This design comes from an exercise in tuning for small area, a short achievable clock period and few clock cycles on the open sky130 flow, not from production work. Only simulation tests tie the RTL to the original design; equivalence was not proved. Some runs may be left out. An edit can pass the tests and still lose a function that they never use.

**Run 1: signal wires by layer**

Drawn at 2 px/µm. Two of the layers only.
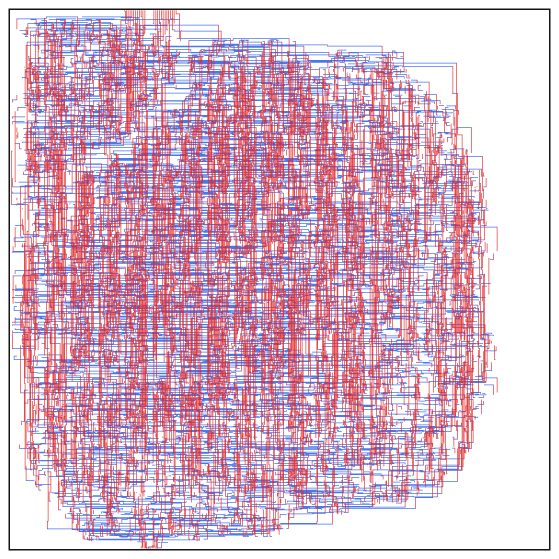
**Run 1: a small window of the routed layout**

Region (55, 190) to (80, 215) µm. Cells in grey, sequential cells in the stronger grey; small squares are vias.
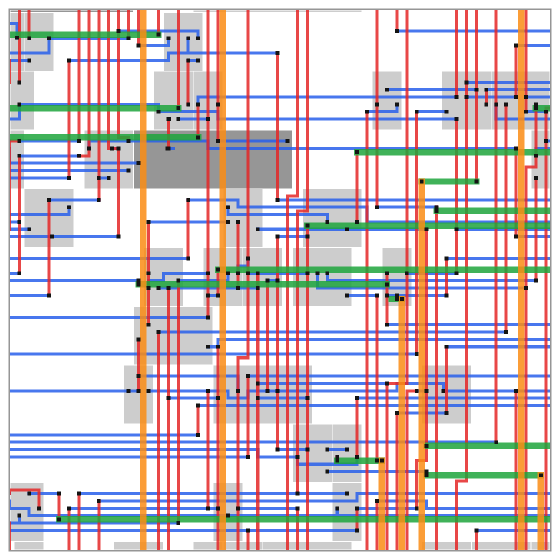
**Run 1: port wiring**

Drawn at 2 px/µm.
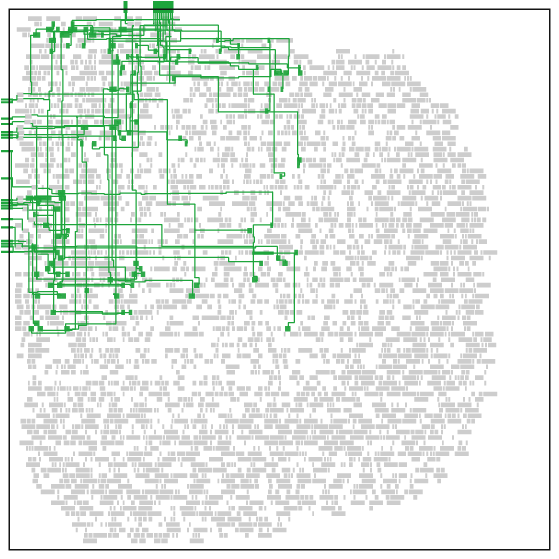
==> design.v <==
`timescale 1ns / 1ps
module SimpleCPU(clk, rst, data_fromRAM, wrEn, addr_toRAM, data_toRAM);
parameter SIZE = 10;
parameter FI = 0;  
parameter DE = 1;  
parameter FD1 = 2;  
parameter FD2 = 3;  
parameter EX = 4;  
parameter WR_UP = 5;  
parameter ADD = 0;
parameter NAND = 1;
parameter SRL = 2;
parameter LT = 3;
parameter CP = 4;
parameter CPI = 5;
parameter BZJ = 6;
parameter MUL = 7;
input clk, rst;
input wire [31:0] data_fromRAM;
output reg wrEn;
output reg [SIZE-1:0] addr_toRAM;
output reg [31:0] data_toRAM;
reg [2:0] state, stateNext;
reg [SIZE-1:0] pCounter, pCounterNext;
reg [31:0] memA, memANext;
reg [31:0] memB, memBNext;
reg [31:0] instruction, instructionNext;
reg gotCPIdata, gotCPIdataNext;
wire [2:0] opcodeDE;
wire immediateDE;
wire [SIZE-1:0] addrADE;
wire [SIZE-1:0] addrBDE;
assign opcodeDE = data_fromRAM[31:29];
assign immediateDE = data_fromRAM[28];
assign addrADE = data_fromRAM[27:14];
assign addrBDE = data_fromRAM[13:0];
wire [2:0] opcode;
wire immediate;
wire [SIZE-1:0] addrA;
wire [SIZE-1:0] addrB;
assign opcode = instruction[31:29];
assign immediate = instruction[28];
assign addrA = instruction[27:14];
assign addrB = instruction[13:0];
always@(posedge clk) begin
    state <= stateNext;
    pCounter <= pCounterNext;
    memA <= memANext;
    memB <= memBNext;
    instruction <= instructionNext;
    gotCPIdata <= gotCPIdataNext;
end
always@(*) begin
    stateNext = state;
    pCounterNext = pCounter;
    memANext = memA;
    memBNext = memB;
    instructionNext = instruction;
    gotCPIdataNext = gotCPIdata;
    addr_toRAM = 0;
    data_toRAM = 0;
    wrEn = 0;
    if(rst) begin
        stateNext = 0;
        pCounterNext = 0;
        memANext = 0;
        memBNext = 0;
        instructionNext = 0;
        gotCPIdataNext = 0;
        wrEn = 0;
        addr_toRAM = 0;
        data_toRAM = 0;
    end
    else begin
        case(state)
            FI : begin
                wrEn = 0;
                addr_toRAM = pCounter;
                stateNext = DE;
            end
            DE : begin
                instructionNext = data_fromRAM;
                addr_toRAM = addrADE;
                if(immediateDE) begin
                    memBNext = addrBDE;
                end
                stateNext = FD1;
                case(opcodeDE)
                    CP : begin
                        if(immediateDE) begin
                            stateNext = EX;
                        end
                        else begin
                            addr_toRAM = addrBDE;
                            stateNext = FD2;
                        end
                    end
                    CPI : begin
                        if(!immediateDE) begin
                            addr_toRAM = addrBDE;
                            stateNext = FD2;
                        end
                    end
                endcase
            end
            FD1 : begin
                memANext = data_fromRAM;
                if(immediate && ~(opcode == CPI)) begin
                    stateNext = EX;
                end
                else begin
                    addr_toRAM = addrB;
                    stateNext = FD2;
                end
                case(opcode)
                    CPI : begin
                        instructionNext = {instruction[31:28], 4'b0000, data_fromRAM[SIZE-1:0], instruction[13:0]};
                    end
                endcase
            end
            FD2 : begin
                memBNext = data_fromRAM;
                stateNext = EX;
                case(opcode)
                    CPI : begin
                        if(~immediate && ~gotCPIdata) begin
                            instructionNext = {instruction[31:14], 4'b0000, data_fromRAM[SIZE-1:0]};
                            addr_toRAM = data_fromRAM[SIZE-1:0];
                            stateNext = FD2;
                            gotCPIdataNext = 1;
                        end
                    end
                endcase
            end
            EX : begin
                stateNext = WR_UP;
                case(opcode)
                    ADD : begin
                        memANext = memA + memB;
                    end
                    NAND : begin
                        memANext = ~(memA & memB);
                    end
                    SRL : begin
                        if(memB < 32) begin
                            memANext = memA >> memB;
                        end
                        else begin
                            memANext = memA << (memB - 32);
                        end
                    end
                    LT : begin
                        if(memA < memB) begin
                            memANext = 1;
                        end
                        else begin
                            memANext = 0;
                        end
                    end
                    CP : begin
                        memANext = memB;
                    end
                    CPI : begin
                        gotCPIdataNext = 0;
                        memANext = memB;
                    end
                    BZJ : begin
                        if(immediate) begin
                            pCounterNext = memA + addrB;
                        end
                        else begin
                            if(memB == 0) begin
                                pCounterNext = memA;
                            end
                            else begin
                                pCounterNext = pCounter + 1;
                            end
                        end
                        stateNext = FI;
                    end
                    MUL : begin
                        memANext = memA * memB;
                    end
                endcase
            end
            WR_UP : begin
                pCounterNext = pCounter + 1;
                wrEn = 1;
                addr_toRAM = addrA;
                data_toRAM = memA;
                stateNext = FI;
            end
        endcase
    end
end
endmodule
==> run.sh <==
#!/bin/bash
# synth_recipe.tcl (not shown) runs the flow's synth.tcl, then flattens the netlist and writes it again
# the make line also repeats each setting of config.mk as NAME=value (left out here)
make -C /OpenROAD-flow-scripts/flow DESIGN_CONFIG=/design/flow/config.mk WORK_HOME=/design/flow/orfs CLKGATE_MAP_FILE= SYNTH_SCRIPT=/design/flow/synth_recipe.tcl finish
==> config.mk <==
export PLATFORM = sky130hd
export DESIGN_NAME = SimpleCPU
export DESIGN_NICKNAME = SimpleCPU
export VERILOG_FILES = /design/flow/design.v
export SDC_FILE = /design/flow/constraint.sdc
export NUM_CORES = 4
export LEC_CHECK = 0
export CAP_MARGIN = 20
export CORE_MARGIN = 2
export CORE_UTILIZATION = 40
export SLEW_MARGIN = 20
==> constraint.sdc <==
create_clock -name core_clock -period 9.0 [get_ports {clk}]
set_input_delay 1.8000 -clock core_clock [delete_from_list [all_inputs] [get_ports {clk}]]
set_output_delay 1.8000 -clock core_clock [all_outputs]
set_load 0.01 [all_outputs]
==> impl_metrics.tcl, run 1 <==
set metrics [dict create \
    outcome "finished clean" \
    period_share_pct 89.81 \
    synth.mux.area_fraction_pct 5.205 \
    hold_depth 2 \
    wire_per_inst_um 27.23 \
    grt_pass1_wl_mm 178.9 \
    seq_cells 102 \
    worstSetupEndpointType "register" \
    die_h_um 269.5 \
    grt_setup_unrepaired "false" \
    nonClkBufAreaFrac_pct 5.191 \
    regToRegSetupSlack_ns 0.92 \
    viasPerCell 5.991 \
    seqCellArea_um2 2064 \
    dp_slack_ns 1.092 \
    fmax_ghz 0.1237 \
    synth_warnings 1 \
    clockBufferDepth 2 \
    wl_met1_mm 49.78 \
    multi_input_cells 2715 \
    ys_top_cells_by_count "inv_1 (451), fa_1 (410), nand2_1 (376)" \
    wl_met2_mm 51.31 \
    drive_gt1_share_pct 6.111 \
    fin_area_um2 30280 \
    maxCapViolations 0 \
    fillCellCount 7205 \
    final_common_cell "inv_1" \
    min_to "instruction[0]" \
    tapCellCount 940 \
    syn_nets 4178 \
    crit_top_cell "fa_1" \
    nets 4106 \
    pin_count 77 \
    async_reset_ff_share_pct 0 \
    hp-start "instruction[0]" \
    final_util_pct 43.31 \
    gp_congestion 1.053 \
    fin_ws_ns 0.9175 \
    overflow 0 \
    placed_cells 4393 \
    inverters_excl_clock 455 \
    drtAntennaViolNets 0 \
    die_area_um2 72630 \
    syn_area_um2 28200 \
    hold_ws_ns 0.4815 \
    top_layer "met5" \
    critPathLaunchType "register" \
    final_cell_mix "inv_1 (451), fa_1 (410), nand2_1 (376), nor2_1 (295), and2_1 (276)" \
    multi_input_area_share_pct 77.46 \
    synth_largest_area_cell "fa_1" \
    worst_setup_hold_path_clk_slew_ns 0.08 \
    cpMaxStageDelayCell "dfxtp_1" \
    met1_usage_pct 45.37 \
    relSlewSlack_pct 24.00 \
    chipWidth_um 269.5 \
    synth_most_common_cell "inv_1" \
    maxSlewViolCount 0 \
    synth_seq_cells 102 \
    antenna_found_initial 3 \
    met2_usage_pct 49.30 \
    core_um2 69910 \
    synth_edf_count 0 \
    hold_viol_final 0 \
    cts_sinks 102 \
    clock_area_share_pct 1.000 \
    tns_ns 0 \
    wl_mm 120.1 \
    worst_r2r_endpoint "memA[28]" \
    io_buffers 76 \
    buffers_excl_clock 181 \
    synthTopCellsByArea "fa_1 (29%), ha_1 (8.8%), dfxtp_1 (7.2%)" \
    grt_pass1_vias 26640 \
    cp_top_family "adder cells" \
    dr_wl_met3_mm 12.82 \
    cts_setup_buffers 0 \
    initial_core_util_pct 40.33 \
    drt-initial-drc-count 3038 \
    syn_area_per_cell_um2 7.974 \
    multi_input_area_um2 23450 \
    required_ns 9.24 \
    dpl.hpwl_mm 90.29 \
    critPathBufInv 4 \
    synth-simple-area-share_pct 20.59 \
    setup_viol_count_final 0 \
    dominant_cells "multi-input gates" \
    synth_top_area_share_pct 29.11 \
    synthCells 3536 \
    grt.total_usage_pct 32.83 \
    clock_latency_ns 0.38 \
    synth_top_family_by_area "adder cells" \
    area_growth_pct 7.379 \
    busiest_layer "met2" \
    critical_path_class "reg2reg" \
    seq_area_frac_synth_pct 7.242 \
    ff2ff_path_depth 24 \
    crit_fanout 18 \
    ys.flop_type "dfxtp_1" \
    seq_share_pct 6.819 \
    finalNonFillerCells 4410 \
    rows 97 \
    arrival_ns 8.33 \
    grtUsageMet3_pct 7.498 \
    slowest_delay_ns 0.83 \
    cts_tree "yes" \
    n_clock_buffer 11 \
    worst_pin_slew_ns 1.138 \
    n_antenna_cell 1 \
    synth-compound-area-share_pct 15.44 \
    crit_path_start "memB[6]" \
    htreeDepth 3 \
    crit_end "memA[28]" \
    drc 0 \
    synth-xor-area-share_pct 3.976 \
    fin_crit_ns 8.082 \
    top_regs "memA (32), memB (32), instruction (24)" \
    path_cells "ha_1, inv_1, fa_1, inv_1, fa_1, fa_1, inv_1, fa_1, inv_1, ha_1, ha_1, fa_1, fa_1, ha_1, a21o_1, a21oi_1, o21ai_0, a221o_1, a221o_1, a211oi_1, nor2_1, mux2i_1, a221oi_1, o22ai_1" \
    synth_adder_area_share_pct 37.90 \
    path_depth 24 \
    cts_root_buffer "clkbuf_16" \
    vias 26421 \
    place_area_um2 29970 \
]
Testbench counts for the RTL of run 1, summed over its fixed seeds: cycles 47,884.
## Picture notes: 'signal wires by layer'
legend:
  blue:
    layer: metal 1
    wire_length: 49.8 mm
  red:
    layer: metal 2
    wire_length: 51.3 mm

## Picture notes: 'a small window of the routed layout'
legend:
  blue:
    layer: metal 1
  green:
    layer: metal 3
  orange:
    layer: metal 4
  red:
    layer: metal 2
netlist names of flops here include: `instruction` (1)
most frequent: nor2_1 (5), nand2_1 (4), nor3_1 (3)
sequential cells in the window: 1
cells with their middle in the window: 27

## Picture notes: 'port wiring'
legend:
  green:
    port: `data_fromRAM`
    direction: input
    edge: 19 west, 13 north
    end_cells: 121
    wire: 4790 µm

**Run 1: cells by drive strength**

Drawn at 2 px/µm.
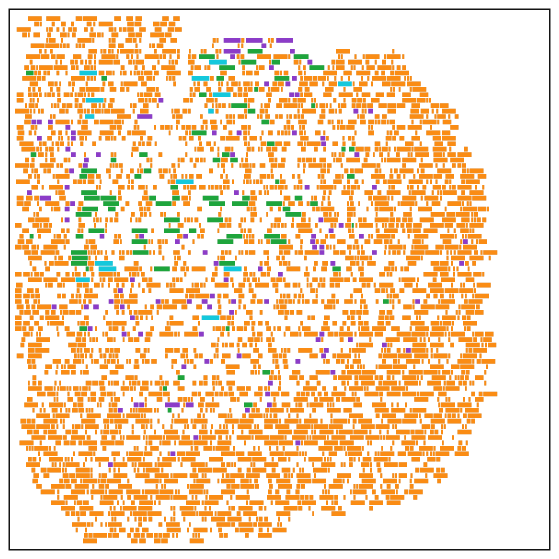

--- run 2 (changed files replaced; the others as in run 1) ---
==> design.v <==
`timescale 1ns / 1ps
module SimpleCPU(clk, rst, data_fromRAM, wrEn, addr_toRAM, data_toRAM);
input clk, rst;
input wire [31:0] data_fromRAM;
output wire wrEn;
output wire [9:0] addr_toRAM;
output wire [31:0] data_toRAM;
localparam OP_ADD = 3'd0, OP_NAND = 3'd1, OP_SRL = 3'd2, OP_LT = 3'd3,
           OP_CP = 3'd4, OP_CPI = 3'd5, OP_BZJ = 3'd6, OP_MUL = 3'd7;
localparam S_F   = 4'd0,   
           S_D   = 4'd1,   
           S_DR  = 4'd2,   
           S_SB  = 4'd3,   
           S_SA  = 4'd4,   
           S_SI  = 4'd5,   
           S_SBZ = 4'd6,   
           S_ST  = 4'd7,   
           S_SH  = 4'd8,   
           S_MU  = 4'd9,   
           S_W   = 4'd10;  
reg [3:0] state;
reg [9:0] pc;
reg [2:0] op;
reg im;
reg [9:0] fa;
reg [31:0] r1;
reg [32:0] r2;    
reg z;
wire [31:0] din = data_fromRAM;
wire [9:0] pc1 = pc + 10'd1;
wire [9:0] fb = r2[9:0];
assign data_toRAM = r1;
wire st_f   = (state == S_F);
wire st_d   = (state == S_D);
wire st_dr  = (state == S_DR);
wire st_sb  = (state == S_SB);
wire st_sa  = (state == S_SA);
wire st_si  = (state == S_SI);
wire st_sbz = (state == S_SBZ);
wire st_st  = (state == S_ST);
wire st_sh  = (state == S_SH);
wire st_mu  = (state == S_MU);
wire st_w   = (state == S_W);
wire o_add  = (op == OP_ADD);
wire o_nand = (op == OP_NAND);
wire o_srl  = (op == OP_SRL);
wire o_lt   = (op == OP_LT);
wire o_cp   = (op == OP_CP);
wire o_cpi  = (op == OP_CPI);
wire o_bzj  = (op == OP_BZJ);
wire o_mul  = (op == OP_MUL);
wire dec_bus = st_d | (st_sbz & ~z);
wire dec     = dec_bus | st_dr;
wire [2:0] c_op = dec_bus ? din[31:29] : op;
wire       c_im = dec_bus ? din[28]    : im;
wire [9:0] c_fa = dec_bus ? din[23:14] : fa;
wire [9:0] c_fb = dec_bus ? din[9:0]   : fb;
wire c_cpimm = c_im & (c_op == OP_CP);
wire sh_big  = |r2[32:7];
wire sh_left = r2[6];
wire sh_c8   = r2[5] | r2[4];
wire sh_done = sh_big | (r2[5:1] == 5'd0);
wire mu_done = (r2[31:0] == 32'd0);
wire mu_skip = (r2[32:25] == 8'd0);
wire b_zero  = (r1[9:0] == 10'd0);
wire sh_run  = st_sh & ~sh_done;
wire mu_run  = st_mu & ~mu_done;
wire sa_alu  = st_sa & (o_add | o_nand | o_lt);
wire sb_load = st_sb & ~(o_cpi & ~im) & ~o_bzj;
wire a_shl = (st_mu & ~mu_skip) | (sh_run & ~sh_c8 & sh_left);
wire a_inv = st_sa & o_lt;
wire a_r1  = st_sa & (o_add | o_bzj);
wire b_en  = st_sb | st_si | st_sa | (st_mu & r2[32]);
wire [31:0] add_a = ({32{a_shl}} & {r1[30:0], 1'b0}) |
                    ({32{a_inv}} & ~r1) |
                    ({32{a_r1}}  & r1);
wire [31:0] add_b = din & {32{b_en}};
wire [32:0] sum = {1'b0, add_a} + {1'b0, add_b} + {32'd0, a_inv};
wire r1_imm  = dec;
wire r1_sum  = sb_load | st_si | (st_sa & (o_add | o_srl)) | (mu_run & ~mu_skip) |
               (sh_run & ~sh_c8 & sh_left);
wire r1_nand = st_sa & o_nand;
wire r1_lt   = st_sa & o_lt;
wire r1_shl8 = (mu_run & mu_skip) | (sh_run & sh_c8 & sh_left);
wire r1_shr8 = sh_run & sh_c8 & ~sh_left;
wire r1_shr1 = sh_run & ~sh_c8 & ~sh_left;
wire r1_clr  = (st_sa & o_mul) | (st_sh & sh_big);
wire r1_en   = r1_imm | r1_sum | r1_nand | r1_lt | r1_shl8 | r1_shr8 | r1_shr1 | r1_clr;
wire [31:0] r1_d = ({32{r1_imm}}  & {22'd0, c_fb}) |
                   ({32{r1_sum}}  & sum[31:0]) |
                   ({32{r1_nand}} & ~(din & r1)) |
                   ({32{r1_lt}}   & {31'd0, ~sum[32]}) |
                   ({32{r1_shl8}} & {r1[23:0], 8'd0}) |
                   ({32{r1_shr8}} & {8'd0, r1[31:8]}) |
                   ({32{r1_shr1}} & {1'b0, r1[31:1]});
wire r2_ld   = st_sa & (o_srl | (o_mul & ~im));
wire r2_ldi  = st_sa & o_mul & im;
wire r2_sh1  = mu_run & ~mu_skip;
wire r2_sh8  = mu_run & mu_skip;
wire r2_fb   = dec | st_w;
wire [32:0] r2_d = ({33{r2_ld}}  & {r1, 1'b1}) |
                   ({33{r2_ldi}} & {r1[9:0], 1'b1, 22'd0}) |
                   ({33{r2_sh1}} & {r2[31:0], 1'b0}) |
                   ({33{r2_sh8}} & {r2[24:0], 8'd0}) |
                   ({33{r2_fb}}  & {23'd0, st_w ? din[9:0] : c_fb});
wire r2_en = r2_ld | r2_ldi | r2_sh1 | r2_sh8 | r2_fb;
wire [4:0] sh_cnt_d = sh_c8 ? {r2[5:4] - 2'd1, r2[3:1]} : {r2[5:4], r2[3:1] - 3'd1};
wire pc_inc = (dec & c_cpimm) | (st_sb & (o_bzj | o_cp | o_cpi) & ~(o_cpi & ~im)) |
              st_si | sa_alu | (st_sh & sh_done) | (st_mu & mu_done);
wire pc_din = st_st | (st_sa & o_bzj & b_zero);
wire pc_sum = st_sa & o_bzj & ~b_zero;
wire ad_pc  = st_f;
wire ad_dlo = (dec_bus & ~din[28]) | (st_sb & o_cpi & ~im) | pc_din;
wire ad_dhi = dec_bus & din[28] & (din[31:29] != OP_CP);
wire ad_fb  = (st_dr & ~im) | (st_sa & o_cpi);
wire ad_fa  = (st_dr & im & ~o_cp) | (st_sb & ~o_cpi & ~o_bzj & ~o_cp) | (st_sbz & z) |
              (st_sa & o_mul) | mu_run | st_w;
wire ad_pc1 = ~(ad_pc | ad_dlo | ad_dhi | ad_fb | ad_fa);
assign addr_toRAM = ({10{ad_pc}}  & pc) |
                    ({10{ad_pc1}} & pc1) |
                    ({10{ad_dlo}} & din[9:0]) |
                    ({10{ad_dhi}} & din[23:14]) |
                    ({10{ad_fb}}  & fb) |
                    ({10{ad_fa}}  & fa);
assign wrEn = st_w;
reg [3:0] state_n;
always @(*) begin
    state_n = state;
    if (dec)
        state_n = ~c_im ? S_SB : c_cpimm ? S_W : S_SA;
    else case (state)
        S_F:   state_n = S_D;
        S_SB:  state_n = (o_cpi & ~im) ? S_SI : o_bzj ? S_SBZ :
                         (o_cp | o_cpi) ? S_W : S_SA;
        S_SI:  state_n = S_W;
        S_SBZ: state_n = S_ST;
        S_ST:  state_n = S_D;
        S_SA:  state_n = o_srl ? S_SH : o_mul ? S_MU : o_cpi ? S_SB :
                         o_bzj ? (b_zero ? S_D : S_F) : S_W;
        S_SH:  if (sh_done) state_n = S_W;
        S_MU:  if (mu_done) state_n = S_W;
        S_W:   state_n = (fa == pc) ? S_F : S_DR;
        default: state_n = S_F;
    endcase
    if (rst) state_n = S_F;
end
always @(posedge clk) begin
    state <= state_n;
    if (rst)         pc <= 10'd0;
    else if (pc_inc) pc <= pc1;
    else if (pc_din) pc <= din[9:0];
    else if (pc_sum) pc <= sum[9:0];
    if (dec | st_w) begin
        op <= st_w ? din[31:29] : c_op;
        im <= st_w ? din[28]    : c_im;
        fa <= st_w ? din[23:14] : c_fa;
    end else if (st_sa & o_cpi)
        fa <= din[9:0];
    if (r1_en) r1 <= r1_d;
    if (r2_en) r2 <= r2_d;
    else if (sh_run) r2[5:1] <= sh_cnt_d;
    if (st_sb) z <= (din == 32'd0);
end
endmodule
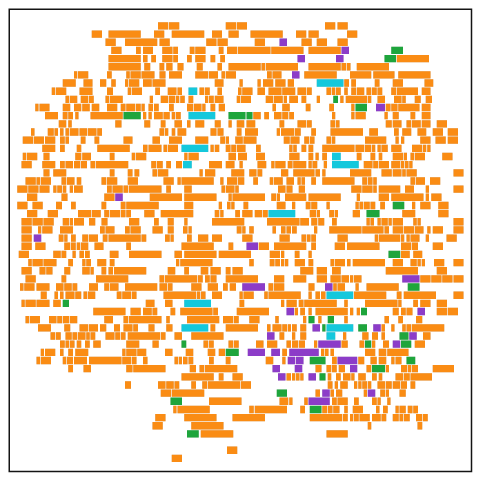
**Above:** run 2 (cells by drive strength).
Drawn at 3 px/µm.
legend:
  purple:
    size: _3 and _4 cells
    cells: 34
  orange:
    size: _0 and _1 cells
    cells: 1026
  cyan:
    size: _6 and larger
    cells: 13
  green:
    size: _2 cells
    cells: 30

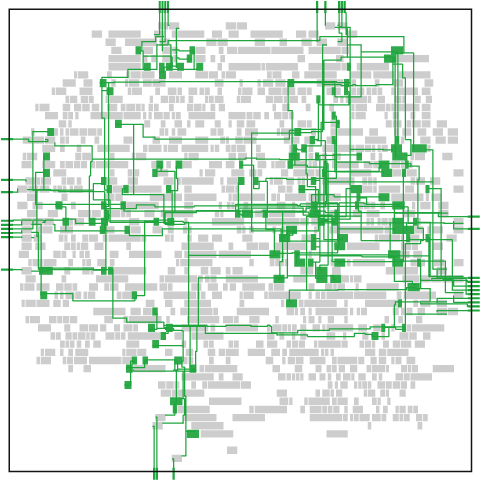
**Above:** run 2 (port wiring).
Drawn at 3 px/µm.
legend:
  green:
    port: `data_fromRAM`
    direction: input
    edge: 11 east, 9 north, 9 west, 3 south
    end_cells: 136
    wire: 4420 µm
PortBufs: 76
I/O pin cnt: 77

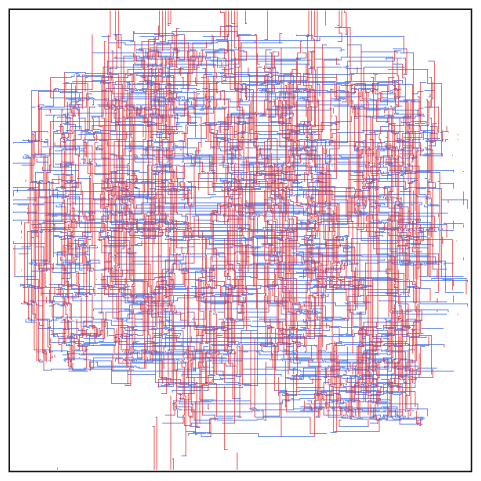
**Above:** run 2 (signal wires by layer).
Drawn at 3 px/µm. Two of the layers only.
legend:
  blue:
    layer: metal 1
    wire_length: 14200 µm
  red:
    layer: metal 2
    wire_length: 15600 µm
GR Util All Layers: 29.15%
total wire length: 35.02 mm
Via Count: 9283
DR WL/cell: 25.30 µm

==> run 2 against run 1 <==
Still clean on timing, DRC and antenna; register-to-register slack improved by 2.5 ns; via count fell by 65%; synthesized cell count fell by 69%; setup slack better by 1.8 ns; maximum frequency is 28% higher; critical path type is now reg2out; highest routed layer is now met4.
==> impl_metrics.tcl, run 2 <==
set metrics [dict create \
    outcome "finished clean" \
    fillCellCount 2188 \
    fin_area_um2 10100 \
    ys_top_cells_by_count "a21oi_1 (120), o21ai_0 (101), nand2_1 (100)" \
    maxSlewViolCount 0 \
    final_common_cell "a21oi_1" \
    gp_congestion 0.9290 \
    synth.mux.area_fraction_pct 3.021 \
    met2_usage_pct 44.63 \
    seq_cells 94 \
    grtUsageMet3_pct 5.271 \
    synth_warnings 1 \
    worst_pin_slew_ns 1.022 \
    synth-compound-area-share_pct 32.27 \
    ys.flop_type "edfxtp_1" \
    overflow 0 \
    tns_ns 0 \
    drc 0 \
    syn_area_per_cell_um2 8.200 \
    hold_viol_final 0 \
    nets 1168 \
    synth_largest_area_cell "edfxtp_1" \
    synthTopCellsByArea "edfxtp_1 (27%), a21oi_1 (6.7%), a221o_1 (6.7%)" \
    met1_usage_pct 40.28 \
    final_util_pct 46.12 \
    worst_setup_hold_path_clk_slew_ns 0.07 \
    chipWidth_um 153.6 \
    wl_met2_mm 15.57 \
    antenna_found_initial 3 \
    area_growth_pct 12.85 \
    hold_ws_ns 0.5848 \
    dominant_cells "multi-input gates" \
    finalNonFillerCells 1384 \
    syn_nets 1161 \
    clockBufferDepth 2 \
    synth-simple-area-share_pct 18.48 \
    dp_slack_ns 2.751 \
    multi_input_cells 862 \
    synth-xor-area-share_pct 4.601 \
    drt-initial-drc-count 1334 \
    clock_latency_ns 0.36 \
    htreeDepth 3 \
    async_reset_ff_share_pct 0 \
    core_um2 21890 \
    crit_path_start "r1[5]" \
    clock_area_share_pct 2.751 \
    synth_adder_area_share_pct 5.203 \
    arrival_ns 4.52 \
    grt_pass1_wl_mm 53.43 \
    syn_area_um2 8946 \
    tapCellCount 280 \
    initial_core_util_pct 40.87 \
    multi_input_area_um2 5729 \
    worst_r2r_endpoint "r1[28]" \
    min_to "pc[0]" \
    synth_seq_cells 94 \
    n_antenna_cell 1 \
    die_area_um2 23580 \
    busiest_layer "met2" \
    drive_gt1_share_pct 6.981 \
    seq_area_frac_synth_pct 29.99 \
    synth_top_family_by_area "compound AO/OA/AOI/OAI gates" \
    setup_viol_count_final 0 \
    fmax_ghz 0.1583 \
    rows 54 \
    synth_most_common_cell "a21oi_1" \
    wl_met1_mm 14.23 \
    seqCellArea_um2 2683 \
    inverters_excl_clock 32 \
    place_area_um2 9816 \
    ff2ff_path_depth 17 \
    final_cell_mix "a21oi_1 (120), nand2_1 (100), o21ai_0 (99), nor2_1 (85), edfxtp_1 (80)" \
    multi_input_area_share_pct 56.75 \
    dr_wl_met3_mm 3.794 \
    required_ns 7.20 \
    top_layer "met4" \
    cts_tree "yes" \
    critPathBufInv 1 \
    nonClkBufAreaFrac_pct 9.245 \
    path_cells "or4_1, nor4_1, a31oi_1, o21ai_1, nor3_4, a221o_1, clkdlybuf4s50_1" \
    cp_top_family "simple AND/OR/NAND/NOR gates" \
    dpl.hpwl_mm 24.55 \
    cts_root_buffer "clkbuf_16" \
    critical_path_class "reg2out" \
    period_share_pct 70.21 \
    hold_depth 2 \
    buffers_excl_clock 99 \
    cts_setup_buffers 0 \
    viasPerCell 6.707 \
    crit_fanout 11 \
    relSlewSlack_pct 31.63 \
    cts_sinks 94 \
    fin_ws_ns 2.681 \
    n_clock_buffer 9 \
    die_h_um 153.6 \
    synthCells 1091 \
]
Testbench counts for the RTL of run 2, summed over its fixed seeds: cycles 35,578.
**Run 2: a small window of the routed layout**

Region (26, 103) to (51, 128) µm. Cells in grey, sequential cells in the stronger grey; small squares are vias.
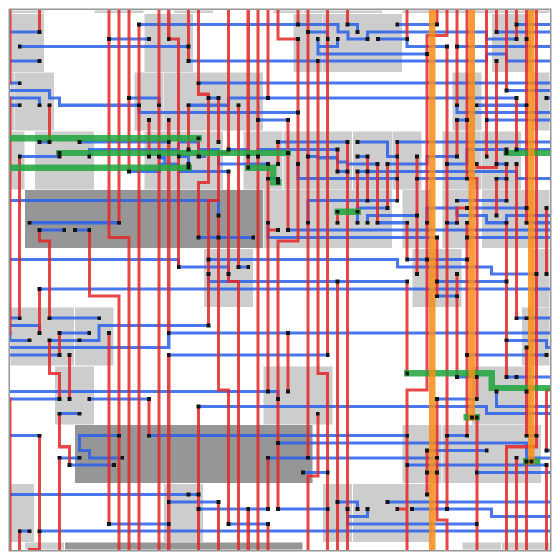

==> inputs of run 3 (changes only) <==
--- a/design.v
+++ b/design.v
@@ -27,4 +27,5 @@
 reg [32:0] r2;    
 reg z;
+reg fw;           
 wire [31:0] din = data_fromRAM;
 wire [9:0] pc1 = pc + 10'd1;
@@ -52,9 +53,11 @@
 wire dec_bus = st_d | (st_sbz & ~z);
 wire dec     = dec_bus | st_dr;
+wire fwd     = st_dr & fw & ~im & ~o_cpi;
+wire dec_rd  = dec & ~fwd;
 wire [2:0] c_op = dec_bus ? din[31:29] : op;
 wire       c_im = dec_bus ? din[28]    : im;
 wire [9:0] c_fa = dec_bus ? din[23:14] : fa;
 wire [9:0] c_fb = dec_bus ? din[9:0]   : fb;
-wire c_cpimm = c_im & (c_op == OP_CP);
+wire c_cpimm = st_dr & im & o_cp;
 wire sh_big  = |r2[32:7];
 wire sh_left = r2[6];
@@ -66,7 +69,7 @@
 wire sh_run  = st_sh & ~sh_done;
 wire mu_run  = st_mu & ~mu_done;
-wire sa_alu  = st_sa & (o_add | o_nand | o_lt);
+wire sa_alu  = st_sa & (o_add | o_nand | o_lt | o_cp);
 wire sb_load = st_sb & ~(o_cpi & ~im) & ~o_bzj;
-wire a_shl = (st_mu & ~mu_skip) | (sh_run & ~sh_c8 & sh_left);
+wire a_shl = st_mu | (st_sh & sh_left);
 wire a_inv = st_sa & o_lt;
 wire a_r1  = st_sa & (o_add | o_bzj);
@@ -77,5 +80,5 @@
 wire [31:0] add_b = din & {32{b_en}};
 wire [32:0] sum = {1'b0, add_a} + {1'b0, add_b} + {32'd0, a_inv};
-wire r1_imm  = dec;
+wire r1_imm  = dec_rd;
 wire r1_sum  = sb_load | st_si | (st_sa & (o_add | o_srl)) | (mu_run & ~mu_skip) |
                (sh_run & ~sh_c8 & sh_left);
@@ -98,5 +101,5 @@
 wire r2_sh1  = mu_run & ~mu_skip;
 wire r2_sh8  = mu_run & mu_skip;
-wire r2_fb   = dec | st_w;
+wire r2_fb   = dec_rd | st_w;
 wire [32:0] r2_d = ({33{r2_ld}}  & {r1, 1'b1}) |
                    ({33{r2_ldi}} & {r1[9:0], 1'b1, 22'd0}) |
@@ -106,5 +109,5 @@
 wire r2_en = r2_ld | r2_ldi | r2_sh1 | r2_sh8 | r2_fb;
 wire [4:0] sh_cnt_d = sh_c8 ? {r2[5:4] - 2'd1, r2[3:1]} : {r2[5:4], r2[3:1] - 3'd1};
-wire pc_inc = (dec & c_cpimm) | (st_sb & (o_bzj | o_cp | o_cpi) & ~(o_cpi & ~im)) |
+wire pc_inc = (dec_rd & c_cpimm) | (fwd & (o_cp | o_bzj)) | (st_sb & (o_bzj | o_cp | o_cpi) & ~(o_cpi & ~im)) |
               st_si | sa_alu | (st_sh & sh_done) | (st_mu & mu_done);
 wire pc_din = st_st | (st_sa & o_bzj & b_zero);
@@ -112,7 +115,7 @@
 wire ad_pc  = st_f;
 wire ad_dlo = (dec_bus & ~din[28]) | (st_sb & o_cpi & ~im) | pc_din;
-wire ad_dhi = dec_bus & din[28] & (din[31:29] != OP_CP);
-wire ad_fb  = (st_dr & ~im) | (st_sa & o_cpi);
-wire ad_fa  = (st_dr & im & ~o_cp) | (st_sb & ~o_cpi & ~o_bzj & ~o_cp) | (st_sbz & z) |
+wire ad_dhi = dec_bus & din[28];
+wire ad_fb  = (st_dr & ~im & ~fwd) | (st_sa & o_cpi);
+wire ad_fa  = (st_dr & im & ~o_cp) | (fwd & ~o_cp & ~o_bzj) | (st_sb & ~o_cpi & ~o_bzj & ~o_cp) | (st_sbz & z) |
               (st_sa & o_mul) | mu_run | st_w;
 wire ad_pc1 = ~(ad_pc | ad_dlo | ad_dhi | ad_fb | ad_fa);
@@ -127,5 +130,7 @@
 always @(*) begin
     state_n = state;
-    if (dec)
+    if (fwd)
+        state_n = o_cp ? S_W : o_bzj ? S_SBZ : S_SA;
+    else if (dec)
         state_n = ~c_im ? S_SB : c_cpimm ? S_W : S_SA;
     else case (state)
@@ -161,4 +166,6 @@
     else if (sh_run) r2[5:1] <= sh_cnt_d;
     if (st_sb) z <= (din == 32'd0);
+    else if (fwd) z <= (r1 == 32'd0);
+    if (st_w) fw <= (din[9:0] == fa);
 end
 endmodule
--- a/config.mk
+++ b/config.mk
@@ -9,3 +9,4 @@
 export CORE_MARGIN = 2
 export CORE_UTILIZATION = 40
+export SETUP_SLACK_MARGIN = 4.5
 export SLEW_MARGIN = 20
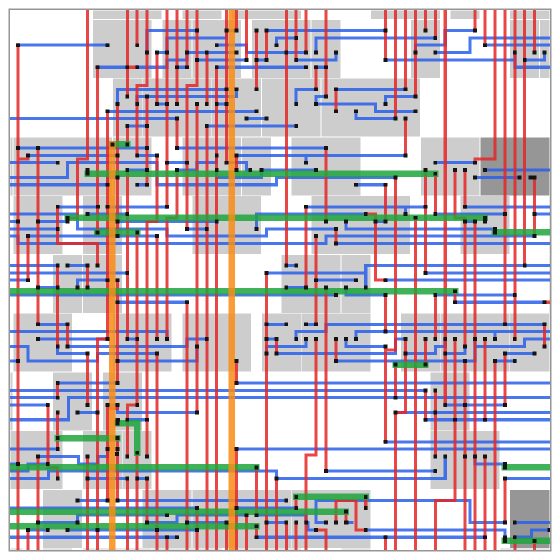
**Above:** run 3 (a small window of the routed layout).
Region (27, 106) to (52, 131) µm. Cells in grey, sequential cells in the stronger grey; small squares are vias.
legend:
  blue:
    layer: metal 1
  red:
    layer: metal 2
  green:
    layer: metal 3
  orange:
    layer: metal 4
cells with their middle in the window: 46
most frequent: a21oi_1 (8), nand2_1 (5)
sequential cells in the window: 0

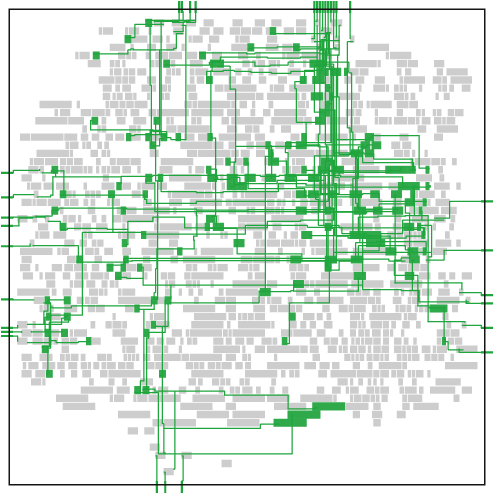
**Above:** run 3 (port wiring).
Drawn at 3 px/µm.
legend:
  green:
    port: `data_fromRAM`
    direction: input
    edge: 14 north, 9 west, 6 east, 3 south
    end_cells: 149
    wire: 4840 µm

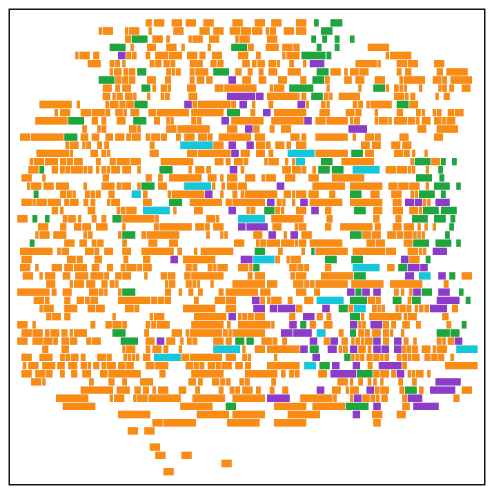
**Above:** run 3 (cells by drive strength).
Drawn at 3 px/µm.
legend:
  orange:
    size: _0 and _1 cells
    cells: 965
  purple:
    size: _3 and _4 cells
    cells: 85
  green:
    size: _2 cells
    cells: 102
  cyan:
    size: _6 and larger
    cells: 18
Final WS setup: 4.389 ns
fin area: 11070 µm²
Non-clock buffers: 135
area delta synth->final: 16.77%

==> run 3 against run 2 <==
Register-to-register slack gained 1.2 ns; non-clock buffer count grew 36; highest routed layer unchanged; sequential share of layout area shrank 2.0 points; die area grew 5.8%; cell count grew 7.6%.
==> impl_metrics.tcl, run 3 <==
set metrics [dict create \
    tapCellCount 319 \
    synth.mux.area_fraction_pct 5.159 \
    io_buffers 76 \
    nonClkBufAreaFrac_pct 9.842 \
    setup_viol_count_final 0 \
    pin_count 77 \
    busiest_layer "met2" \
    hold_depth 2 \
    synthTopCellsByArea "edfxtp_1 (26%), a21oi_1 (4.9%), a221o_1 (4.7%)" \
    met2_usage_pct 46.46 \
    crit_fanout 6 \
    die_h_um 158.0 \
    cts_setup_buffers 14 \
    ff2ff_path_depth 14 \
    wl_met2_mm 17.22 \
    cts_sinks 95 \
    synth_adder_area_share_pct 4.908 \
    gp_congestion 0.9741 \
    syn_area_um2 9483 \
    min_to "pc[1]" \
    clock_area_share_pct 2.746 \
    multi_input_cells 904 \
    synth_seq_cells 95 \
    dominant_cells "multi-input gates" \
    synth_top_family_by_area "compound AO/OA/AOI/OAI gates" \
    die_area_um2 24950 \
    grt_pass1_wl_mm 55.93 \
    arrival_ns 2.81 \
    overflow 0 \
    chipWidth_um 158.0 \
    multi_input_area_share_pct 58.52 \
    initial_core_util_pct 40.52 \
    dpl.hpwl_mm 25.92 \
    cts_tree "yes" \
    maxSlewViolCount 0 \
    dr_wl_met3_mm 3.750 \
    dp_slack_ns 3.369 \
    critical_path_class "in2out" \
    wire_per_inst_um 25.47 \
    antenna_found_initial 0 \
    seq_area_frac_synth_pct 28.61 \
    grt.total_usage_pct 29.91 \
    seqCellArea_um2 2725 \
    top_layer "met4" \
    period_share_pct 51.24 \
    ys_top_cells_by_count "nand2_1 (109), a21oi_1 (93), nor2_1 (85)" \
    synth_most_common_cell "nand2_1" \
    finalNonFillerCells 1489 \
    outcome "finished clean" \
    htreeDepth 3 \
    clock_latency_ns 0.36 \
    worst_pin_slew_ns 1.007 \
    core_um2 23400 \
    hold_viol_final 0 \
    place_area_um2 10260 \
    tns_ns 0 \
    async_reset_ff_share_pct 0 \
    cts_root_buffer "clkbuf_16" \
    inverters_excl_clock 20 \
    worst_setup_hold_path_clk_slew_ns 0.08 \
    viasPerCell 6.565 \
    wl_met1_mm 15.59 \
    fmax_ghz 0.2169 \
    clockBufferDepth 2 \
]
Testbench counts for the RTL of run 3, summed over its fixed seeds: cycles 33,437.
**Run 3: clock wiring as the flow saved it**

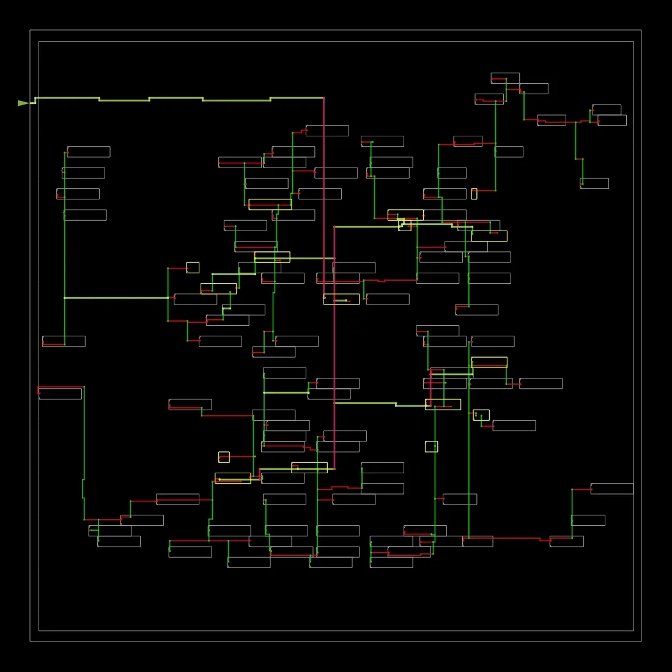

--- run 4 (changed files replaced; the others as in run 3) ---
==> design.v <==
`timescale 1ns / 1ps
module SimpleCPU(clk, rst, data_fromRAM, wrEn, addr_toRAM, data_toRAM);
input clk, rst;
input wire [31:0] data_fromRAM;
output wire wrEn;
output wire [9:0] addr_toRAM;
output wire [31:0] data_toRAM;
localparam OP_ADD = 3'd0, OP_NAND = 3'd1, OP_SRL = 3'd2, OP_LT = 3'd3,
           OP_CP = 3'd4, OP_CPI = 3'd5, OP_BZJ = 3'd6, OP_MUL = 3'd7;
localparam S_F   = 4'd0,   
           S_D   = 4'd1,   
           S_DR  = 4'd2,   
           S_SB  = 4'd3,   
           S_SA  = 4'd4,   
           S_SI  = 4'd5,   
           S_SBZ = 4'd6,   
           S_ST  = 4'd7,   
           S_SH  = 4'd8,   
           S_MU  = 4'd9,   
           S_W   = 4'd10;  
reg [3:0] state;
reg [9:0] pc;
reg [2:0] op;
reg im;
reg [9:0] fa;
reg [31:0] r1;
reg [32:0] r2;    
reg z;
reg fw;           
reg fwa;          
reg sw;           
wire [31:0] din = data_fromRAM;
wire [9:0] pc1 = pc + 10'd1;
wire [9:0] fb = r2[9:0];
assign data_toRAM = r1;
wire st_f   = (state == S_F);
wire st_d   = (state == S_D);
wire st_dr  = (state == S_DR);
wire st_sb  = (state == S_SB);
wire st_sa  = (state == S_SA);
wire st_si  = (state == S_SI);
wire st_sbz = (state == S_SBZ);
wire st_st  = (state == S_ST);
wire st_sh  = (state == S_SH);
wire st_mu  = (state == S_MU);
wire st_w   = (state == S_W);
wire o_add  = (op == OP_ADD);
wire o_nand = (op == OP_NAND);
wire o_srl  = (op == OP_SRL);
wire o_lt   = (op == OP_LT);
wire o_cp   = (op == OP_CP);
wire o_cpi  = (op == OP_CPI);
wire o_bzj  = (op == OP_BZJ);
wire o_mul  = (op == OP_MUL);
wire dec_bus = st_d | (st_sbz & ~z);
wire dec     = dec_bus | st_dr;
wire fwd     = st_dr & fw & ~im & ~o_cpi;
wire fwda    = st_dr & fwa & ~fw & ~im & (o_add | o_nand | o_lt);
wire dec_rd  = dec & ~fwd & ~fwda;
wire [2:0] c_op = dec_bus ? din[31:29] : op;
wire       c_im = dec_bus ? din[28]    : im;
wire [9:0] c_fa = dec_bus ? din[23:14] : fa;
wire [9:0] c_fb = dec_bus ? din[9:0]   : fb;
wire c_cpimm = st_dr & im & o_cp;
wire sa_big  = |r1[31:6];
wire sa_sh0  = sa_big | (r1[4:0] == 5'd0);
wire sh_left = r2[6];
wire sh_c8   = r2[5] | r2[4];
wire sh_last = sh_c8 ? ((r2[5:4] == 2'b01) & (r2[3:1] == 3'd0)) : (r2[3:1] == 3'd1);
wire mu_skip = (r2[32:25] == 8'd0);
wire mu_last = mu_skip ? (r2[23:0] == 24'd0) : (r2[30:0] == 31'd0);
wire b_zero  = (r1[9:0] == 10'd0);
wire sh_run  = st_sh;
wire mu_run  = st_mu;
wire sa_alu  = st_sa & (o_add | o_nand | o_lt | o_cp);
wire sb_load = st_sb & ~(o_cpi & ~im) & ~o_bzj;
wire a_shl = st_mu | (st_sh & sh_left);
wire a_inv = st_sa & o_lt;
wire a_r1  = st_sa & (o_add | o_bzj);
wire b_en  = st_sb | st_si | st_sa | (st_mu & r2[32]);
wire [31:0] add_a = ({32{a_shl}} & {r1[30:0], 1'b0}) |
                    ({32{a_inv}} & ~r1) |
                    ({32{a_r1}}  & r1);
wire [31:0] add_b = din & {32{b_en}};
wire a_cin = a_inv & ~sw;
wire [33:0] sum_x = {1'b0, add_a, 1'b1} + {1'b0, add_b, a_cin};
wire [32:0] sum = sum_x[33:1];
wire lt = sw ? sum[32] : ~sum[32];
wire r1_imm  = dec_rd;
wire r1_sum  = sb_load | st_si | (st_sa & (o_add | (o_srl & ~sa_big))) | (mu_run & ~mu_skip) |
               (sh_run & ~sh_c8 & sh_left);
wire r1_nand = st_sa & o_nand;
wire r1_lt   = st_sa & o_lt;
wire r1_shl8 = (mu_run & mu_skip) | (sh_run & sh_c8 & sh_left);
wire r1_shr8 = sh_run & sh_c8 & ~sh_left;
wire r1_shr1 = sh_run & ~sh_c8 & ~sh_left;
wire r1_clr  = (st_sa & (o_mul | (o_srl & sa_big)));
wire r1_en   = r1_imm | r1_sum | r1_nand | r1_lt | r1_shl8 | r1_shr8 | r1_shr1 | r1_clr;
wire [31:0] r1_d = ({32{r1_imm}}  & {22'd0, c_fb}) |
                   ({32{r1_sum}}  & sum[31:0]) |
                   ({32{r1_nand}} & ~(din & r1)) |
                   ({32{r1_lt}}   & {31'd0, lt}) |
                   ({32{r1_shl8}} & {r1[23:0], 8'd0}) |
                   ({32{r1_shr8}} & {8'd0, r1[31:8]}) |
                   ({32{r1_shr1}} & {1'b0, r1[31:1]});
wire r2_ld   = st_sa & ((o_srl & ~sa_sh0) | (o_mul & ~im));
wire r2_ldi  = st_sa & o_mul & im;
wire r2_sh1  = mu_run & ~mu_skip;
wire r2_sh8  = mu_run & mu_skip;
wire r2_fb   = dec_rd | st_w;
wire [32:0] r2_d = ({33{r2_ld}}  & {r1, 1'b1}) |
                   ({33{r2_ldi}} & {r1[9:0], 1'b1, 22'd0}) |
                   ({33{r2_sh1}} & {r2[31:0], 1'b0}) |
                   ({33{r2_sh8}} & {r2[24:0], 8'd0}) |
                   ({33{r2_fb}}  & {23'd0, st_w ? din[9:0] : c_fb});
wire r2_en = r2_ld | r2_ldi | r2_sh1 | r2_sh8 | r2_fb;
wire [4:0] sh_cnt_d = sh_c8 ? {r2[5:4] - 2'd1, r2[3:1]} : {r2[5:4], r2[3:1] - 3'd1};
wire pc_inc = (dec_rd & c_cpimm) | (fwd & (o_cp | o_bzj)) | (st_sb & (o_bzj | o_cp | o_cpi) & ~(o_cpi & ~im)) |
              st_si | sa_alu | (st_sa & o_srl & sa_sh0) | (st_sh & sh_last) | (st_mu & mu_last);
wire pc_din = st_st | (st_sa & o_bzj & b_zero);
wire pc_sum = st_sa & o_bzj & ~b_zero;
wire ad_pc  = st_f;
wire ad_dlo = (dec_bus & ~din[28]) | (st_sb & o_cpi & ~im) | pc_din;
wire ad_dhi = dec_bus & din[28];
wire ad_fb  = (st_dr & ~im & ~fwd) | (st_sa & o_cpi);
wire ad_fa  = (st_dr & im & ~o_cp) | (fwd & ~o_cp & ~o_bzj) | (st_sb & ~o_cpi & ~o_bzj & ~o_cp) | (st_sbz & z) |
              (st_sa & o_mul) | (st_mu & ~mu_last) | st_w;
wire ad_pc1 = ~(ad_pc | ad_dlo | ad_dhi | ad_fb | ad_fa);
assign addr_toRAM = ({10{ad_pc}}  & pc) |
                    ({10{ad_pc1}} & pc1) |
                    ({10{ad_dlo}} & din[9:0]) |
                    ({10{ad_dhi}} & din[23:14]) |
                    ({10{ad_fb}}  & fb) |
                    ({10{ad_fa}}  & fa);
assign wrEn = st_w;
reg [3:0] state_n;
always @(*) begin
    state_n = state;
    if (fwd)
        state_n = o_cp ? S_W : o_bzj ? S_SBZ : S_SA;
    else if (fwda)
        state_n = S_SA;
    else if (dec)
        state_n = ~c_im ? S_SB : c_cpimm ? S_W : S_SA;
    else case (state)
        S_F:   state_n = S_D;
        S_SB:  state_n = (o_cpi & ~im) ? S_SI : o_bzj ? S_SBZ :
                         (o_cp | o_cpi) ? S_W : S_SA;
        S_SI:  state_n = S_W;
        S_SBZ: state_n = S_ST;
        S_ST:  state_n = S_D;
        S_SA:  state_n = o_srl ? (sa_sh0 ? S_W : S_SH) : o_mul ? S_MU : o_cpi ? S_SB :
                         o_bzj ? (b_zero ? S_D : S_F) : S_W;
        S_SH:  if (sh_last) state_n = S_W;
        S_MU:  if (mu_last) state_n = S_W;
        S_W:   state_n = (fa == pc) ? S_F : S_DR;
        default: state_n = S_F;
    endcase
    if (rst) state_n = S_F;
end
always @(posedge clk) begin
    state <= state_n;
    if (rst)         pc <= 10'd0;
    else if (pc_inc) pc <= pc1;
    else if (pc_din) pc <= din[9:0];
    else if (pc_sum) pc <= sum[9:0];
    if (dec | st_w) begin
        op <= st_w ? din[31:29] : c_op;
        im <= st_w ? din[28]    : c_im;
        fa <= st_w ? din[23:14] : c_fa;
    end else if (st_sa & o_cpi)
        fa <= din[9:0];
    if (r1_en) r1 <= r1_d;
    if (r2_en) r2 <= r2_d;
    else if (sh_run) r2[5:1] <= sh_cnt_d;
    if (st_sb) z <= (din == 32'd0);
    else if (fwd) z <= (r1 == 32'd0);
    if (st_w) fw <= (din[9:0] == fa);
    if (st_w) fwa <= (din[23:14] == fa);
    if (dec) sw <= fwda;
end
endmodule
==> config.mk <==
export PLATFORM = sky130hd
export DESIGN_NAME = SimpleCPU
export DESIGN_NICKNAME = SimpleCPU
export VERILOG_FILES = /design/flow/design.v
export SDC_FILE = /design/flow/constraint.sdc
export NUM_CORES = 4
export LEC_CHECK = 0
export CAP_MARGIN = 20
export CORE_MARGIN = 2
export CORE_UTILIZATION = 60
export SETUP_SLACK_MARGIN = 4.5
export SLEW_MARGIN = 20
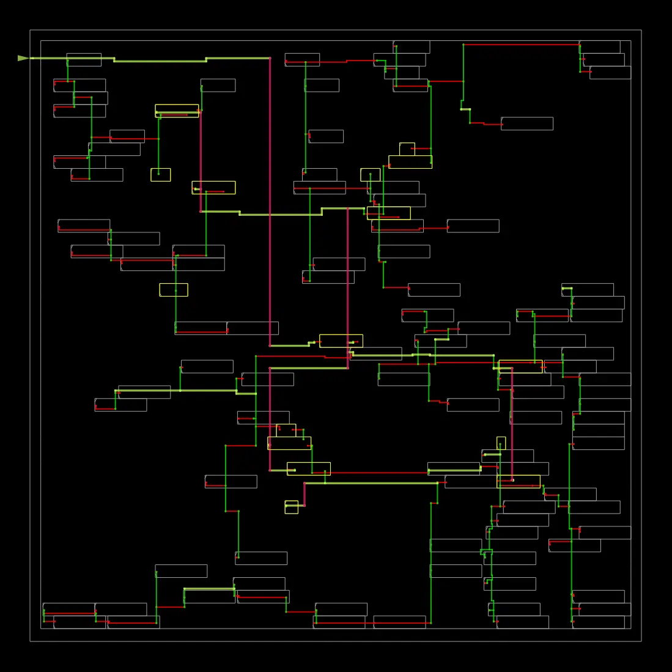
**Above:** run 4 (clock wiring as the flow saved it).
number of buffers created by CTS: 9
Layout clock buffers: 9
Setup Skew: 0.02056 ns
# clock sinks: 97

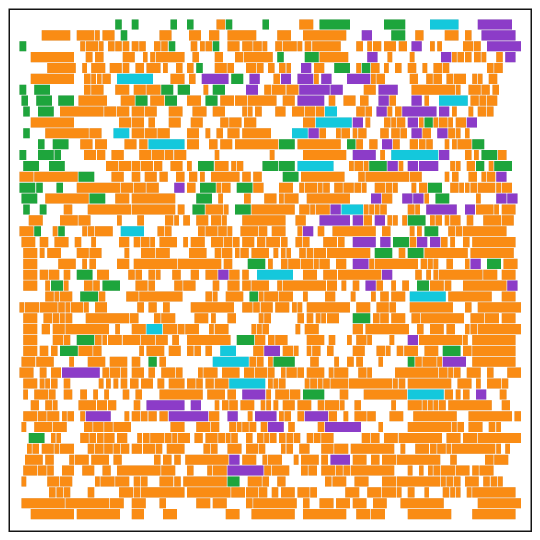
**Above:** run 4 (cells by drive strength).
Drawn at 4 px/µm.
legend:
  green:
    size: _2 cells
    cells: 93
  purple:
    size: _3 and _4 cells
    cells: 79
  orange:
    size: _0 and _1 cells
    cells: 1029
  cyan:
    size: _6 and larger
    cells: 19
Final WS setup: 4.428 ns
area delta synth->final: 17.28%
fin area: 11190 µm²

==> run 4 against run 3 <==
Synthesized cell count grew 4.4%; worst hold slack lost 0.074 ns; sequential cell count grew 2; setup slack gained 0.039 ns; die area shrank 32%; clock-buffer cell count is the same; maximum frequency grew 0.86%; largest cell class unchanged; register-to-register slack is essentially flat.
==> impl_metrics.tcl, run 4 <==
set metrics [dict create \
    outcome "finished clean" \
    chipWidth_um 130.1 \
    core_um2 15710 \
    die_h_um 130.1 \
    largest_register "r2" \
    crit_fanout 6 \
    wire_per_inst_um 26.71 \
    synthTopCellsByArea "edfxtp_1 (26%), a221o_1 (7.7%), a21oi_1 (7.0%)" \
    syn_area_um2 9542 \
    synth_edf_count 83 \
    met2_usage_pct 65.11 \
    antenna_found_initial 0 \
    clockBufferDepth 2 \
    fmax_ghz 0.2187 \
    seq_share_pct 24.89 \
    clock_latency_ns 0.37 \
    multi_input_cells 958 \
    overflow 0 \
    seqCellArea_um2 2785 \
    async_reset_ff_share_pct 0 \
    pin_count 77 \
    place_area_um2 10320 \
    io_buffers 76 \
    critical_path_class "in2out" \
    busiest_layer "met2" \
    path_cells "buf_12, and2_4, a221o_1, a21oi_1, o21ai_1, buf_2" \
    grt_pass1_wl_mm 56.25 \
    worst_pin_slew_ns 1.076 \
    arrival_ns 2.77 \
    synth_most_common_cell "a21oi_1" \
    cts_root_buffer "clkbuf_16" \
    die_area_um2 16930 \
    tapCellCount 216 \
    htreeDepth 3 \
    cts_hold_buffers 0 \
    buffers_excl_clock 127 \
    maxSlewViolCount 0 \
    cts_tree "yes" \
    final_cell_mix "a21oi_1 (124), nor2_1 (104), nand2_1 (102), edfxtp_1 (83), a221o_1 (73)" \
    crit_end "addr_toRAM[3]" \
    tns_ns 0 \
    inverters_excl_clock 22 \
    hold_viol_final 0 \
    synth_top_family_by_area "compound AO/OA/AOI/OAI gates" \
    ff2ff_path_depth 15 \
    nonClkBufAreaFrac_pct 9.649 \
    period_share_pct 50.80 \
    grt.total_usage_pct 43.77 \
    seq_area_frac_synth_pct 29.06 \
    setup_viol_count_final 0 \
    finalNonFillerCells 1436 \
    synth.mux.area_fraction_pct 4.891 \
    multi_input_area_share_pct 59.66 \
    clock_area_share_pct 2.650 \
    initial_core_util_pct 60.73 \
    dp_slack_ns 3.345 \
    worst_setup_hold_path_clk_slew_ns 0.07 \
    wl_met1_mm 13.93 \
    hold_depth 2 \
    synth_adder_area_share_pct 4.931 \
    gp_congestion 1.047 \
    cts_setup_buffers 16 \
    top_layer "met4" \
    min_to "pc[3]" \
    dr_wl_met3_mm 5.783 \
    nets 1286 \
    wl_met2_mm 16.29 \
]
Testbench counts for the RTL of run 4, summed over its fixed seeds: cycles 31,797.
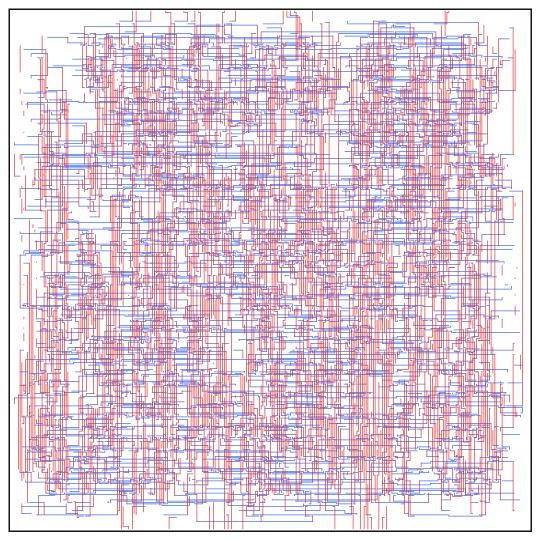
**Above:** run 4 (signal wires by layer).
Drawn at 4 px/µm. Two of the layers only.
legend:
  blue:
    layer: metal 1
    wire_length: 13900 µm
  red:
    layer: metal 2
    wire_length: 16300 µm

**Run 4: a small window of the routed layout**

Region (20, 85) to (45, 110) µm. Cells in grey, sequential cells in the stronger grey; small squares are vias.
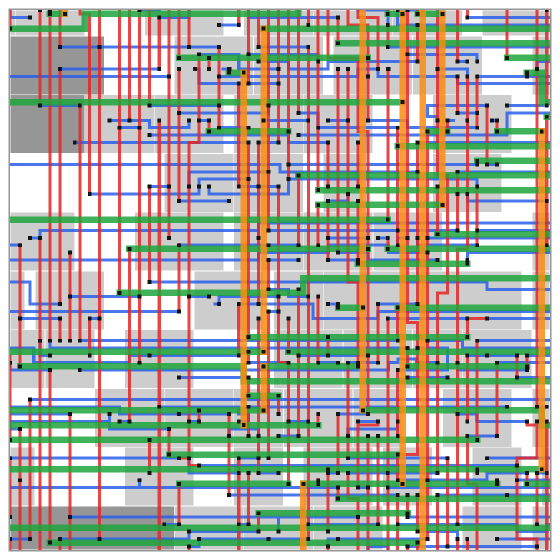

==> inputs of run 5 (changes only) <==
--- a/design.v
+++ b/design.v
@@ -30,4 +30,5 @@
 reg fwa;          
 reg sw;           
+reg mlq;          
 wire [31:0] din = data_fromRAM;
 wire [9:0] pc1 = pc + 10'd1;
@@ -69,5 +70,8 @@
 wire sh_last = sh_c8 ? ((r2[5:4] == 2'b01) & (r2[3:1] == 3'd0)) : (r2[3:1] == 3'd1);
 wire mu_skip = (r2[32:25] == 8'd0);
-wire mu_last = mu_skip ? (r2[23:0] == 24'd0) : (r2[30:0] == 31'd0);
+wire mu_last = mlq;
+function mu_last_of(input [32:0] x);
+    mu_last_of = (x[32:25] == 8'd0) ? (x[23:0] == 24'd0) : (x[30:0] == 31'd0);
+endfunction
 wire b_zero  = (r1[9:0] == 10'd0);
 wire sh_run  = st_sh;
@@ -172,4 +176,5 @@
         fa <= din[9:0];
     if (r1_en) r1 <= r1_d;
+    mlq <= mu_last_of(r2_en ? r2_d : r2);
     if (r2_en) r2 <= r2_d;
     else if (sh_run) r2[5:1] <= sh_cnt_d;
==> flow/run.sh (new file) <==
#!/bin/bash
# The standard layout (standard.sh: standard synthesis, floorplan, place,
# CTS, route, finish), with one change: buffer_ports uses plain
# sky130_fd_sc_hd__buf_1 cells for the port buffers instead of the resizer's
# default choice (clkdlybuf4s50_1, 2.7x the area). Every port still gets a
# buffer. make's full output goes to flow.log; ORFS keeps each step's own log
# under orfs/logs/.
set -euo pipefail
bash standard.sh "BUFFER_PORTS_ARGS=-buffer_cell sky130_fd_sc_hd__buf_1" finish > flow.log 2>&1
==> standard.sh (new file) <==
#!/bin/bash
# synth_recipe.tcl (not shown) runs the flow's synth.tcl, then flattens the netlist and writes it again
# the make line also repeats each setting of config.mk as NAME=value (left out here)
make -C /OpenROAD-flow-scripts/flow DESIGN_CONFIG=/design/flow/config.mk WORK_HOME=/design/flow/orfs CLKGATE_MAP_FILE= SYNTH_SCRIPT=/design/flow/synth_recipe.tcl "${@:-finish}"
removed: run.sh
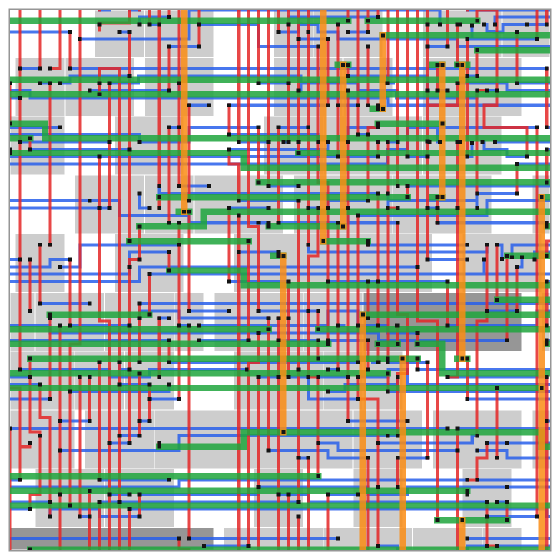
**Above:** run 5 (a small window of the routed layout).
Region (20, 86) to (45, 111) µm. Cells in grey, sequential cells in the stronger grey; small squares are vias.
legend:
  blue:
    layer: metal 1
  red:
    layer: metal 2
  green:
    layer: metal 3
  orange:
    layer: metal 4
netlist names of flops here include: `pc` (1)
sequential cells in the window: 1
cells with their middle in the window: 48
most frequent: xnor2_1 (14)

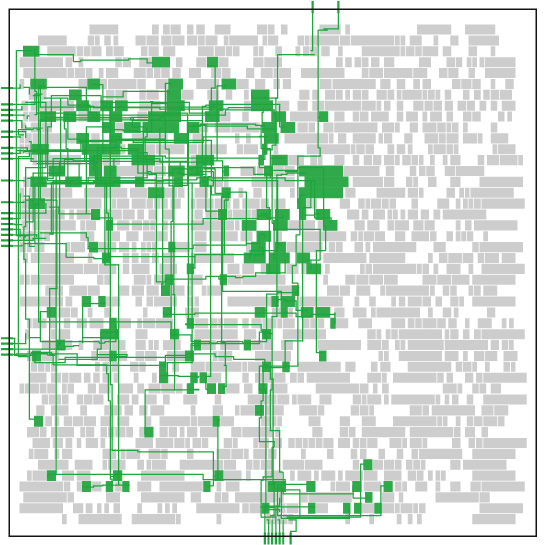
**Above:** run 5 (port wiring).
Drawn at 4 px/µm.
legend:
  green:
    port: `data_fromRAM`
    direction: input
    edge: 23 west, 7 south, 2 north
    end_cells: 155
    wire: 4530 µm

==> run 5 against run 4 <==
Register-to-register slack improved by 0.09 ns; worst hold slack improved by 0.049 ns; maximum frequency fell by 3.9%; non-clock buffer count fell by 11; clock skew fell by 0.0068 ns; setup slack got worse by 0.19 ns; first-iteration DRC count rose by 31%; critical path depth rose by 1; via count fell by 1.8%.
==> impl_metrics.tcl, run 5 <==
set metrics [dict create \
    synth_largest_area_cell "edfxtp_1" \
    maxCapViolations 0 \
    place_area_um2 10060 \
    inverters_excl_clock 19 \
    viasPerCell 7.370 \
    multi_input_area_um2 6599 \
    synth_most_common_cell "a21oi_1" \
    nonClkBufAreaFrac_pct 6.103 \
    tns_ns 0 \
    clockBufferDepth 2 \
    outcome "finished clean" \
    drive_gt1_share_pct 12.43 \
    clock_area_share_pct 2.829 \
    regToRegSetupSlack_ns 4.69 \
    clock_latency_ns 0.36 \
    area_growth_pct 9.950 \
    relSlewSlack_pct 29.34 \
    multi_input_cells 958 \
    met2_usage_pct 62.49 \
    hold_viol_final 0 \
    period_share_pct 52.87 \
    min_to "pc[4]" \
    cts-buffers-inserted 9 \
    async_reset_ff_share_pct 0 \
    fin_ws_ns 4.242 \
    synth_cell_types 73 \
    path_cells "buf_8, inv_4, a221o_2, nor2_4, nand2_4, o211ai_1, buf_2" \
    dr_wl_met3_mm 5.556 \
    critical_path_class "in2out" \
    worst_pin_slew_ns 1.060 \
    die_h_um 131.4 \
    n_clock_buffer 9 \
    cts_hold_buffers 0 \
    die_area_um2 17260 \
    ys.flop_type "edfxtp_1" \
    cts_setup_buffers 8 \
    synth_edf_count 83 \
    chipWidth_um 131.4 \
    multi_input_area_share_pct 61.66 \
    cpMaxStageDelayCell "a221o_2" \
    seq_area_frac_synth_pct 28.69 \
    maxSlewViolCount 0 \
    cts_sinks 98 \
    hp-start "pc[4]" \
    final_cell_mix "a21oi_1 (121), nor2_1 (103), o21ai_0 (89), edfxtp_1 (83), nand2_1 (78)" \
    nets 1273 \
    syn_area_um2 9733 \
    drt-initial-drc-count 1990 \
    buffers_excl_clock 116 \
    initial_core_util_pct 61.27 \
    tapCellCount 216 \
    finClkSkew_ns 0.01378 \
    seq_share_pct 26.14 \
    synth_seq_cells 98 \
    worst_setup_hold_path_clk_slew_ns 0.07 \
    fmax_ghz 0.2102 \
    hold_depth 2 \
    synth_top_family_by_area "compound AO/OA/AOI/OAI gates" \
    fin_area_um2 10700 \
    wl_met2_mm 15.75 \
    gp_congestion 0.9760 \
    io_buffers 76 \
    cts_tree "yes" \
    met1_usage_pct 58.80 \
    ff2ff_path_depth 15 \
    dp_slack_ns 3.678 \
    setup_viol_count_final 0 \
    busiest_layer "met2" \
    fillCellCount 1413 \
    cp_top_family "compound AO/OA/AOI/OAI gates" \
    top_layer "met4" \
    finalNonFillerCells 1423 \
    crit_end "addr_toRAM[0]" \
    crit_fanout 6 \
    synth_adder_area_share_pct 4.936 \
    htreeDepth 3 \
    pin_count 77 \
    overflow 0 \
    wl_met1_mm 14.30 \
    dpl.hpwl_mm 25.94 \
    grt_setup_unrepaired "true" \
    largest_register "r2" \
    cts_root_buffer "clkbuf_16" \
    grt_pass1_wl_mm 56.80 \
    arrival_ns 2.96 \
    synthTopCellsByArea "edfxtp_1 (26%), a21oi_1 (6.4%), a221o_1 (6.4%)" \
    seqCellArea_um2 2798 \
    synth.mux.area_fraction_pct 4.834 \
    top_regs "r2 (33), r1 (32)" \
    core_um2 15890 \
    antenna_found_initial 1 \
]
Testbench counts for the RTL of run 5, summed over its fixed seeds: cycles 31,797.
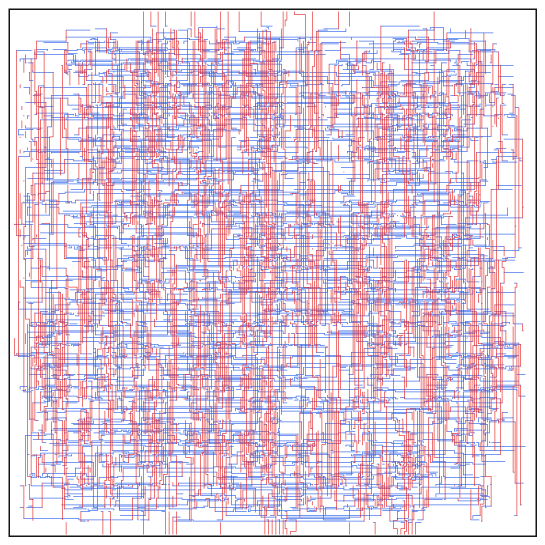
**Above:** run 5 (signal wires by layer).
Drawn at 4 px/µm. Two of the layers only.
legend:
  red:
    layer: metal 2
    wire_length: 15800 µm
  blue:
    layer: metal 1
    wire_length: 14300 µm
total wire length: 37.55 mm
DR WL/cell: 26.39 µm
GR Util All Layers: 42.27%

**Run 5: clock wiring as the flow saved it**

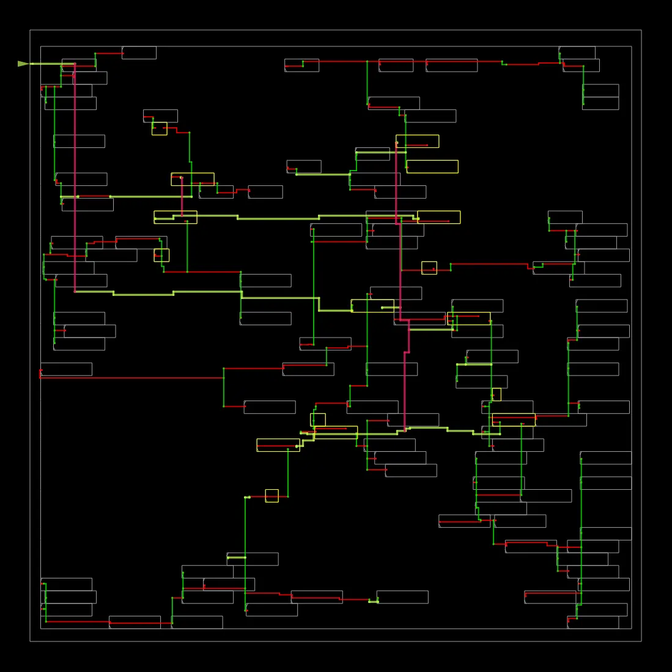

==> inputs of run 6 (changes only) <==
--- a/design.v
+++ b/design.v
@@ -101,5 +101,6 @@
 wire r1_clr  = (st_sa & (o_mul | (o_srl & sa_big)));
 wire r1_en   = r1_imm | r1_sum | r1_nand | r1_lt | r1_shl8 | r1_shr8 | r1_shr1 | r1_clr;
-wire [31:0] r1_d = ({32{r1_imm}}  & {22'd0, c_fb}) |
+wire [31:0] r1_d = ({32{~r1_en}}  & r1) |
+                   ({32{r1_imm}}  & {22'd0, c_fb}) |
                    ({32{r1_sum}}  & sum[31:0]) |
                    ({32{r1_nand}} & ~(din & r1)) |
@@ -175,5 +176,5 @@
     end else if (st_sa & o_cpi)
         fa <= din[9:0];
-    if (r1_en) r1 <= r1_d;
+    r1 <= r1_d;
     mlq <= mu_last_of(r2_en ? r2_d : r2);
     if (r2_en) r2 <= r2_d;
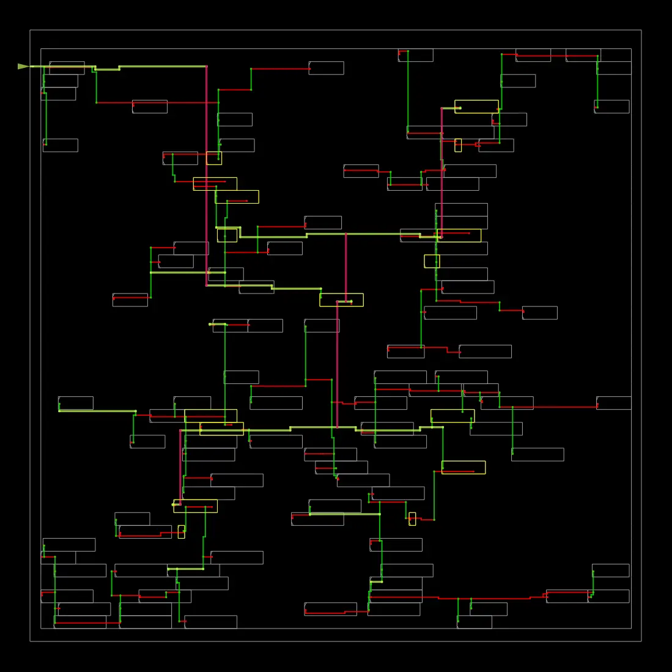
**Above:** run 6 (clock wiring as the flow saved it).
Clock Latency Late Sink: 0.36 ns
Setup Skew: 0.01347 ns
Layout clock buffers: 10

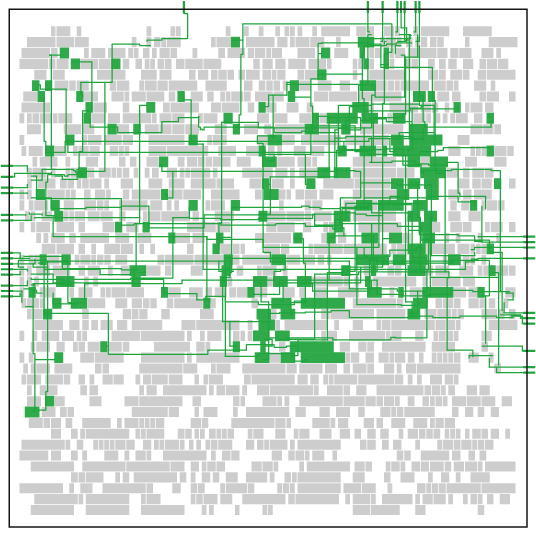
**Above:** run 6 (port wiring).
Drawn at 4 px/µm.
legend:
  green:
    port: `data_fromRAM`
    direction: input
    edge: 14 west, 10 east, 8 north
    end_cells: 159
    wire: 4260 µm

==> run 6 against run 5 <==
Still clean on timing, DRC and antenna; non-clock buffer count up 3; via count down 1.3%; first-iteration DRC count down 14%; area after synthesis down 3.6%; core utilization up 0.37 points; critical path type unchanged; critical endpoint is now addr_toRAM[8]; largest cell class unchanged.
==> impl_metrics.tcl, run 6 <==
set metrics [dict create \
    outcome "finished clean" \
    dr_wl_met3_mm 5.090 \
    period_share_pct 51.87 \
    cts_hold_buffers 0 \
    multi_input_area_share_pct 62.20 \
    hold_viol_final 0 \
    rows 45 \
    cts_setup_buffers 4 \
    clock_area_share_pct 2.857 \
    tapCellCount 211 \
    async_reset_ff_share_pct 0 \
    fillCellCount 1308 \
    path_cells "buf_1, buf_6, and2_4, a222oi_1, o211ai_1, buf_2" \
    grt.total_usage_pct 42.85 \
    ff2ff_path_depth 16 \
    ys.flop_type "edfxtp_1" \
    worst_setup_hold_path_clk_slew_ns 0.08 \
    grt_setup_unrepaired "true" \
    arrival_ns 2.87 \
    wire_per_inst_um 25.54 \
    seqCellArea_um2 2487 \
    setup_viol_count_final 0 \
    grt_pass1_wl_mm 54.64 \
    largest_register "r2" \
    top_regs "r2 (33), r1 (32)" \
    maxSlewViolCount 0 \
    final_cell_mix "nand2_1 (117), a21oi_1 (104), nor2_1 (95), o21ai_0 (69), a221o_1 (64)" \
    hp-start "r2[30]" \
    wl_met1_mm 13.64 \
    antenna_found_initial 0 \
    synth_edf_count 51 \
    fin_ws_ns 4.332 \
    multi_input_cells 941 \
    crit_end "addr_toRAM[8]" \
    worst_pin_slew_ns 0.9528 \
    drive_gt1_share_pct 11.98 \
    wl_mm 36.53 \
    hold_depth 3 \
    synth_top_family_by_area "compound AO/OA/AOI/OAI gates" \
    buffers_excl_clock 119 \
    grt_pass1_vias 9202 \
    clockBufferDepth 2 \
    cts_tree "yes" \
    nonClkBufAreaFrac_pct 6.658 \
    dp_slack_ns 4.028 \
    nets 1285 \
    vias 10355 \
    gp_congestion 1.066 \
    synth_most_common_cell "nand2_1" \
    seq_area_frac_synth_pct 26.34 \
    place_area_um2 9693 \
    overflow 0 \
    drt-initial-drc-count 1703 \
    min_to "mlq" \
    cpMaxStageDelayCell "a222oi_1" \
    met1_usage_pct 56.63 \
    critPathBufInv 3 \
    inverters_excl_clock 45 \
    synth_largest_area_cell "edfxtp_1" \
    crit_fanout 7 \
    area_growth_pct 10.12 \
    cts_sinks 98 \
    htreeDepth 3 \
    synth.mux.area_fraction_pct 3.066 \
    worstSetupEndpointType "output port" \
    fin_area_um2 10340 \
    cts_root_buffer "clkbuf_16" \
    critical_path_class "in2out" \
    relSlewSlack_pct 36.35 \
    finalNonFillerCells 1430 \
    top_layer "met4" \
    io_buffers 76 \
    wl_met2_mm 16.05 \
    die_h_um 129.1 \
    synth_adder_area_share_pct 5.225 \
    die_area_um2 16660 \
    synth_seq_cells 98 \
    core_um2 15260 \
    seq_share_pct 24.06 \
    busiest_layer "met2" \
    tns_ns 0 \
    regToRegSetupSlack_ns 4.63 \
    syn_area_um2 9387 \
    pin_count 77 \
    synthTopCellsByArea "edfxtp_1 (16%), dfxtp_1 (10%), a221o_1 (6.8%)" \
    multi_input_area_um2 6429 \
    fmax_ghz 0.2142 \
    cts-buffers-inserted 9 \
    cp_top_family "compound AO/OA/AOI/OAI gates" \
    synth_cell_types 80 \
    viasPerCell 7.241 \
    met2_usage_pct 65.73 \
    maxCapViolations 0 \
    dpl.hpwl_mm 25.07 \
    initial_core_util_pct 61.52 \
    chipWidth_um 129.1 \
]
Testbench counts for the RTL of run 6, summed over its fixed seeds: cycles 31,797.
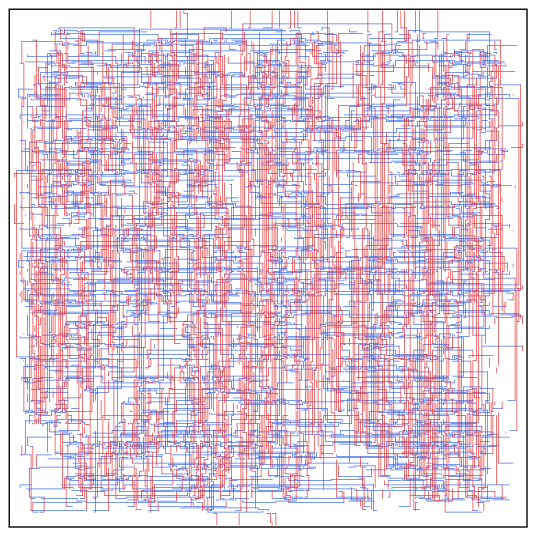
**Above:** run 6 (signal wires by layer).
Drawn at 4 px/µm. Two of the layers only.
legend:
  blue:
    layer: metal 1
    wire_length: 13600 µm
  red:
    layer: metal 2
    wire_length: 16100 µm

**Run 6: cells by drive strength**

Drawn at 4 px/µm.
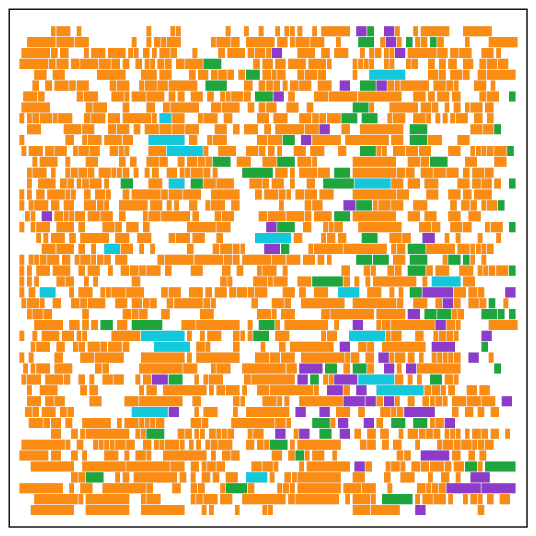

==> inputs of run 7 (changes only) <==
--- a/design.v
+++ b/design.v
@@ -79,19 +79,21 @@
 wire sa_alu  = st_sa & (o_add | o_nand | o_lt | o_cp);
 wire sb_load = st_sb & ~(o_cpi & ~im) & ~o_bzj;
-wire a_shl = st_mu | (st_sh & sh_left);
+wire a_shl = st_mu;
 wire a_inv = st_sa & o_lt;
 wire a_r1  = st_sa & (o_add | o_bzj);
-wire b_en  = st_sb | st_si | st_sa | (st_mu & r2[32]);
 wire [31:0] add_a = ({32{a_shl}} & {r1[30:0], 1'b0}) |
                     ({32{a_inv}} & ~r1) |
                     ({32{a_r1}}  & r1);
-wire [31:0] add_b = din & {32{b_en}};
+wire [31:0] add_b = din;
 wire a_cin = a_inv & ~sw;
 wire [33:0] sum_x = {1'b0, add_a, 1'b1} + {1'b0, add_b, a_cin};
 wire [32:0] sum = sum_x[33:1];
 wire lt = sw ? sum[32] : ~sum[32];
-wire r1_imm  = dec_rd;
-wire r1_sum  = sb_load | st_si | (st_sa & (o_add | (o_srl & ~sa_big))) | (mu_run & ~mu_skip) |
-               (sh_run & ~sh_c8 & sh_left);
+wire w_fwd   = ~din[28] & (((din[9:0] == fa) & (din[31:29] != OP_CPI)) |
+                           ((din[23:14] == fa) & ((din[31:29] == OP_ADD) |
+                            (din[31:29] == OP_NAND) | (din[31:29] == OP_LT))));
+wire r1_imm  = dec_bus | (st_w & ~w_fwd);
+wire r1_sum  = sb_load | st_si | (st_sa & (o_add | (o_srl & ~sa_big))) | (mu_run & ~mu_skip & r2[32]);
+wire r1_shl1 = (mu_run & ~mu_skip & ~r2[32]) | (sh_run & ~sh_c8 & sh_left);
 wire r1_nand = st_sa & o_nand;
 wire r1_lt   = st_sa & o_lt;
@@ -100,10 +102,11 @@
 wire r1_shr1 = sh_run & ~sh_c8 & ~sh_left;
 wire r1_clr  = (st_sa & (o_mul | (o_srl & sa_big)));
-wire r1_en   = r1_imm | r1_sum | r1_nand | r1_lt | r1_shl8 | r1_shr8 | r1_shr1 | r1_clr;
+wire r1_en   = r1_imm | r1_sum | r1_shl1 | r1_nand | r1_lt | r1_shl8 | r1_shr8 | r1_shr1 | r1_clr;
 wire [31:0] r1_d = ({32{~r1_en}}  & r1) |
-                   ({32{r1_imm}}  & {22'd0, c_fb}) |
+                   ({32{r1_imm}}  & {22'd0, din[9:0]}) |
                    ({32{r1_sum}}  & sum[31:0]) |
                    ({32{r1_nand}} & ~(din & r1)) |
                    ({32{r1_lt}}   & {31'd0, lt}) |
+                   ({32{r1_shl1}} & {r1[30:0], 1'b0}) |
                    ({32{r1_shl8}} & {r1[23:0], 8'd0}) |
                    ({32{r1_shr8}} & {8'd0, r1[31:8]}) |
@@ -113,10 +116,10 @@
 wire r2_sh1  = mu_run & ~mu_skip;
 wire r2_sh8  = mu_run & mu_skip;
-wire r2_fb   = dec_rd | st_w;
+wire r2_fb   = dec_bus | st_w;
 wire [32:0] r2_d = ({33{r2_ld}}  & {r1, 1'b1}) |
                    ({33{r2_ldi}} & {r1[9:0], 1'b1, 22'd0}) |
                    ({33{r2_sh1}} & {r2[31:0], 1'b0}) |
                    ({33{r2_sh8}} & {r2[24:0], 8'd0}) |
-                   ({33{r2_fb}}  & {23'd0, st_w ? din[9:0] : c_fb});
+                   ({33{r2_fb}}  & {23'd0, din[9:0]});
 wire r2_en = r2_ld | r2_ldi | r2_sh1 | r2_sh8 | r2_fb;
 wire [4:0] sh_cnt_d = sh_c8 ? {r2[5:4] - 2'd1, r2[3:1]} : {r2[5:4], r2[3:1] - 3'd1};
--- a/config.mk
+++ b/config.mk
@@ -9,4 +9,4 @@
 export CORE_MARGIN = 2
 export CORE_UTILIZATION = 60
-export SETUP_SLACK_MARGIN = 4.5
+export SETUP_SLACK_MARGIN = 4.25
 export SLEW_MARGIN = 20
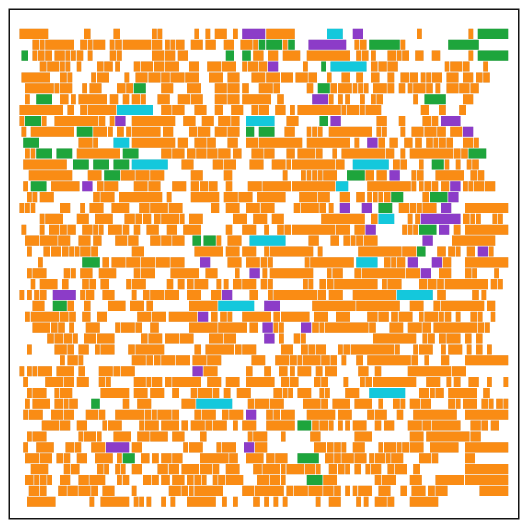
**Above:** run 7 (cells by drive strength).
Drawn at 4 px/µm.
legend:
  cyan:
    size: _6 and larger
    cells: 15
  orange:
    size: _0 and _1 cells
    cells: 1031
  purple:
    size: _3 and _4 cells
    cells: 38
  green:
    size: _2 cells
    cells: 46
Non-clock buffers: 105
fin area: 9852 µm²
area delta synth->final: 8.502%
Final WS setup: 4.310 ns

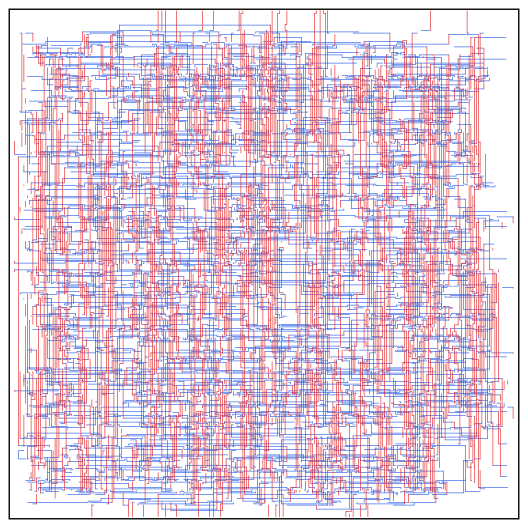
**Above:** run 7 (signal wires by layer).
Drawn at 4 px/µm. Two of the layers only.
legend:
  blue:
    layer: metal 1
    wire_length: 13600 µm
  red:
    layer: metal 2
    wire_length: 15000 µm
DR WL/cell: 27.07 µm
Via Count: 10197
GR Util All Layers: 43.40%

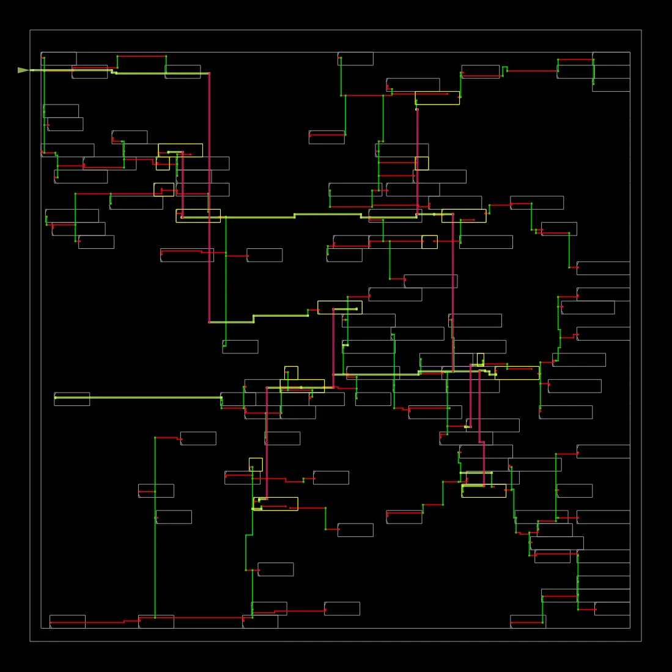
**Above:** run 7 (clock wiring as the flow saved it).
# clock sinks: 98
Seq Cell Count: 98
Clock Latency Late Sink: 0.37 ns
Setup Skew: 0.01526 ns

==> run 7 against run 6 <==
Synthesized cell count fell by 6.6%; core utilization fell by 0.46 points; highest routed layer unchanged.
==> impl_metrics.tcl, run 7 <==
set metrics [dict create \
    outcome "finished clean" \
    crit_fanout 32 \
    wl_met1_mm 13.59 \
    synth_edf_count 51 \
    initial_core_util_pct 62.00 \
    antenna_found_initial 0 \
    grt_pass1_vias 9037 \
    rows 44 \
    synth_most_common_cell "a21oi_1" \
    critical_path_class "in2reg" \
    largest_register "r2" \
    multi_input_cells 884 \
    hold_depth 2 \
    gp_congestion 1.019 \
    ys.flop_type "edfxtp_1" \
    top_layer "met4" \
    top_regs "r2 (33), r1 (32)" \
    final_cell_mix "a221o_1 (101), a21oi_1 (101), nand2_1 (89), nor2_1 (79)" \
    cp_top_family "simple AND/OR/NAND/NOR gates" \
    clock_area_share_pct 2.832 \
    busiest_layer "met1" \
    htreeDepth 3 \
    seq_area_frac_synth_pct 27.23 \
    tapCellCount 184 \
    multi_input_area_um2 6226 \
    n_clock_buffer 10 \
    finalNonFillerCells 1314 \
    core_um2 14640 \
    nets 1196 \
    maxSlewViolCount 0 \
    clockBufferDepth 2 \
    met2_usage_pct 62.27 \
    cts_tree "yes" \
    pin_count 77 \
    ff2ff_path_depth 15 \
    worstSetupEndpointType "register" \
    cts_hold_buffers 0 \
    setup_viol_count_final 0 \
    nonClkBufAreaFrac_pct 5.461 \
    async_reset_ff_share_pct 0 \
    wl_mm 35.57 \
    met1_usage_pct 62.66 \
    cts_setup_buffers 2 \
    synth_top_family_by_area "compound AO/OA/AOI/OAI gates" \
    drive_gt1_share_pct 8.761 \
    synth_seq_cells 98 \
    synth_adder_area_share_pct 5.181 \
    regToRegSetupSlack_ns 4.43 \
    synth_cell_types 67 \
    die_h_um 127.0 \
    period_share_pct 52.11 \
    seqCellArea_um2 2477 \
]
Testbench counts for the RTL of run 7, summed over its fixed seeds: cycles 31,797.

-- static timing again, ports no longer ideal --
In the flow no input, the clock included, has a driving cell. The finished layouts below were timed again as built, in two steps.
Step 1: set_driving_cell puts a clkbuf_16 on clk and a buf_2 on each other input, an assumption about the parent block.
Step 2, shift: input delay + t, output delay - t, t = (earliest + latest rising clock arrival at the registers) / 2. This alone moves slack from input paths to output paths.
a / b / c = no drivers / after step 1 / after step 2; a / b = the first two.
run	shift t [ns]	slack for setup (ns)	worst data-port slew with drivers (ns)	cell pins on the clock port's net
run 1	0.410	0.918 / 0.917 / 0.917	0.05	1
run 2	0.400	2.681 / 2.634 / 2.688	0.04	1
run 3	0.404	4.389 / 4.340 / 4.132	0.06	1
run 4	0.409	4.428 / 4.380 / 4.152	0.06	1
run 5	0.404	4.242 / 4.190 / 4.190	0.05	1
run 6	0.400	4.332 / 4.312 / 4.272	0.04	1
run 7	0.410	4.310 / 4.325 / 3.921	0.04	1
After both steps every run listed still meets setup and hold. For run 7, which loses most, drivers alone change the setup slack by +0.015 ns; drivers and shift together by -0.389 ns.
